This is an optimization exercise on Yosys and OpenROAD, whose aim is small area, a short achievable clock period and few clock cycles, not a production implementation.
Function was checked by simulation only, so behaviour that the tests miss may differ from the original.
Not every run is shown, and edits may drop behaviour that the tests do not exercise.
Power figures rest on the tool's default switching activity, not on a simulated workload.

==> flow/design.v <==
`default_nettype none
module cpu_alu (
    input wire [31:0] src_a,
    input wire [31:0] src_b,
    input wire [ 3:0] control,
    output reg signed [31:0] result,
    output reg carry,
    output reg borrow,
    output wire zero,
    output reg overflow,
    output wire neg,
    output reg lt
);
  wire signed [31:0] src_a_signed = src_a;
  wire signed [31:0] src_b_signed = src_b;
  wire [4:0] shamt = src_b[4:0];
  always @(*) begin
    carry    = 0;
    borrow   = 0;
    overflow = 0;
    lt       = 0;
    casez (control)
      4'b0000: {carry, result} = {1'b0, src_a} + {1'b0, src_b};
      4'b1000: begin
        {carry, result} = {1'b1, src_a} - {1'b0, src_b};
        borrow = ~carry;
        overflow = (src_a[31] != src_b[31]) && (result[31] != src_a[31]);
        lt = (result[31] ^ overflow);
      end
      4'b0001: result = src_a << shamt;
      4'b0010: result = {31'b0, src_a_signed < src_b_signed};
      4'b0011: result = {31'b0, src_a < src_b};
      4'b0100: result = src_a ^ src_b;
      4'b0101: result = src_a >> shamt;
      4'b1101: result = src_a_signed >>> shamt;
      4'b0110: result = src_a | src_b;
      4'b0111: result = src_a & src_b;
      4'b1001: result = src_a;
      4'b1010: result = src_b;
      4'b1111: result = 32'b0;
      default: result = 32'b0;
    endcase
  end
  assign zero = (result == 0);
  assign neg  = result[31];
endmodule
`default_nettype none
module cpu_imm_extend (
    input  wire [24:0] data,
    input  wire [ 2:0] imm_src,
    output reg  [31:0] imm_ext
);
  wire [11:0] imm_i = data[24:13];
  wire [11:0] imm_s = {data[24:18], data[4:0]};
  wire [12:0] imm_b = {data[24], data[0], data[23:18], data[4:1], 1'b0};
  wire [31:0] imm_u = {data[24:5], {12{1'b0}}};
  wire [20:0] imm_j = {data[24], data[12:5], data[13], data[23:14], 1'b0};
  always @(*) begin
    case (imm_src)
      3'd0: imm_ext = {{20{imm_i[11]}}, imm_i};
      3'd1: imm_ext = {{20{imm_s[11]}}, imm_s};
      3'd2: imm_ext = {{19{imm_b[12]}}, imm_b};
      3'd3: imm_ext = imm_u;
      3'd4: imm_ext = {{11{imm_j[20]}}, imm_j};
      default: imm_ext = 32'b0;
    endcase
  end
endmodule
`default_nettype none
module cpu_register_file (
    input wire clk,
    input wire rst_n,
    input wire [4:0] a1,
    input wire [4:0] a2,
    input wire [4:0] a3,
    input wire [31:0] wd3,
    input wire we3,
    output wire [31:0] rd1,
    output wire [31:0] rd2
);
  localparam REGS_SIZE = 32;
  reg [31:0] regs[0:REGS_SIZE-1];
  integer i;
  always @(posedge clk or negedge rst_n) begin
    if (!rst_n) begin
      for (i = 0; i < REGS_SIZE; i = i + 1) begin
        regs[i] <= 0;
      end
    end else begin
      if (we3 && a3 != 0) begin
        regs[a3] <= wd3;
      end
    end
  end
  assign rd1 = (a1 == 0) ? 0 : regs[a1];
  assign rd2 = (a2 == 0) ? 0 : regs[a2];
  generate
    genvar idx;
    for (idx = 0; idx < 32; idx = idx + 1) begin : g_register
      wire [31:0] val = regs[idx];
    end
  endgenerate
endmodule
`default_nettype none
module cpu_data_extend (
    input  wire [31:0] data,
    input  wire [ 2:0] control,
    output reg  [31:0] data_ext
);
  always @(*) begin
    case (control)
      3'b000:  data_ext = {{24{data[7]}}, data[7:0]};
      3'b001:  data_ext = {{16{data[15]}}, data[15:0]};
      3'b010:  data_ext = data;
      3'b100:  data_ext = {{24{1'b0}}, data[7:0]};
      3'b101:  data_ext = {{16{1'b0}}, data[15:0]};
      default: data_ext = 32'b0;
    endcase
  end
endmodule
`default_nettype none
module mcc_control (
    input wire clk,
    input wire rst_n,
    input wire [6:0] op,
    input wire [2:0] funct3,
    input wire [6:0] funct7,
    output reg [1:0] branch_type,
    output reg adr_src,
    output reg [3:0] mem_write,
    output reg ir_write,
    output reg [1:0] result_src,
    output reg [3:0] alu_control,
    output reg [1:0] alu_src_a,
    output reg [1:0] alu_src_b,
    output reg [2:0] imm_src,
    output reg reg_write,
    output reg [2:0] data_ext_control
);
  localparam S_FETCH = 3'd0;
  localparam S_DECODE = 3'd1;
  localparam S_EXECUTE = 3'd2;
  localparam S_WRITE = 3'd3;
  localparam S_MEM_READ = 3'd4;
  localparam OP_LOAD = 7'b0000011;
  localparam OP_ALU_IMM = 7'b0010011;
  localparam OP_AUIPC = 7'b0010111;
  localparam OP_STORE = 7'b0100011;
  localparam OP_ALU_RD = 7'b0110011;
  localparam OP_LUI = 7'b0110111;
  localparam OP_BRANCH = 7'b1100011;
  localparam OP_JALR = 7'b1100111;
  localparam OP_JAL = 7'b1101111;
  reg [2:0] state, next_state;
  always @(*) begin
    branch_type = 2'd0;
    adr_src = 1'd0;
    mem_write = 4'b0000;
    ir_write = 0;
    result_src = 2'd0;
    alu_control = 4'b0000;
    alu_src_a = 2'd0;
    alu_src_b = 2'd0;
    imm_src = 3'd0;
    reg_write = 0;
    data_ext_control = 3'b000;
    case (state)
      S_FETCH: begin
        adr_src = 1'd0;
        branch_type = 2'd1;
        ir_write = 1;
        alu_src_a = 2'd0;
        alu_src_b = 2'd2;
        alu_control = 4'b0000;
        result_src = 2'd2;
        next_state = S_DECODE;
      end
      S_DECODE: begin
        if (op == OP_BRANCH) begin
          imm_src = 3'd2;
          alu_src_a = 2'd1;
          alu_src_b = 2'd1;
          alu_control = 4'b0000;
        end else if (op == OP_AUIPC) begin
          imm_src = 3'd3;
          alu_src_a = 2'd1;
          alu_src_b = 2'd1;
          alu_control = 4'b0000;
        end else if (op == OP_JAL) begin
          imm_src = 3'd4;
          alu_src_a = 2'd1;
          alu_src_b = 2'd1;
          alu_control = 4'b0000;
        end
        next_state = S_EXECUTE;
      end
      S_EXECUTE: begin
        case (op)
          OP_LOAD: begin
            imm_src = 3'd0;
            alu_src_a = 2'd2;
            alu_src_b = 2'd1;
            alu_control = 4'b0000;
            next_state = S_MEM_READ;
          end
          OP_ALU_IMM: begin
            imm_src = 3'd0;
            alu_src_a = 2'd2;
            alu_src_b = 2'd1;
            alu_control = {(funct3 == 3'b101) ? funct7[5] : 1'b0, funct3};
            next_state = S_WRITE;
          end
          OP_AUIPC: begin
            result_src = 2'd0;
            reg_write  = 1;
            next_state = S_FETCH;
          end
          OP_STORE: begin
            imm_src = 3'd1;
            alu_src_a = 2'd2;
            alu_src_b = 2'd1;
            alu_control = 4'b0000;
            next_state = S_WRITE;
          end
          OP_ALU_RD: begin
            alu_src_a   = 2'd2;
            alu_src_b   = 2'd0;
            alu_control = {funct7[5], funct3};
            next_state  = S_WRITE;
          end
          OP_LUI: begin
            imm_src = 3'd3;
            alu_src_b = 2'd1;
            alu_control = 4'b1010;
            next_state = S_WRITE;
          end
          OP_BRANCH: begin
            alu_src_a   = 2'd2;
            alu_src_b   = 2'd0;
            alu_control = 4'b1000;
            branch_type = 2'd2;
            result_src  = 2'd0;
            next_state  = S_FETCH;
          end
          OP_JALR: begin
            imm_src = 3'd0;
            alu_src_a = 2'd2;
            alu_src_b = 2'd1;
            alu_control = 4'b0000;
            branch_type = 2'd1;
            result_src = 2'd2;
            next_state = S_WRITE;
          end
          OP_JAL: begin
            branch_type = 2'd1;
            result_src  = 2'd0;
            next_state  = S_WRITE;
          end
          default: next_state = S_FETCH;
        endcase
      end
      S_MEM_READ: begin
        result_src = 2'd0;
        adr_src = 1'd1;
        next_state = S_WRITE;
      end
      S_WRITE: begin
        case (op)
          OP_LOAD: begin
            result_src = 2'd1;
            data_ext_control = funct3;
            reg_write = 1;
          end
          OP_ALU_IMM, OP_ALU_RD: begin
            result_src = 2'd0;
            reg_write  = 1;
          end
          OP_STORE: begin
            result_src = 2'd0;
            adr_src = 1'd1;
            case (funct3)
              3'b000:  mem_write = 4'b0001;
              3'b001:  mem_write = 4'b0011;
              3'b010:  mem_write = 4'b1111;
              default: mem_write = 4'b0000;
            endcase
          end
          OP_LUI: begin
            result_src = 2'd0;
            reg_write  = 1;
          end
          OP_JALR, OP_JAL: begin
            alu_src_a   = 2'd1;
            alu_src_b   = 2'd2;
            alu_control = 4'b0000;
            result_src  = 2'd2;
            reg_write   = 1;
          end
          default: begin
          end
        endcase
        next_state = S_FETCH;
      end
      default: next_state = S_FETCH;
    endcase
  end
  always @(posedge clk or negedge rst_n) begin
    if (!rst_n) begin
      state <= S_FETCH;
    end else begin
      state <= next_state;
    end
  end
endmodule
module mcc_branch_logic (
    input wire [1:0] branch_type,
    input wire [2:0] funct3,
    input wire alu_zero,
    input wire alu_lt,
    input wire alu_borrow,
    output reg pc_write
);
  always @(*) begin
    case (branch_type)
      2'd0: pc_write = 0;
      2'd1: pc_write = 1;
      2'd2: begin
        case (funct3)
          3'b000:  pc_write = alu_zero;   
          3'b001:  pc_write = !alu_zero;   
          3'b100:  pc_write = alu_lt;   
          3'b101:  pc_write = !alu_lt;   
          3'b110:  pc_write = alu_borrow;   
          3'b111:  pc_write = !alu_borrow;   
          default: pc_write = 0;
        endcase
      end
      default: pc_write = 0;
    endcase
  end
endmodule
module multi_cycle_cpu (
    input wire clk,
    input wire rst_n,
    output wire [31:0] mem_addr,
    output wire [31:0] mem_wdata,
    output wire [ 3:0] mem_wenable,
    input  wire [31:0] mem_rdata
);
  reg [31:0] pc;
  reg [31:0] old_pc;
  reg [31:0] instr;
  reg [31:0] data;
  wire [1:0] branch_type;
  wire adr_src;
  wire ir_write;
  wire [1:0] result_src;
  wire [3:0] alu_control;
  wire [1:0] alu_src_a;
  wire [1:0] alu_src_b;
  wire [2:0] imm_src;
  wire reg_write;
  wire [2:0] data_ext_control;
  wire [2:0] funct3 = instr[14:12];
  mcc_control control (
      .clk  (clk),
      .rst_n(rst_n),
      .op(instr[6:0]),
      .funct3(funct3),
      .funct7(instr[31:25]),
      .branch_type(branch_type),
      .adr_src(adr_src),
      .mem_write(mem_wenable),
      .ir_write(ir_write),
      .result_src(result_src),
      .alu_control(alu_control),
      .alu_src_a(alu_src_a),
      .alu_src_b(alu_src_b),
      .imm_src(imm_src),
      .reg_write(reg_write),
      .data_ext_control(data_ext_control)
  );
  wire alu_zero;
  wire alu_lt;
  wire alu_borrow;
  wire pc_write;
  mcc_branch_logic branch_logic (
      .branch_type(branch_type),
      .funct3(funct3),
      .alu_zero(alu_zero),
      .alu_lt(alu_lt),
      .alu_borrow(alu_borrow),
      .pc_write(pc_write)
  );
  wire [31:0] imm_ext;
  cpu_imm_extend imm_extend (
      .data(instr[31:7]),
      .imm_src(imm_src),
      .imm_ext(imm_ext)
  );
  wire [31:0] data_ext;
  cpu_data_extend data_extend (
      .data(data),
      .control(data_ext_control),
      .data_ext(data_ext)
  );
  wire [31:0] rd1;
  wire [31:0] rd2;
  cpu_register_file register_file (
      .clk  (clk),
      .rst_n(rst_n),
      .a1(instr[19:15]),
      .a2(instr[24:20]),
      .a3(instr[11:7]),
      .rd1(rd1),
      .rd2(rd2),
      .we3(reg_write),
      .wd3(result)
  );
  reg  [31:0] rd1_buf;
  reg  [31:0] rd2_buf;
  reg  [31:0] src_a;
  reg  [31:0] src_b;
  wire [31:0] alu_result;
  cpu_alu alu (
      .src_a  (src_a),
      .src_b  (src_b),
      .control(alu_control),
      .result(alu_result),
      .zero(alu_zero),
      .lt(alu_lt),
      .borrow(alu_borrow)
  );
  reg [31:0] alu_out;
  reg [31:0] result;
  always @(*) begin
    case (alu_src_a)
      2'd0:     src_a = pc;
      2'd1: src_a = old_pc;
      2'd2:    src_a = rd1_buf;
      default:           src_a = 32'b0;
    endcase
    case (alu_src_b)
      2'd0: src_b = rd2_buf;
      2'd1: src_b = imm_ext;
      2'd2:   src_b = 4;
      default:        src_b = 32'b0;
    endcase
    case (result_src)
      2'd0:    result = alu_out;
      2'd1:       result = data_ext;
      2'd2: result = alu_result;
      default:                result = 32'b0;
    endcase
  end
  wire [31:0] pc_next = result;
  always @(posedge clk or negedge rst_n) begin
    if (!rst_n) begin
      pc <= 0;
    end else begin
      if (pc_write) begin
        pc <= pc_next & ~1;
      end
      if (ir_write) begin
        old_pc <= pc;
        instr  <= mem_rdata;
      end
      rd1_buf <= rd1;
      rd2_buf <= rd2;
      data <= mem_rdata;
      alu_out <= alu_result;
    end
  end
  assign mem_addr  = adr_src == 1'd0 ? pc : result;
  assign mem_wdata = rd2_buf;
endmodule
==> flow/run.sh <==
#!/bin/bash
# synth_recipe.tcl (not shown) runs the flow's synth.tcl, then flattens the netlist and writes it again
# the make line also repeats each setting of config.mk as NAME=value (left out here)
make -C /OpenROAD-flow-scripts/flow DESIGN_CONFIG=/design/flow/config.mk WORK_HOME=/design/flow/orfs CLKGATE_MAP_FILE= SYNTH_SCRIPT=/design/flow/synth_recipe.tcl finish
==> flow/config.mk <==
export PLATFORM = sky130hd
export DESIGN_NAME = multi_cycle_cpu
export DESIGN_NICKNAME = multi_cycle_cpu
export VERILOG_FILES = /design/flow/design.v
export SDC_FILE = /design/flow/constraint.sdc
export NUM_CORES = 4
export LEC_CHECK = 0
export CAP_MARGIN = 20
export CORE_MARGIN = 2
export CORE_UTILIZATION = 40
export PLACE_DENSITY = 0.6
export SETUP_SLACK_MARGIN = 0.5
export SLEW_MARGIN = 20
==> flow/constraint.sdc <==
create_clock -name core_clock -period 11.0 [get_ports {clk}]
set_input_delay 2.2000 -clock core_clock [delete_from_list [all_inputs] [get_ports {clk}]]
set_output_delay 2.2000 -clock core_clock [all_outputs]
set_load 0.01 [all_outputs]
Figure 1. M4 wires (run 1).
Scale bar: 100 um. Supply wires on this layer in grey. Cells faint in the background.
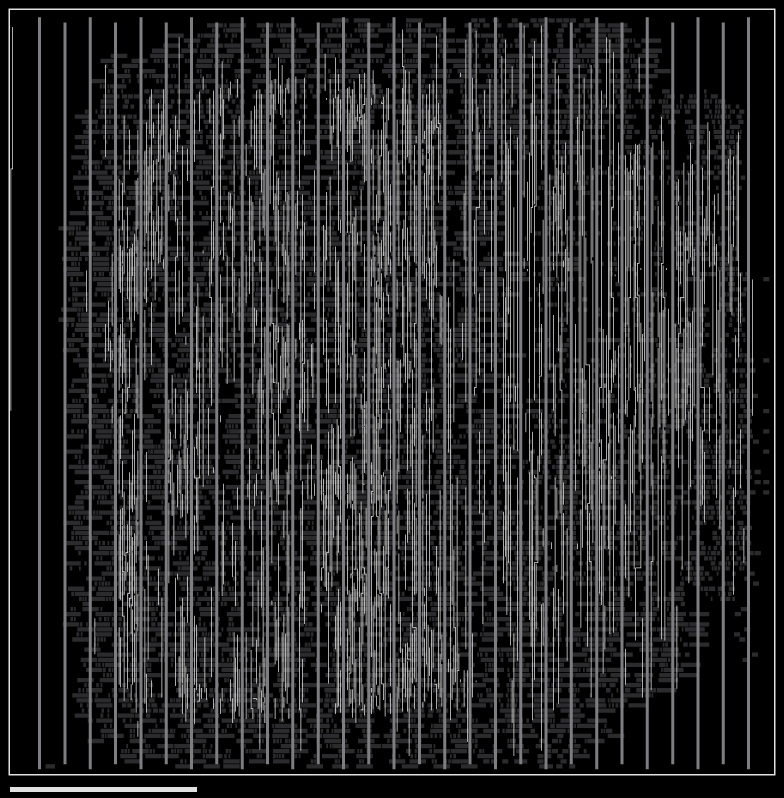
- main direction: vertical
- share of all routed wire: 9.8%
via count of the routed design: 67.3k
DRT Wirelength: 362 mm

Figure 2. Clock wiring as the flow saved it (run 1).
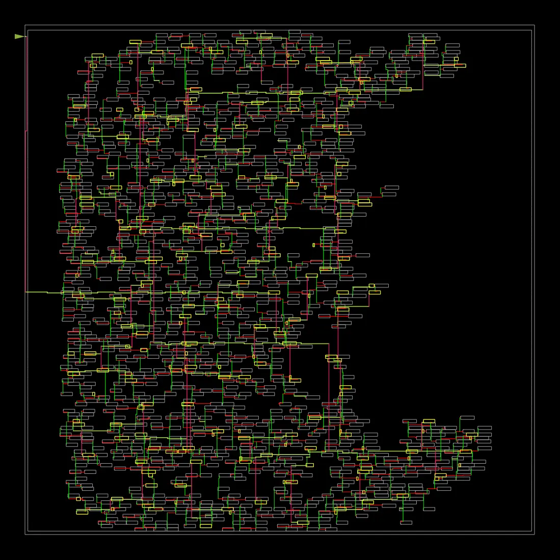
worst-skew pair later-pin latency: 0.81 ns
CTS Sinks: 1217

Figure 3. Wiring by layer (run 1).
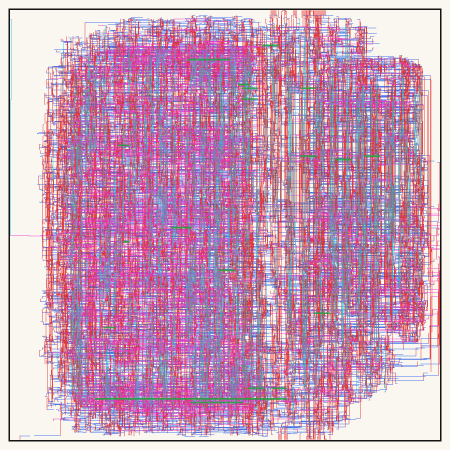
- red: M2 (wire length 148 mm)
- blue: M1 (wire length 126 mm)
- cyan: M4 (wire length 35.6 mm)
- magenta: M3 (wire length 52.1 mm)
- green: M5 (wire length 471 um)
per-cell routed wire length: 38.4 um
GR Util All Layers: 41.9%

==> flow_summary.toml, run 1 <==
[final_layout]
largestClassByArea = "multi-input combinational cells"
bufAreaShareNonClock_pct = 4.93
multi_input_area_share_pct = 43.2
finalInstanceArea_sq_um = 75300
seq_share_pct = 41.7
multi_input_area_sq_um = 32500
syn_to_final_growth_pct = 14.5
layout-drive-gt1-share_pct = 11.1
utilization_pct = 46.2

[critical_path]
endpoint = "mem_addr[31]"
crit_path_frequent_cell = "a21oi_2"
rr_endpoint = "pc[27]"
worstPathBufferInverterCount = 3

[logic_synthesis]
synth_top_family_by_area = "compound AO/OA/AOI/OAI gates"
yosys.cell_count.top_type = "dfrtp_1"
synth_simple_gate_area_share_pct = 14.6
synth.area.top_cells = "dfrtp_1 39%, edfxtp_1 8.7%, a21oi_1 6.4%"
synth_edf_count = 191

[routing]
top_layer = "met5"
detail-route-antenna-nets = 0

[global_routing]
top_usage_layer = "met2"
grt_pass1_wl_mm = 498
use_met3_pct = 16.7
grt_util_met2_pct = 59.8
grt_pass1_vias = 62900

[sta]
max_freq_mhz = 94.2
final.setup.tns_ns = 0

[floorplanning]
rows = 148
well_tap_count = 2175

[placement]
port_buffers = 101
place_ws_ns = 0.0961
gp_congestion = 1.09

[pwr]
p_leak_nw = 31.6
power.density_nw_per_um2 = 238
power_switching_w = 0.00821

[outcome]
status = "no timing/DRC/antenna violations"

[flow_run]
drv_cap = 0

[cts]
htree_levels = 4
Testbench counts for the RTL of run 1, summed over its fixed seeds: cycles 1,746,720.
Figure 4. Clock network drawn from the DEF (run 1).
Scale bar: 100 um.
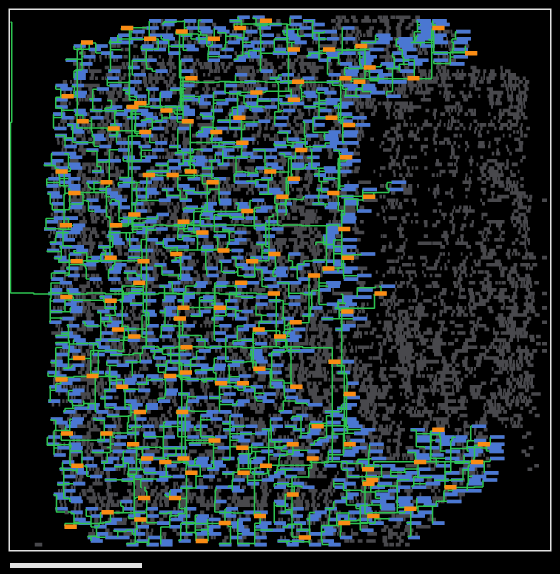

## Run 2: files that changed since run 1, shown whole
==> flow/design.v <==
`default_nettype none
module cpu_alu (
    input wire [31:0] src_a,
    input wire [31:0] src_b,
    input wire sub,
    input wire [2:0] funct3,
    input wire alt,   
    output wire [31:0] sum,
    output reg  [31:0] result,
    output wire eq,
    output wire lt,
    output wire ltu
);
  wire [32:0] s = {1'b0, src_a} + {1'b0, src_b ^ {32{sub}}} + {32'b0, sub};
  assign sum = s[31:0];
  assign ltu = ~s[32];
  assign lt  = (src_a[31] ^ src_b[31]) ? src_a[31] : s[31];
  assign eq  = src_a == src_b;
  wire left = ~funct3[2];
  wire [4:0] shamt = src_b[4:0];
  reg [31:0] a_rev, sh_rev;
  integer k;
  always @(*) for (k = 0; k < 32; k = k + 1) a_rev[k] = src_a[31-k];
  wire [31:0] sh_in = left ? a_rev : src_a;
  wire fill = alt & src_a[31] & ~left;
  wire signed [32:0] sh_s = {fill, sh_in};
  wire [32:0] sh_w = sh_s >>> shamt;
  wire [31:0] sh = sh_w[31:0];
  always @(*) for (k = 0; k < 32; k = k + 1) sh_rev[k] = sh[31-k];
  always @(*) begin
    case (funct3)
      3'b000:  result = sum;
      3'b001:  result = sh_rev;
      3'b010:  result = {31'b0, lt};
      3'b011:  result = {31'b0, ltu};
      3'b100:  result = src_a ^ src_b;
      3'b101:  result = sh;
      3'b110:  result = src_a | src_b;
      default: result = src_a & src_b;
    endcase
  end
endmodule
`default_nettype none
module cpu_imm_extend (
    input  wire [24:0] data,
    input  wire [ 1:0] imm_src,
    output wire [31:0] imm_ext
);
  wire [11:0] imm_i = data[24:13];
  wire [11:0] imm_s = {data[24:18], data[4:0]};
  assign imm_ext = {{20{data[24]}}, (imm_src == 2'd1) ? imm_s : imm_i};
endmodule
`default_nettype none
module cpu_register_file (
    input wire clk,
    input wire rst_n,
    input wire [4:0] a1,
    input wire [4:0] a2,
    input wire [4:0] a3,
    input wire [31:0] wd3,
    input wire we3,
    output wire [31:0] rd1,
    output wire [31:0] rd2
);
  reg [31:0] regs[1:31];
  reg [31:1] valid;
  genvar i;
  generate
    for (i = 1; i < 32; i = i + 1) begin : g_reg
      always @(posedge clk) begin
        if (we3 && a3 == i) regs[i] <= wd3;
      end
    end
  endgenerate
  always @(posedge clk or negedge rst_n) begin
    if (!rst_n) valid <= 0;
    else if (we3 && a3 != 0) valid[a3] <= 1'b1;
  end
  wire [31:0] v = {valid, 1'b0};
  wire [31:0] r1 = (a1 == 0) ? 32'b0 : regs[a1];
  wire [31:0] r2 = (a2 == 0) ? 32'b0 : regs[a2];
  assign rd1 = v[a1] ? r1 : 32'b0;
  assign rd2 = v[a2] ? r2 : 32'b0;
endmodule
`default_nettype none
module cpu_data_extend (
    input  wire [31:0] data,
    input  wire [ 2:0] control,
    output wire [31:0] data_ext
);
  wire b = control[1:0] == 2'b00;
  wire h = control[1:0] == 2'b01;
  wire s = ~control[2] & (b ? data[7] : data[15]);
  assign data_ext[7:0]   = data[7:0];
  assign data_ext[15:8]  = b ? {8{s}} : data[15:8];
  assign data_ext[31:16] = (b | h) ? {16{s}} : data[31:16];
endmodule
`default_nettype none
module multi_cycle_cpu (
    input wire clk,
    input wire rst_n,
    output wire [31:0] mem_addr,
    output wire [31:0] mem_wdata,
    output wire [ 3:0] mem_wenable,
    input  wire [31:0] mem_rdata
);
  reg  [31:1] pc;      
  reg         v;       
  reg  [31:2] ir;      
  reg  [31:1] alt;     
  reg  [31:0] rs1v;    
  reg  [31:0] rs2v;
  wire [6:2] op = ir[6:2];
  wire [2:0] f3 = ir[14:12];
  wire [4:0] rd = ir[11:7];
  wire e_branch = op[6] & ~op[2];
  wire e_jalr   = op[6] & op[2] & ~op[3];
  wire e_jal    = op[6] & op[3];
  wire e_load   = ~op[6] & ~op[4] & ~op[5];
  wire e_store  = ~op[6] & ~op[4] & op[5];
  wire e_lui    = ~op[6] & op[4] & op[2] & op[5];
  wire e_auipc  = ~op[6] & op[4] & op[2] & ~op[5];
  wire e_reg    = ~op[6] & op[4] & ~op[2] & op[5];
  wire e_mem    = ~op[6] & ~op[4];
  wire [31:0] imm_ext;
  cpu_imm_extend imm_extend (
      .data(ir[31:7]),
      .imm_src(e_store ? 2'd1 : 2'd0),
      .imm_ext(imm_ext)
  );
  wire [31:0] src_b = (e_reg | e_branch) ? rs2v : imm_ext;
  wire sub = e_branch | (~op[6] & op[4] & ~op[2] & (f3[1] & ~f3[2] | (op[5] & ir[30] & f3 == 3'b000)));
  wire [31:0] sum, alu_result;
  wire eq, lt, ltu;
  cpu_alu alu (
      .src_a(rs1v),
      .src_b(src_b),
      .sub(sub),
      .funct3(f3),
      .alt(ir[30]),
      .sum(sum),
      .result(alu_result),
      .eq(eq),
      .lt(lt),
      .ltu(ltu)
  );
  wire cond = f3[0] ^ (f3[2] ? (f3[1] ? ltu : lt) : eq);
  wire redirect = v & ((e_branch & (cond ^ ir[31])) | e_jalr);
  wire fetch = ~(v & e_mem);
  wire [31:0] ld_ext;
  cpu_data_extend data_extend (
      .data(mem_rdata),
      .control(f3),
      .data_ext(ld_ext)
  );
  wire [31:0] ex_result = e_lui ? {ir[31:12], 12'b0} :
                          (op[6] | op[2]) ? {alt, 1'b0} : alu_result;
  wire [31:0] wb_data = e_load ? ld_ext : ex_result;
  wire wb_en = v & ~e_branch & ~e_store & (rd != 5'd0);
  wire [31:0] inst = mem_rdata;
  wire [4:0] rs1 = inst[19:15];
  wire [4:0] rs2 = inst[24:20];
  wire [31:0] rf1, rf2;
  cpu_register_file register_file (
      .clk(clk),
      .rst_n(rst_n),
      .a1(rs1),
      .a2(rs2),
      .a3(rd),
      .wd3(wb_data),
      .we3(wb_en),
      .rd1(rf1),
      .rd2(rf2)
  );
  wire byp1 = wb_en & (rd == rs1);
  wire byp2 = wb_en & (rd == rs2);
  wire f_branch = inst[6] & ~inst[2];
  wire f_jal    = inst[6] & inst[3];
  wire f_auipc  = ~inst[6] & inst[4] & inst[2] & ~inst[5];
  wire f_taken  = f_jal | (f_branch & inst[31]);
  wire [31:1] f_imm = f_branch ? {{20{inst[31]}}, inst[7], inst[30:25], inst[11:8]} :
                      f_jal    ? {{12{inst[31]}}, inst[19:12], inst[20], inst[30:21]} :
                                 {inst[31:12], 11'b0};
  wire [31:1] f_target = pc + f_imm;
  wire [31:1] pc4 = pc + 31'd2;
  wire [31:1] jalr_target = sum[31:1];
  always @(posedge clk or negedge rst_n) begin
    if (!rst_n) begin
      pc <= 31'b0;
      v  <= 1'b0;
    end else begin
      v <= fetch & ~redirect;
      if (redirect) pc <= e_jalr ? jalr_target : alt;
      else if (fetch) pc <= f_taken ? f_target : pc4;
    end
  end
  always @(posedge clk) begin
    ir   <= inst[31:2];
    alt  <= ((f_branch & ~inst[31]) | f_auipc) ? f_target : pc4;
    rs1v <= byp1 ? ex_result : rf1;
    rs2v <= byp2 ? ex_result : rf2;
  end
  assign mem_addr = (v & e_mem) ? sum : {pc, 1'b0};
  assign mem_wdata = rs2v;
  assign mem_wenable = (v & e_store) ? {f3[1], f3[1], f3[1] | f3[0], 1'b1} : 4'b0000;
endmodule
Figure 5. Clock network drawn from the DEF (run 2).
Scale bar: 100 um.
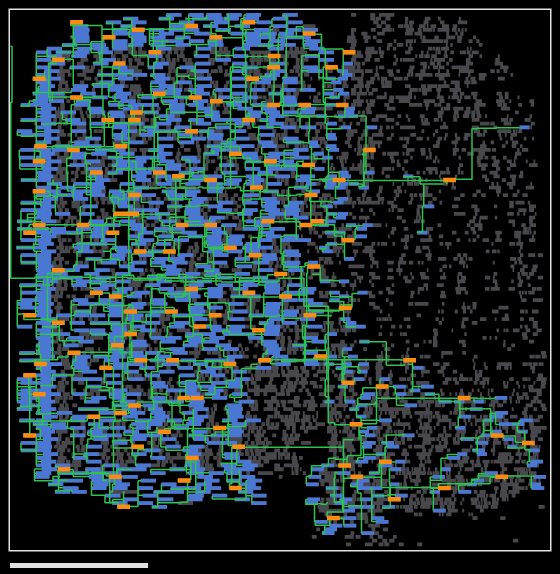
- green: clock wires (length 14800 um)
- orange: clock-net drivers (count 121)
- blue: flip-flops (count 1180)
- routed clock nets: 122
Worst Skew: 0.0860 ns
Clock Power: 0.00439 W

Figure 6. Wiring by layer (run 2).
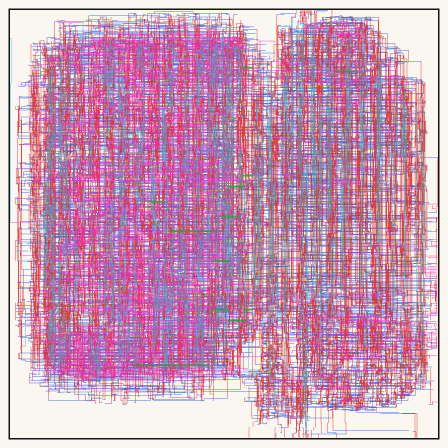
GR Util All Layers: 42.3%
per-cell routed wire length: 46.2 um
via count of the routed design: 55.2k

==> run 2 against run 1 <==
  * Sequential share of layout area up 7.6 points
  * Power fell by 21%
  * Largest cell class is now registers
  * Global-route usage up 0.41 points
  * Register-to-register slack better by 1.4 ns
  * Final cell count decreased by 23%
  * Area after synthesis fell by 8.9%
  * Clock skew up 0.047 ns
==> flow_summary.toml, run 2 <==
[logic_synthesis]
yosys.cell_count.top_type = "edfxtp_1"
synth_top_family_by_area = "compound AO/OA/AOI/OAI gates"
synth_top_area_share_pct = 49.7
ys_top_cells_by_count = "992 x edfxtp_1, 456 x a22oi_1, 376 x nand2_1"
ys_seq_area_share_pct = 56.5
synth_simple_gate_area_share_pct = 9.31
synthXorXnorAreaFrac_pct = 1.91

[critical_path]
worstPathBufferInverterCount = 1
rr_endpoint = "pc[31]"
endpoint = "mem_addr[27]"
crit_path_frequent_cell = "nand2_1"
path_depth = 17

[final_layout]
bufAreaShareNonClock_pct = 3.83
final_cells = 7225
multi_input_area_sq_um = 25100
multi_input_area_share_pct = 36.5
seq_share_pct = 49.3
finalInstanceArea_sq_um = 68700
syn_to_final_growth_pct = 14.6
layout-drive-gt1-share_pct = 12.4

[routing]
wl_mm = 334
detail-route-antenna-nets = 0
top_layer = "met5"
routed_via_density = 7.64

[floorplanning]
rows = 142
die-area_sq_um = 153000
well_tap_count = 1944

[global_routing]
top_usage_layer = "met2"
grt_util_met2_pct = 62.3
grt_pass1_wl_mm = 441
use_met3_pct = 16.5
grt_pass1_vias = 51100

[cts]
worstSkewPairLatency_ns = 0.81
cts_root_buf = "clkbuf_16"
htree_levels = 3
post_cts_resized = 0
cts.sinks = 1180

[outcome]
status = "no timing/DRC/antenna violations"

[sta]
hold_viol_final = 0
final.setup.tns_ns = 0
worst_slew_pin_slew_ns = 1.25
max_freq_mhz = 111

[placement]
port_buffers = 101
place_ws_ns = 2.83

[flow_run]
drv_cap = 0

[pwr]
power.density_nw_per_um2 = 205

[hold_path]
hold_depth = 1
Testbench counts for the RTL of run 2, summed over its fixed seeds: cycles 511,671.
==> run 3: a larger rewrite; changed files in full <==
==> flow/design.v <==
`default_nettype none
module cpu_alu (
    input wire [31:0] src_a,
    input wire [31:0] src_b,
    input wire sub,
    input wire [2:0] funct3,
    input wire alt,   
    output reg  [31:0] result,
    output wire eq,
    output wire lt,
    output wire ltu
);
  wire [32:0] s = {1'b0, src_a} + {1'b0, src_b ^ {32{sub}}} + {32'b0, sub};
  assign ltu = ~s[32];
  assign lt  = (src_a[31] ^ src_b[31]) ? src_a[31] : s[31];
  assign eq  = src_a == src_b;
  wire left = ~funct3[2];
  wire [4:0] shamt = src_b[4:0];
  reg [31:0] a_rev, sh_rev;
  integer k;
  always @(*) for (k = 0; k < 32; k = k + 1) a_rev[k] = src_a[31-k];
  wire [31:0] sh_in = left ? a_rev : src_a;
  wire fill = alt & src_a[31] & ~left;
  wire signed [32:0] sh_s = {fill, sh_in};
  wire [32:0] sh_w = sh_s >>> shamt;
  wire [31:0] sh = sh_w[31:0];
  always @(*) for (k = 0; k < 32; k = k + 1) sh_rev[k] = sh[31-k];
  always @(*) begin
    case (funct3)
      3'b000:  result = s[31:0];
      3'b001:  result = sh_rev;
      3'b010:  result = {31'b0, lt};
      3'b011:  result = {31'b0, ltu};
      3'b100:  result = src_a ^ src_b;
      3'b101:  result = sh;
      3'b110:  result = src_a | src_b;
      default: result = src_a & src_b;
    endcase
  end
endmodule
`default_nettype none
module cpu_imm_extend (
    input  wire [24:0] data,
    input  wire [ 1:0] imm_src,
    output wire [31:0] imm_ext
);
  wire [11:0] imm_i = data[24:13];
  wire [11:0] imm_s = {data[24:18], data[4:0]};
  assign imm_ext = {{20{data[24]}}, (imm_src == 2'd1) ? imm_s : imm_i};
endmodule
`default_nettype none
module cpu_register_file (
    input wire clk,
    input wire rst_n,
    input wire [4:0] a1,
    input wire [4:0] a2,
    input wire [4:0] a3,
    input wire [31:0] wd3,
    input wire we3,
    output wire [31:0] rd1,
    output wire [31:0] rd2
);
  reg [31:0] regs[1:31];
  reg [31:1] valid;
  genvar i;
  generate
    for (i = 1; i < 32; i = i + 1) begin : g_reg
      always @(posedge clk) begin
        if (we3 && a3 == i) regs[i] <= wd3;
      end
    end
  endgenerate
  always @(posedge clk or negedge rst_n) begin
    if (!rst_n) valid <= 0;
    else if (we3 && a3 != 0) valid[a3] <= 1'b1;
  end
  wire [31:0] v = {valid, 1'b0};
  wire [31:0] r1 = (a1 == 0) ? 32'b0 : regs[a1];
  wire [31:0] r2 = (a2 == 0) ? 32'b0 : regs[a2];
  assign rd1 = v[a1] ? r1 : 32'b0;
  assign rd2 = v[a2] ? r2 : 32'b0;
endmodule
`default_nettype none
module cpu_data_extend (
    input  wire [31:0] data,
    input  wire [ 2:0] control,
    output wire [31:0] data_ext
);
  wire b = control[1:0] == 2'b00;
  wire h = control[1:0] == 2'b01;
  wire s = ~control[2] & (b ? data[7] : data[15]);
  assign data_ext[7:0]   = data[7:0];
  assign data_ext[15:8]  = b ? {8{s}} : data[15:8];
  assign data_ext[31:16] = (b | h) ? {16{s}} : data[31:16];
endmodule
`default_nettype none
module multi_cycle_cpu (
    input wire clk,
    input wire rst_n,
    output wire [31:0] mem_addr,
    output wire [31:0] mem_wdata,
    output wire [ 3:0] mem_wenable,
    input  wire [31:0] mem_rdata
);
  reg  [31:1] pc;        
  reg         x_wb;      
  reg         x_mem;     
  reg         x_store;
  reg         x_branch;
  reg         x_jalr;
  reg         x_load;
  reg         x_link;    
  reg         x_sub;
  reg  [2:0]  x_f3;
  reg         x_f7;      
  reg         x_pred;    
  reg  [4:0]  x_rd;
  reg  [11:0] x_imm;     
  reg  [31:1] alt;       
  reg  [31:0] rs1v;
  reg  [31:0] opb;       
  wire [31:0] alu_result;
  wire eq, lt, ltu;
  cpu_alu alu (
      .src_a(rs1v),
      .src_b(opb),
      .sub(x_sub),
      .funct3(x_f3),
      .alt(x_f7),
      .result(alu_result),
      .eq(eq),
      .lt(lt),
      .ltu(ltu)
  );
  wire [31:0] addr = rs1v + {{20{x_imm[11]}}, x_imm};
  wire cond = x_f3[0] ^ (x_f3[2] ? (x_f3[1] ? ltu : lt) : eq);
  wire redirect = (x_branch & (cond ^ x_pred)) | x_jalr;
  wire fetch = ~x_mem;
  wire take = fetch & ~redirect;
  wire [31:0] ld_ext;
  cpu_data_extend data_extend (
      .data(mem_rdata),
      .control(x_f3),
      .data_ext(ld_ext)
  );
  wire [31:0] ex_result = x_link ? {alt, 1'b0} : alu_result;
  wire [31:0] wb_data = x_load ? ld_ext : ex_result;
  wire [31:0] inst = mem_rdata;
  wire [4:0] rs1 = inst[19:15];
  wire [4:0] rs2 = inst[24:20];
  wire [4:0] rd = inst[11:7];
  wire [2:0] f3 = inst[14:12];
  wire f_branch = inst[6] & ~inst[2];
  wire f_jalr   = inst[6] & inst[2] & ~inst[3];
  wire f_jal    = inst[6] & inst[3];
  wire f_mem    = ~inst[6] & ~inst[4];
  wire f_load   = f_mem & ~inst[5];
  wire f_store  = f_mem & inst[5];
  wire f_lui    = ~inst[6] & inst[4] & inst[2] & inst[5];
  wire f_auipc  = ~inst[6] & inst[4] & inst[2] & ~inst[5];
  wire f_alu    = ~inst[6] & inst[4] & ~inst[2];
  wire f_opimm  = f_alu & ~inst[5];
  wire f_wb     = ~f_branch & ~f_store & (rd != 5'd0);
  wire f_sub    = f_branch | (f_alu & ((f3[2:1] == 2'b01) | (inst[5] & inst[30] & f3 == 3'b000)));
  wire f_taken  = f_jal | (f_branch & inst[31]);
  wire [31:0] rf1, rf2;
  cpu_register_file register_file (
      .clk(clk),
      .rst_n(rst_n),
      .a1(rs1),
      .a2(rs2),
      .a3(x_rd),
      .wd3(wb_data),
      .we3(x_wb),
      .rd1(rf1),
      .rd2(rf2)
  );
  wire byp1 = x_wb & (x_rd == rs1);
  wire byp2 = x_wb & (x_rd == rs2);
  wire [31:0] imm_i;
  cpu_imm_extend imm_extend (
      .data(inst[31:7]),
      .imm_src(2'd0),
      .imm_ext(imm_i)
  );
  wire [31:1] f_imm = f_branch ? {{20{inst[31]}}, inst[7], inst[30:25], inst[11:8]} :
                      f_jal    ? {{12{inst[31]}}, inst[19:12], inst[20], inst[30:21]} :
                                 {inst[31:12], 11'b0};
  wire [31:1] f_target = pc + f_imm;
  wire [31:1] pc4 = pc + 31'd2;
  always @(posedge clk or negedge rst_n) begin
    if (!rst_n) begin
      pc       <= 31'b0;
      x_wb     <= 1'b0;
      x_mem    <= 1'b0;
      x_store  <= 1'b0;
      x_branch <= 1'b0;
      x_jalr   <= 1'b0;
    end else begin
      x_wb     <= take & f_wb;
      x_mem    <= take & f_mem;
      x_store  <= take & f_store;
      x_branch <= take & f_branch;
      x_jalr   <= take & f_jalr;
      if (redirect) pc <= x_jalr ? addr[31:1] : alt;
      else if (fetch) pc <= f_taken ? f_target : pc4;
    end
  end
  always @(posedge clk) begin
    x_load <= f_load;
    x_link <= (inst[6] & inst[2]) | f_auipc | f_lui;
    x_sub  <= f_sub;
    x_f3   <= f3;
    x_f7   <= inst[30];
    x_pred <= inst[31];
    x_rd   <= rd;
    x_imm  <= f_store ? {inst[31:25], inst[11:7]} : inst[31:20];
    alt    <= f_lui ? {inst[31:12], 11'b0} : ((f_branch & ~inst[31]) | f_auipc) ? f_target : pc4;
    rs1v   <= byp1 ? ex_result : rf1;
    opb    <= f_opimm ? imm_i : byp2 ? ex_result : rf2;
  end
  assign mem_addr = x_mem ? addr : {pc, 1'b0};
  assign mem_wdata = opb;
  assign mem_wenable = x_store ? {x_f3[1], x_f3[1], x_f3[1] | x_f3[0], 1'b1} : 4'b0000;
endmodule
==> flow/config.mk <==
export PLATFORM = sky130hd
export DESIGN_NAME = multi_cycle_cpu
export DESIGN_NICKNAME = multi_cycle_cpu
export VERILOG_FILES = /design/flow/design.v
export SDC_FILE = /design/flow/constraint.sdc
export NUM_CORES = 4
export LEC_CHECK = 0
export CAP_MARGIN = 20
export CORE_MARGIN = 2
export CORE_UTILIZATION = 40
export PLACE_DENSITY = 0.6
export SETUP_SLACK_MARGIN = 4
export SLEW_MARGIN = 20
Figure 7. Local utilization (run 3).
Scale bar: 100 um. 40 x 40 tiles, from dark blue (low) to red (high), 0 to 100% covered.
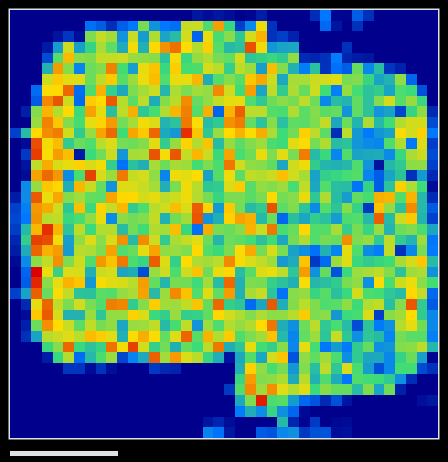
- nearly empty tiles: 19%
- fullest tile: 100%
- tiles over 75% full: 12%
- emptiest ninth of the die: south-west
core box area: 152000 sq um
Util after Layout: 45.9%
Initial Util: 40.3%

Figure 8. Clock wiring as the flow saved it (run 3).
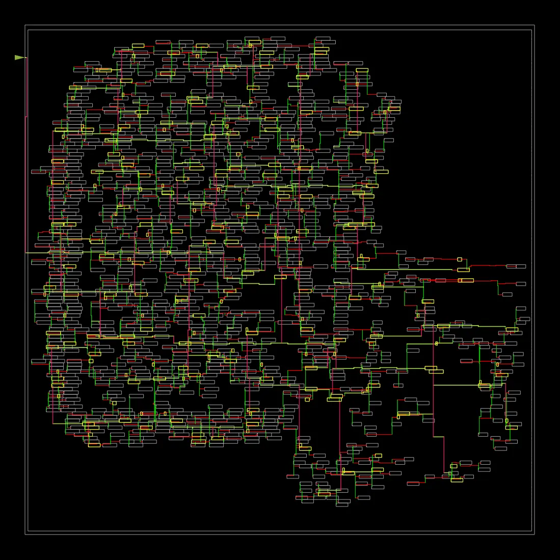
FF+latch count: 1177
CTS Sinks: 1177
clkbuf count: 151
Worst Skew: 0.0768 ns

==> run 3 against run 2 <==
  * Worst setup slack gained 2.1 ns
  * Final cell count grew 1.2%
  * First-iteration DRC count grew 5.2%
==> flow_summary.toml, run 3 <==
[routing]
vias = 55000
wl_mm = 302
detail-route-antenna-nets = 0
top_layer = "met5"
routed_via_density = 7.52

[logic_synthesis]
yosys.cell_count.top_type = "edfxtp_1"
synth_top_family_by_area = "compound AO/OA/AOI/OAI gates"
synth_simple_gate_area_share_pct = 9.03
ys_seq_area_share_pct = 55.2

[sta]
max_freq_mhz = 144
hold_viol_final = 0
worst_slew_pin_slew_ns = 1.31

[outcome]
status = "no timing/DRC/antenna violations"

[final_layout]
syn_to_final_growth_pct = 14.0
layout-drive-gt1-share_pct = 13.2
largestClassByArea = "registers"
bufAreaShareNonClock_pct = 3.55

[critical_path]
endpoint = "mem_addr[28]"

[global_routing]
grt_pass1_wl_mm = 409
grt_pass1_vias = 51000
grt_util_met2_pct = 52.2

[pwr]
p_leak_nw = 24.1
power_switching_w = 0.00481

[cts]
post_cts_resized = 5
cts_root_buf = "clkbuf_16"

[hold_path]
hold_depth = 1

[floorplanning]
well_tap_count = 2030
rows = 143

[placement]
place_ws_ns = 3.90

[flow_run]
drv_cap = 0
Testbench counts for the RTL of run 3, summed over its fixed seeds: cycles 511,671.
==> run 4: changes to the inputs <==
--- a/flow/config.mk
+++ b/flow/config.mk
@@ -11,3 +11,3 @@
 export PLACE_DENSITY = 0.6
-export SETUP_SLACK_MARGIN = 4
+export SETUP_SLACK_MARGIN = 5
 export SLEW_MARGIN = 20
Figure 9. Wiring by layer (run 4).
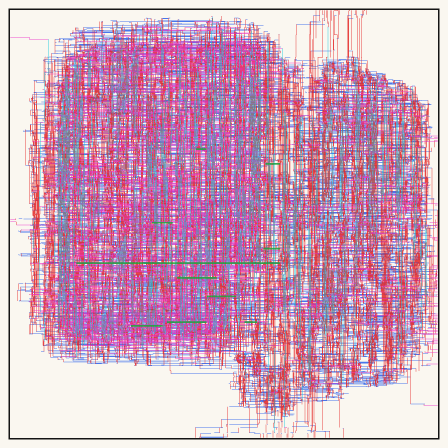
GR Util All Layers: 37.3%
DRT Wirelength: 304 mm

Figure 10. M4 wires (run 4).
Scale bar: 100 um. Supply wires on this layer in grey. Cells faint in the background.
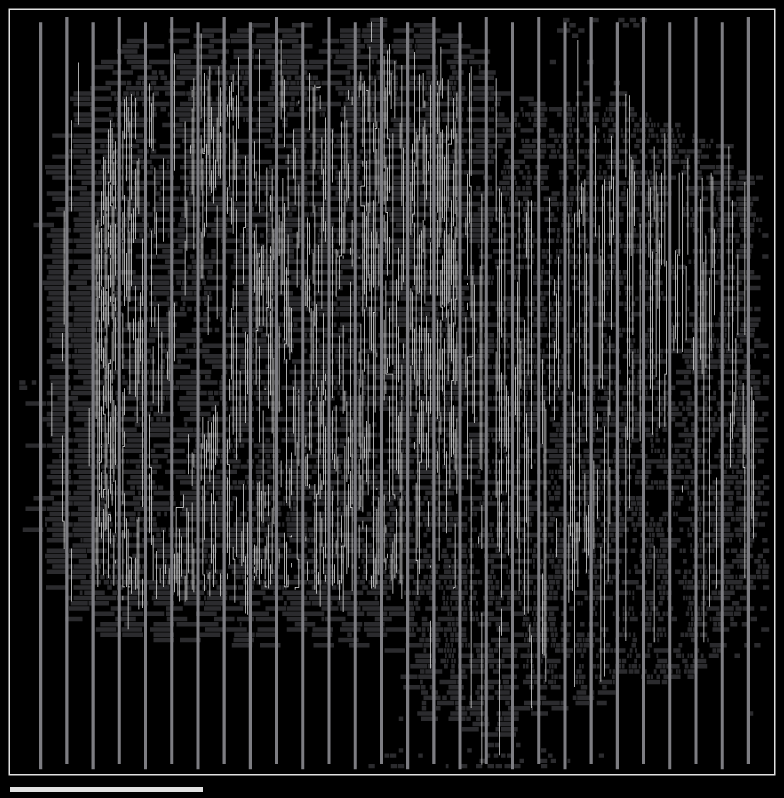
- main direction: vertical
- wire length on this layer: 26.8 mm
- share of all routed wire: 8.8%
- nets with wire on the layer: 306
- longest straight run: 245 um
via count of the routed design: 55.2k

==> run 4 against run 3 <==
  * Via count grew 0.44%
  * Final area up 1.4%
  * Largest cell class unchanged
  * Count of clock-buffer cells in the layout decreased by 7
  * Global-route usage rose by 0.10 points
==> flow_summary.toml, run 4 <==
[outcome]
status = "no timing/DRC/antenna violations"

[pwr]
p_leak_nw = 24.5
power.density_nw_per_um2 = 201

[routing]
routed_via_density = 7.50
top_layer = "met5"

[placement]
gp_congestion = 1.02
place_ws_ns = 3.91

[floorplanning]
fp.coreArea_sq_um = 152000
start_util_pct = 40.3
die-area_sq_um = 156000

[logic_synthesis]
synth_top_family_by_area = "compound AO/OA/AOI/OAI gates"
ys_top_cells_by_count = "992 x edfxtp_1, 325 x clkbuf_1, 321 x nor2_1"
ys_seq_area_share_pct = 55.2
synth_simple_gate_area_share_pct = 9.03

[sta]
fin_skew_ns = 0.109

[final_layout]
multi_input_area_sq_um = 27000
syn_to_final_growth_pct = 15.6
design.seq.count = 1177
largestClassByArea = "registers"
final_cells = 7363
multi_input_area_share_pct = 38.1
n_clock_buffer = 144
finalInstanceArea_sq_um = 70900
bufAreaShareNonClock_pct = 4.16

[global_routing]
top_usage_layer = "met2"
grt_util_met2_pct = 53.4

[cts]
cts.sinks = 1177
htree_levels = 3
post_cts_resized = 117
cts_root_buf = "clkbuf_16"
worstSkewPairLatency_ns = 0.84

[critical_path]
rr_endpoint = "pc[30]"
endpoint = "mem_addr[26]"
worstPathBufferInverterCount = 7

[flow_run]
drv_cap = 0

[hold_path]
hold_depth = 1
==> run 5: changes to the inputs <==
--- a/flow/design.v
+++ b/flow/design.v
@@ -7,2 +7,3 @@
     input wire alt,   
+    output wire [31:0] sum,
     output reg  [31:0] result,
@@ -13,2 +14,3 @@
   wire [32:0] s = {1'b0, src_a} + {1'b0, src_b ^ {32{sub}}} + {32'b0, sub};
+  assign sum = s[31:0];
   assign ltu = ~s[32];
@@ -109,5 +111,6 @@
   reg         x_branch;
-  reg         x_jalr;
+  reg         x_jump;    
   reg         x_load;
   reg         x_link;    
+  reg         x_pcrel;   
   reg         x_sub;
@@ -121,3 +124,3 @@
   reg  [31:0] opb;       
-  wire [31:0] alu_result;
+  wire [31:0] alu_sum, alu_result;
   wire eq, lt, ltu;
@@ -129,2 +132,3 @@
       .alt(x_f7),
+      .sum(alu_sum),
       .result(alu_result),
@@ -136,3 +140,3 @@
   wire cond = x_f3[0] ^ (x_f3[2] ? (x_f3[1] ? ltu : lt) : eq);
-  wire redirect = (x_branch & (cond ^ x_pred)) | x_jalr;
+  wire redirect = (x_branch & (cond ^ x_pred)) | x_jump;
   wire fetch = ~x_mem;
@@ -164,3 +168,3 @@
   wire f_sub    = f_branch | (f_alu & ((f3[2:1] == 2'b01) | (inst[5] & inst[30] & f3 == 3'b000)));
-  wire f_taken  = f_jal | (f_branch & inst[31]);
+  wire f_taken  = f_branch & inst[31];
   wire [31:0] rf1, rf2;
@@ -185,7 +189,9 @@
   );
-  wire [31:1] f_imm = f_branch ? {{20{inst[31]}}, inst[7], inst[30:25], inst[11:8]} :
-                      f_jal    ? {{12{inst[31]}}, inst[19:12], inst[20], inst[30:21]} :
-                                 {inst[31:12], 11'b0};
-  wire [31:1] f_target = pc + f_imm;
+  wire [31:1] f_target = pc + {{20{inst[31]}}, inst[7], inst[30:25], inst[11:8]};
   wire [31:1] pc4 = pc + 31'd2;
+  wire f_pcrel = f_jal | f_auipc;
+  wire f_u     = f_lui | f_auipc;
+  wire [31:0] f_immb = f_opimm ? imm_i :
+                       f_u     ? {inst[31:12], 12'b0} :
+                                 {{12{inst[31]}}, inst[19:12], inst[20], inst[30:21], 1'b0};
   always @(posedge clk or negedge rst_n) begin
@@ -197,3 +203,3 @@
       x_branch <= 1'b0;
-      x_jalr   <= 1'b0;
+      x_jump   <= 1'b0;
     end else begin
@@ -203,4 +209,4 @@
       x_branch <= take & f_branch;
-      x_jalr   <= take & f_jalr;
-      if (redirect) pc <= x_jalr ? addr[31:1] : alt;
+      x_jump   <= take & (f_jal | f_jalr);
+      if (redirect) pc <= x_jump ? (x_pcrel ? alu_sum[31:1] : addr[31:1]) : alt;
       else if (fetch) pc <= f_taken ? f_target : pc4;
@@ -209,13 +215,14 @@
   always @(posedge clk) begin
-    x_load <= f_load;
-    x_link <= (inst[6] & inst[2]) | f_auipc | f_lui;
-    x_sub  <= f_sub;
-    x_f3   <= f3;
-    x_f7   <= inst[30];
-    x_pred <= inst[31];
-    x_rd   <= rd;
-    x_imm  <= f_store ? {inst[31:25], inst[11:7]} : inst[31:20];
-    alt    <= f_lui ? {inst[31:12], 11'b0} : ((f_branch & ~inst[31]) | f_auipc) ? f_target : pc4;
-    rs1v   <= byp1 ? ex_result : rf1;
-    opb    <= f_opimm ? imm_i : byp2 ? ex_result : rf2;
+    x_load  <= f_load;
+    x_link  <= inst[6] & inst[2];
+    x_pcrel <= f_pcrel;
+    x_sub   <= f_sub;
+    x_f3    <= f_u | f_jal ? 3'b000 : f3;
+    x_f7    <= inst[30];
+    x_pred  <= inst[31];
+    x_rd    <= rd;
+    x_imm   <= f_store ? {inst[31:25], inst[11:7]} : inst[31:20];
+    alt     <= (f_branch & ~inst[31]) ? f_target : pc4;
+    rs1v    <= f_pcrel ? {pc, 1'b0} : f_lui ? 32'b0 : byp1 ? ex_result : rf1;
+    opb     <= (f_opimm | f_u | f_jal) ? f_immb : byp2 ? ex_result : rf2;
   end
--- a/flow/config.mk
+++ b/flow/config.mk
@@ -10,3 +10,3 @@
 export CORE_UTILIZATION = 40
-export PLACE_DENSITY = 0.6
+export PLACE_DENSITY = 0.45
 export SETUP_SLACK_MARGIN = 5
Figure 11. Clock network drawn from the DEF (run 5).
Scale bar: 100 um.
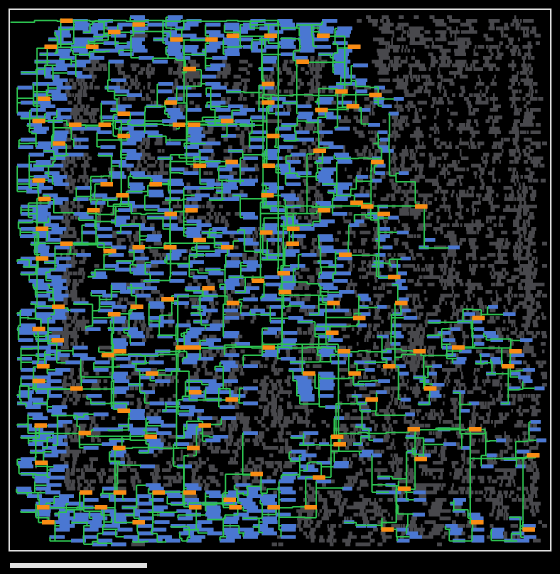
- orange: clock-net drivers (count 133)
- green: clock wires (length 15700 um)
- blue: flip-flops (count 1178)
- routed clock nets: 134
- flops lie: spread over the die
Clock Power: 0.00448 W
Worst Skew: 0.0283 ns
Clock Power Share: 29.8%
worst-skew pair later-pin latency: 0.79 ns

==> run 5 against run 4 <==
  * Still clean on timing, DRC and antenna
  * Sequential power grew 5.2%
  * Core utilization grew 0.076 points
  * Register-to-register slack lost 0.55 ns
  * Count of clock-buffer cells in the layout grew 19
  * Area after synthesis is essentially flat
  * Largest power group unchanged
==> flow_summary.toml, run 5 <==
[floorplanning]
well_tap_count = 2030
die-area_sq_um = 156000
fp.coreArea_sq_um = 152000

[flow_run]
drv_cap = 0

[outcome]
status = "no timing/DRC/antenna violations"

[global_routing]
track_usage_pct = 43.2
grt_util_met2_pct = 64.8

[hold_path]
hold_depth = 1

[final_layout]
final_cells = 7472
layout-drive-gt1-share_pct = 15.1
bufAreaShareNonClock_pct = 4.21
syn_to_final_growth_pct = 15.8
largestClassByArea = "registers"
finalInstanceArea_sq_um = 71000
design.seq.count = 1178
seq_share_pct = 47.8

[placement]
gp_congestion = 1.01
place_ws_ns = 4.34
port_buffers = 101

[pwr]
power.density_nw_per_um2 = 212
power_switching_w = 0.00557

[critical_path]
worstPathBufferInverterCount = 2
path_depth = 11

[cts]
cts.sinks = 1178
post_cts_resized = 98
cts_root_buf = "clkbuf_16"

[sta]
final.setup.tns_ns = 0
max_freq_mhz = 161
worst_slew_pin_slew_ns = 1.32

[routing]
top_layer = "met5"
routedWlPerCell_um = 46.5
vias = 55700

[logic_synthesis]
yosys.cell_count.top_type = "edfxtp_1"
synth_simple_gate_area_share_pct = 9.82
ys_seq_area_share_pct = 55.2
Testbench counts for the RTL of run 5, summed over its fixed seeds: cycles 513,540.
Figure 12. Local utilization (run 5).
Scale bar: 100 um. 40 x 40 tiles, from dark blue (low) to red (high), 0 to 100% covered.
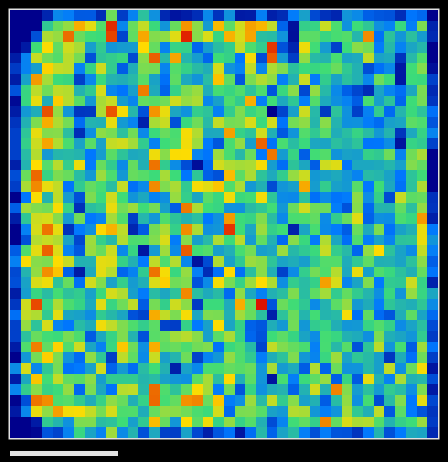
- nearly empty tiles: 1.8%
- fullest tile: 98%
- tiles over 75% full: 4.9%
- mean over tiles: 44%
Initial Util: 40.3%
Util after Layout: 46.7%

==> run 6: changes to the inputs <==
==> flow/flow/run.sh (new file) <==
#!/bin/bash
set -euo pipefail
bash standard.sh SETUP_SLACK_MARGIN=6.5 "BUFFER_PORTS_ARGS=-buffer_cell sky130_fd_sc_hd__buf_4" finish > standard.log 2>&1
==> flow/standard.sh (new file) <==
#!/bin/bash
# synth_recipe.tcl (not shown) runs the flow's synth.tcl, then flattens the netlist and writes it again
# the make line also repeats each setting of config.mk as NAME=value (left out here)
make -C /OpenROAD-flow-scripts/flow DESIGN_CONFIG=/design/flow/config.mk WORK_HOME=/design/flow/orfs CLKGATE_MAP_FILE= SYNTH_SCRIPT=/design/flow/synth_recipe.tcl "${@:-finish}"
--- a/flow/config.mk
+++ b/flow/config.mk
@@ -13 +13,2 @@
 export SLEW_MARGIN = 20
+export TNS_END_PERCENT = 20
removed: flow/run.sh
==> run 6 against run 5 <==
  * Flip-flop and latch count stayed put
  * Sequential share of layout area down 1.4 points
  * Core utilization is 1.4 points higher
  * Combinational power rose by 9.8%
  * Clock power grew 4.9%
  * Global-route usage is 0.42 points higher
  * Non-clock buffer count increased by 74
  * Highest routed layer unchanged
  * Still clean
  * Critical path type is now reg -> out
  * First-iteration DRC count is 2.0% higher
  * Wire length is 1.5% higher
==> flow_summary.toml, run 6 <==
[logic_synthesis]
yosys.cell_count.top_type = "edfxtp_1"
synth_simple_gate_area_share_pct = 9.82
synth_edf_count = 992
synth.area.top_cells = "edfxtp_1 49%, a221oi_1 4.5%, a22o_1 4.2%"
ys_seq_area_share_pct = 55.2

[final_layout]
final_cells = 7563
design.seq.count = 1178
largestClassByArea = "registers"
n_clock_buffer = 165
bufAreaShareNonClock_pct = 5.09
finalInstanceArea_sq_um = 73100
multi_input_area_sq_um = 27800
utilization_pct = 48.1

[global_routing]
grt_pass1_vias = 52300
grt_pass1_wl_mm = 464
top_usage_layer = "met2"

[critical_path]
worstPathBufferInverterCount = 2
crit_path_frequent_cell = "a211oi_2"
path_depth = 11
endpoint = "mem_addr[29]"

[routing]
detail-route-antenna-nets = 0
routed_via_density = 7.43
top_layer = "met5"

[pwr]
power.density_nw_per_um2 = 214
power_switching_w = 0.00579
p_leak_nw = 25.6
clockPowerShare_pct = 30.0

[cts]
cts.sinks = 1178
htree_levels = 4
post_cts_resized = 177
worstSkewPairLatency_ns = 0.82
cts_root_buf = "clkbuf_16"

[floorplanning]
rows = 143

[sta]
max_freq_mhz = 173
hold_viol_final = 0

[outcome]
status = "no timing/DRC/antenna violations"

[hold_path]
hold_depth = 1

[placement]
gp_congestion = 0.988
place_ws_ns = 5.06

[flow_run]
drv_cap = 0
Figure 13. M4 wires (run 6).
Scale bar: 100 um. Supply wires on this layer in grey. Cells faint in the background.
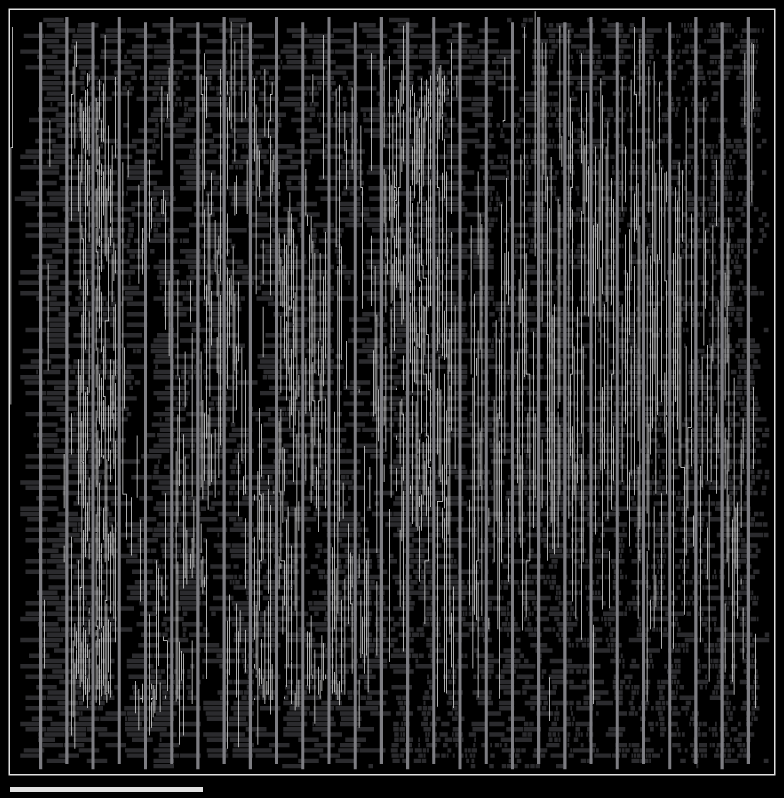
- wire length on this layer: 33.2 mm
- nets with wire on the layer: 322
- longest straight run: 226 um
- main direction: vertical
- share of all routed wire: 9.4%
DRT Wirelength: 353 mm
via count of the routed design: 56.2k

Figure 14. Wiring by layer (run 6).
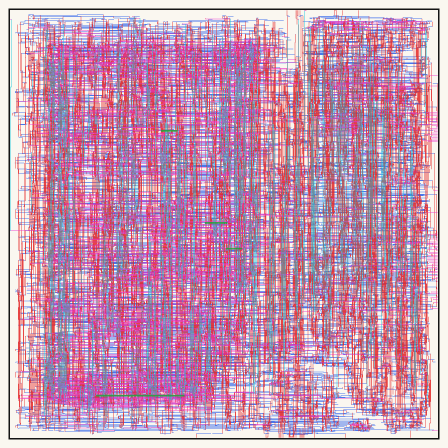
- red: M2 (wire length 150 mm)
- green: M5 (wire length 127 um)
- blue: M1 (wire length 125 mm)
- magenta: M3 (wire length 44.4 mm)
- cyan: M4 (wire length 33.2 mm)
GR Util All Layers: 43.6%
per-cell routed wire length: 46.6 um

Figure 15. Local utilization (run 6).
Scale bar: 100 um. 40 x 40 tiles, from dark blue (low) to red (high), 0 to 100% covered.
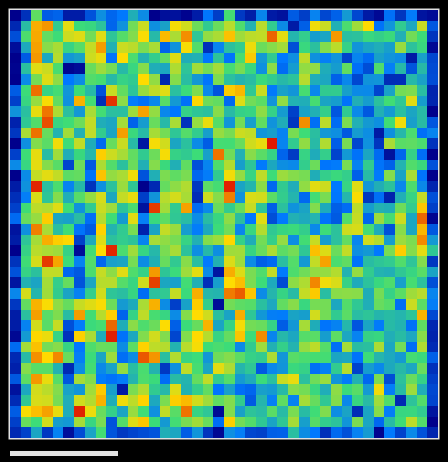

==> run 7: changes to the inputs <==
--- a/flow/config.mk
+++ b/flow/config.mk
@@ -10,2 +10,4 @@
 export CORE_UTILIZATION = 40
+export CTS_CLUSTER_DIAMETER = 60
+export CTS_CLUSTER_SIZE = 20
 export PLACE_DENSITY = 0.45
@@ -13,2 +15,2 @@
 export SLEW_MARGIN = 20
-export TNS_END_PERCENT = 20
+export TNS_END_PERCENT = 5
Figure 16. Local utilization (run 7).
Scale bar: 100 um. 40 x 40 tiles, from dark blue (low) to red (high), 0 to 100% covered.
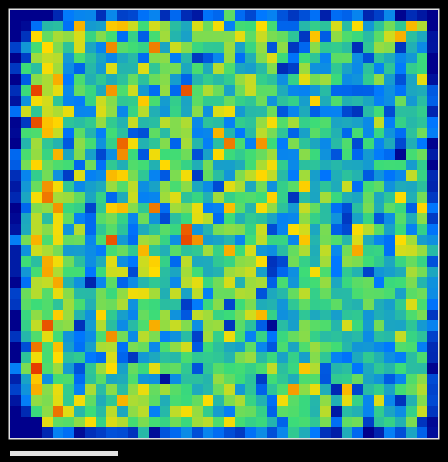
- mean over tiles: 44%
- tiles over 75% full: 4.5%
- fullest tile: 93%
- nearly empty tiles: 2.3%
Util after Layout: 46.6%

Figure 17. Wiring by layer (run 7).
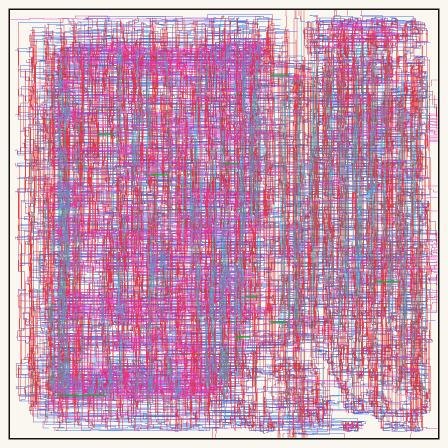
- green: M5 (wire length 156 um)
- magenta: M3 (wire length 43.6 mm)
- cyan: M4 (wire length 30.9 mm)
- blue: M1 (wire length 121 mm)
- red: M2 (wire length 148 mm)
DRT Wirelength: 344 mm
per-cell routed wire length: 46.3 um
GR Util All Layers: 42.7%

==> run 7 against run 6 <==
  * Still clean on timing, DRC and antenna
  * Via count fell by 1.6%
  * Sequential share of layout area rose by 1.5 points
  * Global-route usage fell by 0.95 points
  * Register-to-register slack barely moved
  * Clock power fell by 9.6%
  * Non-clock buffer count fell by 75
  * Flip-flop and latch count did not move
  * Combinational power fell by 6.5%
  * Hold slack got worse by 0.014 ns
  * Final area fell by 3.1%
  * Area after synthesis did not move
  * Critical path type unchanged
  * Largest cell class unchanged
==> flow_summary.toml, run 7 <==
[outcome]
status = "no timing/DRC/antenna violations"

[logic_synthesis]
synth_simple_gate_area_share_pct = 9.82
yosys.cell_count.top_type = "edfxtp_1"
synth_top_family_by_area = "compound AO/OA/AOI/OAI gates"
synth_top_area_share_pct = 48.6
synthXorXnorAreaFrac_pct = 2.33
synth_edf_count = 992
ys_top_cells_by_count = "992 x edfxtp_1, 368 x nor2_1, 323 x nand2_1"

[final_layout]
seq_share_pct = 47.9
finalInstanceArea_sq_um = 70800
bufAreaShareNonClock_pct = 4.03
syn_to_final_growth_pct = 15.5
final_cells = 7438
multi_input_area_share_pct = 38.2
layout-drive-gt1-share_pct = 17.8
largestClassByArea = "registers"
multi_input_area_sq_um = 27100
n_clock_buffer = 113
design.seq.count = 1178

[flow_run]
drv_cap = 0

[placement]
port_buffers = 101
place_ws_ns = 5.07
gp_congestion = 0.973

[sta]
max_freq_mhz = 174
hold_viol_final = 0
worst_slew_pin_slew_ns = 1.17

[pwr]
clk-power_w = 0.00425
power_switching_w = 0.00574
clockPowerShare_pct = 28.6
power.density_nw_per_um2 = 210
p_int_w = 0.00915
p_leak_nw = 24.6

[cts]
cts_root_buf = "clkbuf_16"
worstSkewPairLatency_ns = 0.80
post_cts_resized = 98
htree_levels = 3

[critical_path]
endpoint = "mem_addr[30]"
rr_startpoint = "x_sub"
rr_endpoint = "register_file.regs[29][27]"
worstPathBufferInverterCount = 2

[global_routing]
top_usage_layer = "met2"
use_met3_pct = 13.3
grt_util_met2_pct = 64.2
grt_pass1_vias = 51700

[floorplanning]
fp.coreArea_sq_um = 152000
well_tap_count = 2030
die-area_sq_um = 156000
start_util_pct = 40.3

[routing]
routed_via_density = 7.43
detail-route-antenna-nets = 0
vias = 55300
top_layer = "met5"
==> run 8: changes to the inputs <==
--- a/flow/design.v
+++ b/flow/design.v
@@ -17,3 +17,3 @@
   assign lt  = (src_a[31] ^ src_b[31]) ? src_a[31] : s[31];
-  assign eq  = src_a == src_b;
+  assign eq  = ~|s[31:0];   
   wire left = ~funct3[2];
Figure 18. M4 wires (run 8).
Scale bar: 100 um. Supply wires on this layer in grey. Cells faint in the background.
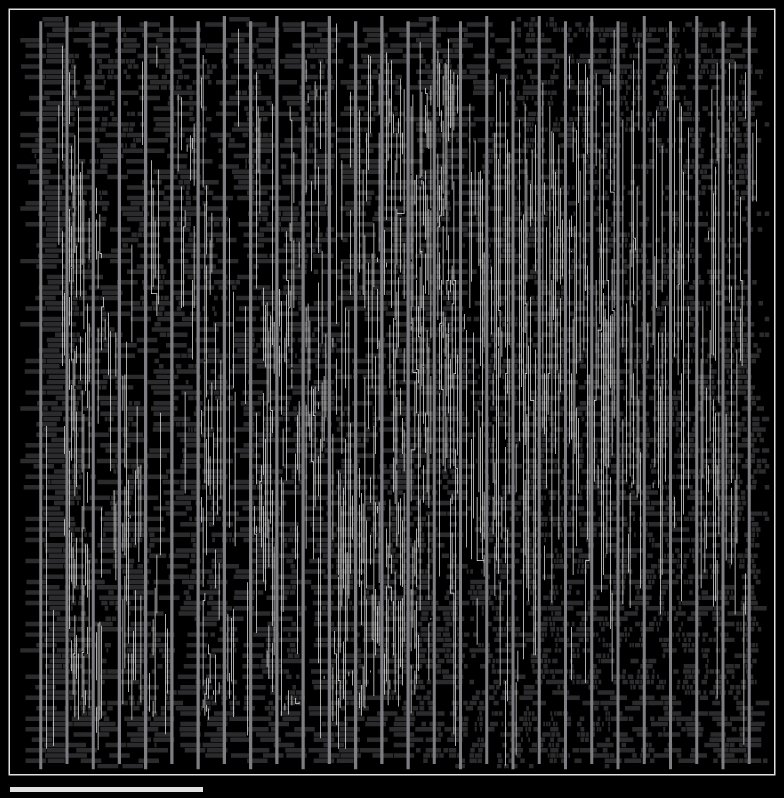
DRT Wirelength: 351 mm
via count of the routed design: 55.8k

==> run 8 against run 7 <==
  * Global-route usage increased by 0.89 points
  * Count of clock-buffer cells in the layout increased by 3
  * Largest cell class unchanged
  * Highest routed layer unchanged
  * Worst setup slack got worse by 0.51 ns
  * Clock skew about the same
  * Non-clock buffer count increased by 79
  * Wire length increased by 1.8%
  * Synthesized cell count decreased by 0.19%
  * Largest power group unchanged
==> flow_summary.toml, run 8 <==
[final_layout]
utilization_pct = 47.5
inv_count = 121
multi_input_area_sq_um = 27400
final_cells = 7516
n_clock_buffer = 116
layout_commonest_cell = "edfxtp_1"
finalInstanceArea_sq_um = 72100
layout-drive-gt1-share_pct = 20.0
syn_to_final_growth_pct = 17.8
multi_input_area_share_pct = 38.0
design.seq.count = 1178
bufAreaShareNonClock_pct = 5.26
seq_share_pct = 47.1

[sta]
hold_viol_final = 0
final.setup.tns_ns = 0
worst_slew_pin_slew_ns = 1.27

[floorplanning]
start_util_pct = 40.3
die-area_sq_um = 156000
fp.coreArea_sq_um = 152000
well_tap_count = 2030
rows = 143

[pwr]
power_switching_w = 0.00582
power.density_nw_per_um2 = 210
p_leak_nw = 25.0
p_int_w = 0.00930

[critical_path]
endpoint = "mem_addr[28]"
path_depth = 17
rr_startpoint = "opb[4]"
arrival_ns = 4.06
rr_endpoint = "register_file.regs[18][27]"
worstPathBufferInverterCount = 4
crit_path_frequent_cell = "buf_4"

[routing]
detail-route-antenna-nets = 0
routed_via_density = 7.42
top_layer = "met5"
routedWlPerCell_um = 46.6

[logic_synthesis]
ys_top_cells_by_count = "992 x edfxtp_1, 369 x nor2_1, 342 x a221oi_1"
synth_simple_gate_area_share_pct = 9.33
ys_seq_area_share_pct = 55.3
synthXorXnorAreaFrac_pct = 2.25
yosys.cell_count.top_type = "edfxtp_1"
synth.area.top_cells = "edfxtp_1 49%, a221oi_1 4.9%, a22o_1 4.4%"
synth_top_area_share_pct = 48.7
synth_edf_count = 992
yosysWarnings = 36

[global_routing]
grt_pass1_vias = 51900
grt_util_met2_pct = 64.2
top_usage_layer = "met2"
use_met3_pct = 12.9
track_usage_pct = 43.5
grt_pass1_wl_mm = 464

[outcome]
status = "no timing/DRC/antenna violations"

[placement]
port_buffers = 101
gp_congestion = 1.00
place_ws_ns = 4.39

[flow_run]
drv_cap = 0

[cts]
cts_root_buf = "clkbuf_16"
cts.sinks = 1178
htree_levels = 3

[hold_path]
hold_depth = 1
Testbench counts for the RTL of run 8, summed over its fixed seeds: cycles 513,540.
Figure 19. Clock network drawn from the DEF (run 8).
Scale bar: 100 um.
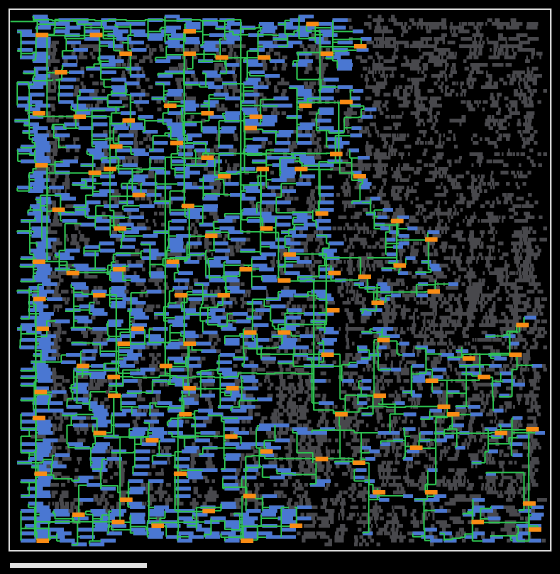
- blue: flip-flops (count 1178)
- orange: clock-net drivers (count 108)
- green: clock wires (length 15200 um)
- routed clock nets: 109
worst-skew pair later-pin latency: 0.80 ns
Worst Skew: 0.0868 ns
Clock Power: 0.00417 W
Clock Power Share: 27.6%

==> run 9: changes to the inputs <==
--- a/flow/config.mk
+++ b/flow/config.mk
@@ -10,4 +10,4 @@
 export CORE_UTILIZATION = 40
-export CTS_CLUSTER_DIAMETER = 60
-export CTS_CLUSTER_SIZE = 20
+export CTS_CLUSTER_DIAMETER = 50
+export CTS_CLUSTER_SIZE = 16
 export PLACE_DENSITY = 0.45
==> run 9 against run 8 <==
  * Still clean on timing, DRC and antenna
  * Critical path depth shrank 2
  * Count of clock-buffer cells in the layout increased by 33
  * Register-to-register slack better by 0.04 ns
  * Synthesized cell count is the same
  * Largest power group unchanged
==> flow_summary.toml, run 9 <==
[placement]
gp_congestion = 1.00
port_buffers = 101
place_ws_ns = 4.39

[pwr]
p_int_w = 0.00983
power.density_nw_per_um2 = 217
clk-power_w = 0.00479
top_power_group = "sequential cells"
power_switching_w = 0.00591

[logic_synthesis]
synth.area.top_cells = "edfxtp_1 49%, a221oi_1 4.9%, a22o_1 4.4%"
ys_top_cells_by_count = "992 x edfxtp_1, 369 x nor2_1, 342 x a221oi_1"
yosysWarnings = 36
yosys.cell_count.top_type = "edfxtp_1"
synth_edf_count = 992
synth_simple_gate_area_share_pct = 9.33
synth_top_family_by_area = "compound AO/OA/AOI/OAI gates"
ys_seq_area_share_pct = 55.3
synth_fp_nets = 5427

[final_layout]
bufAreaShareNonClock_pct = 4.82
multi_input_area_share_pct = 37.7
layout-drive-gt1-share_pct = 19.7
design.seq.count = 1178
layout_commonest_cell = "edfxtp_1"
largestClassByArea = "registers"
seq_share_pct = 46.8
finalInstanceArea_sq_um = 72500
inv_count = 121
syn_to_final_growth_pct = 18.6
multi_input_area_sq_um = 27400
final_cells = 7534

[critical_path]
rr_endpoint = "register_file.regs[20][27]"
crit_path_frequent_cell = "buf_4"
endpoint = "mem_addr[28]"
path_depth = 15
critPathCaptureType = "output pin"
rr_startpoint = "opb[15]"
worstPathBufferInverterCount = 3

[cts]
cts.sinks = 1178
post_cts_resized = 211
htree_levels = 4

[routing]
detail-route-antenna-nets = 0
vias = 56200
routed_via_density = 7.46
routedWlPerCell_um = 46.7
top_layer = "met5"
wl_mm = 352

[floorplanning]
well_tap_count = 2030
rows = 143

[sta]
max_freq_mhz = 160
fin_skew_ns = 0.0706
post-route-worst-setup-slack_ns = 4.73
final.setup.tns_ns = 0
hold_viol_final = 0

[global_routing]
use_met3_pct = 13.3
grt_pass1_wl_mm = 466
grt_util_met2_pct = 64.4
top_usage_layer = "met2"
track_usage_pct = 43.7
grt_pass1_vias = 52400

[outcome]
status = "no timing/DRC/antenna violations"

[flow_run]
drv_cap = 0
Figure 20. Local utilization (run 9).
Scale bar: 100 um. 40 x 40 tiles, from dark blue (low) to red (high), 0 to 100% covered.
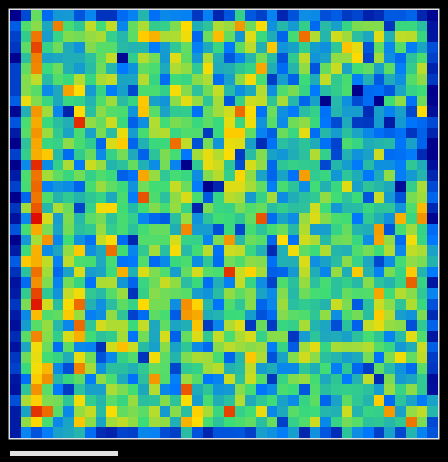
Initial Util: 40.3%
core box area: 152000 sq um
Util after Layout: 47.8%

Figure 21. Clock network drawn from the DEF (run 9).
Scale bar: 100 um.
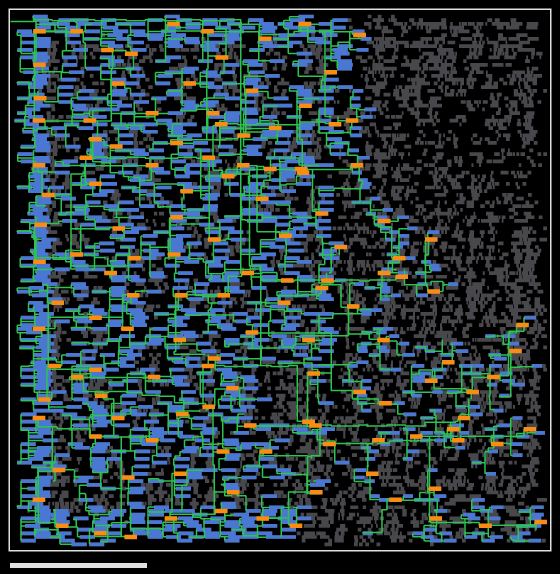
- orange: clock-net drivers (count 134)
- green: clock wires (length 15500 um)
- blue: flip-flops (count 1178)
- routed clock nets: 135
worst-skew pair later-pin latency: 0.81 ns
Clock Power Share: 30.4%


==> gallery <==
Clock network drawn from the DEF.
Scale bar: 100 um.
(a)
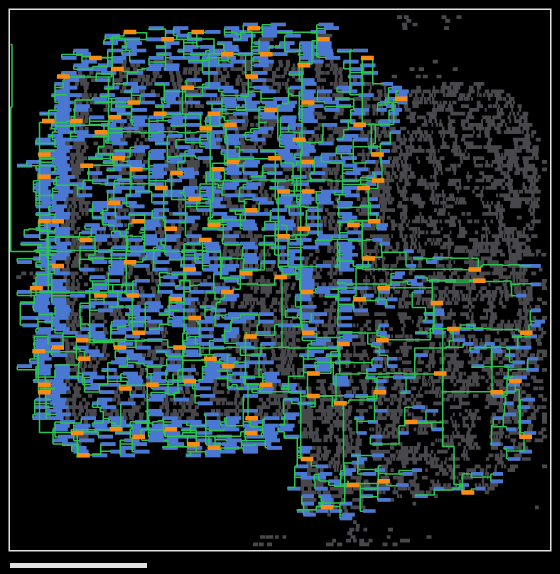
(b)
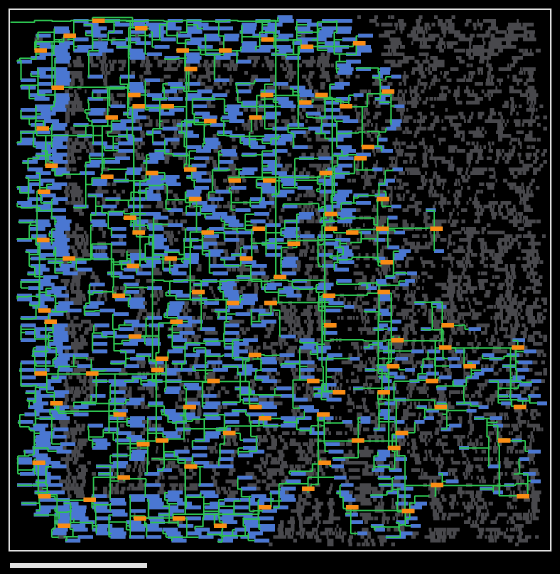
- (b) = run 7
- (a) = run 3

Key to (b):
- orange: clock-net drivers (count 110)
- green: clock wires (length 15300 um)
- blue: flip-flops (count 1178)
- flops lie: spread over the die


==> notes/layouts.md <==
Pictures saved along the way, in no particular order.

Local utilization.
image #1
Scale bar: 100 um. 40 x 40 tiles, from dark blue (low) to red (high), 0 to 100% covered.
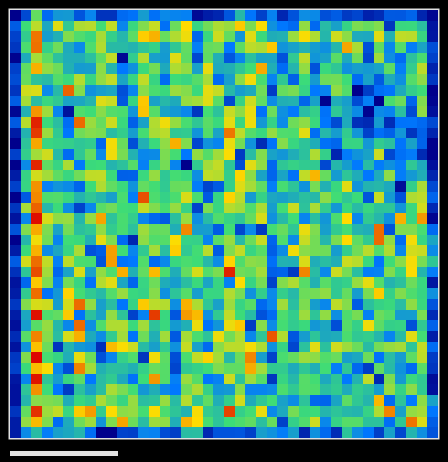
image #2
Scale bar: 100 um. 20 x 20 tiles, from dark blue (low) to red (high), 0 to 100% covered.
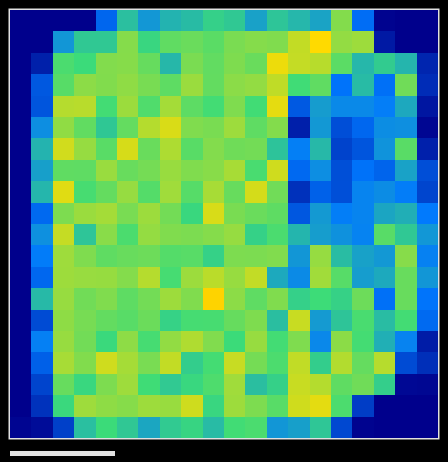
image #3
Scale bar: 100 um. 39 x 39 tiles, from dark blue (low) to red (high), 0 to 100% covered.
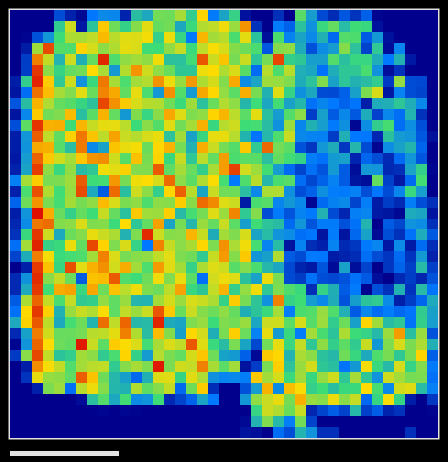
image #4
Scale bar: 100 um. 40 x 40 tiles, from dark blue (low) to red (high), 0 to 100% covered.
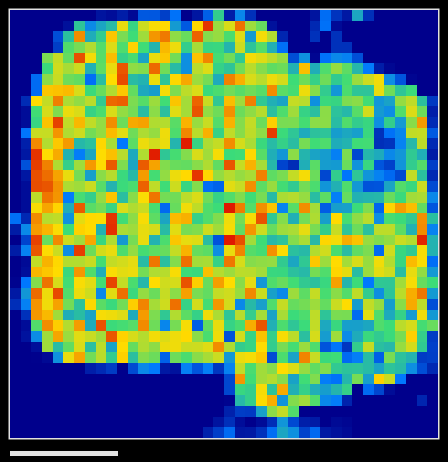
- run 1 = image #2
- run 4 = image #4
- run 8 = image #1
- run 2 = image #3

[afterwards: timing with drivers on the ports]
The results above use ideal ports. As a check the final layouts listed here were re-extracted and re-timed, cells and wires unchanged.
Step 1: set_driving_cell puts a clkbuf_16 on clk and a buf_2 on each other input, an assumption about the parent block.
Step 2 times the ports against the registers' clock, not the clock port: input delays grow and output delays shrink by t, the midpoint of the rising clock arrivals with the driver on.
a / b / c = ideal / step 1 / step 2; a / b = the first two.
run | shift t [ns] | slack for setup (ns) | worst setup path at the end | worst register clock-pin slew, ns | cell pins on the clock port's net
run 1 | 0.869 | 0.384 / 0.304 / 1.174 | register to output | 0.07 / 0.07 | 1
run 2 | 0.848 | 1.952 / 1.874 / 2.721 | register to output | 0.07 / 0.07 | 1
run 3 | 0.851 | 4.064 / 3.983 / 3.759 | input to register | 0.07 / 0.07 | 1
run 4 | 0.871 | 4.937 / 4.848 / 4.197 | input to register | 0.07 / 0.07 | 1
run 5 | 0.869 | 4.793 / 4.858 / 3.990 | input to register | 0.07 / 0.07 | 1
run 6 | 0.871 | 5.221 / 5.140 / 5.315 | input to register | 0.07 / 0.07 | 1
run 7 | 0.846 | 5.251 / 5.162 / 4.744 | input to register | 0.09 / 0.09 | 1
run 8 | 0.845 | 4.743 / 4.654 / 4.504 | input to register | 0.09 / 0.09 | 1
run 9 | 0.869 | 4.731 / 4.641 / 4.444 | input to register | 0.07 / 0.07 | 1
After both steps every run listed still meets setup and hold. For run 5, which loses most, drivers alone change the setup slack by +0.065 ns; drivers and shift together by -0.803 ns.
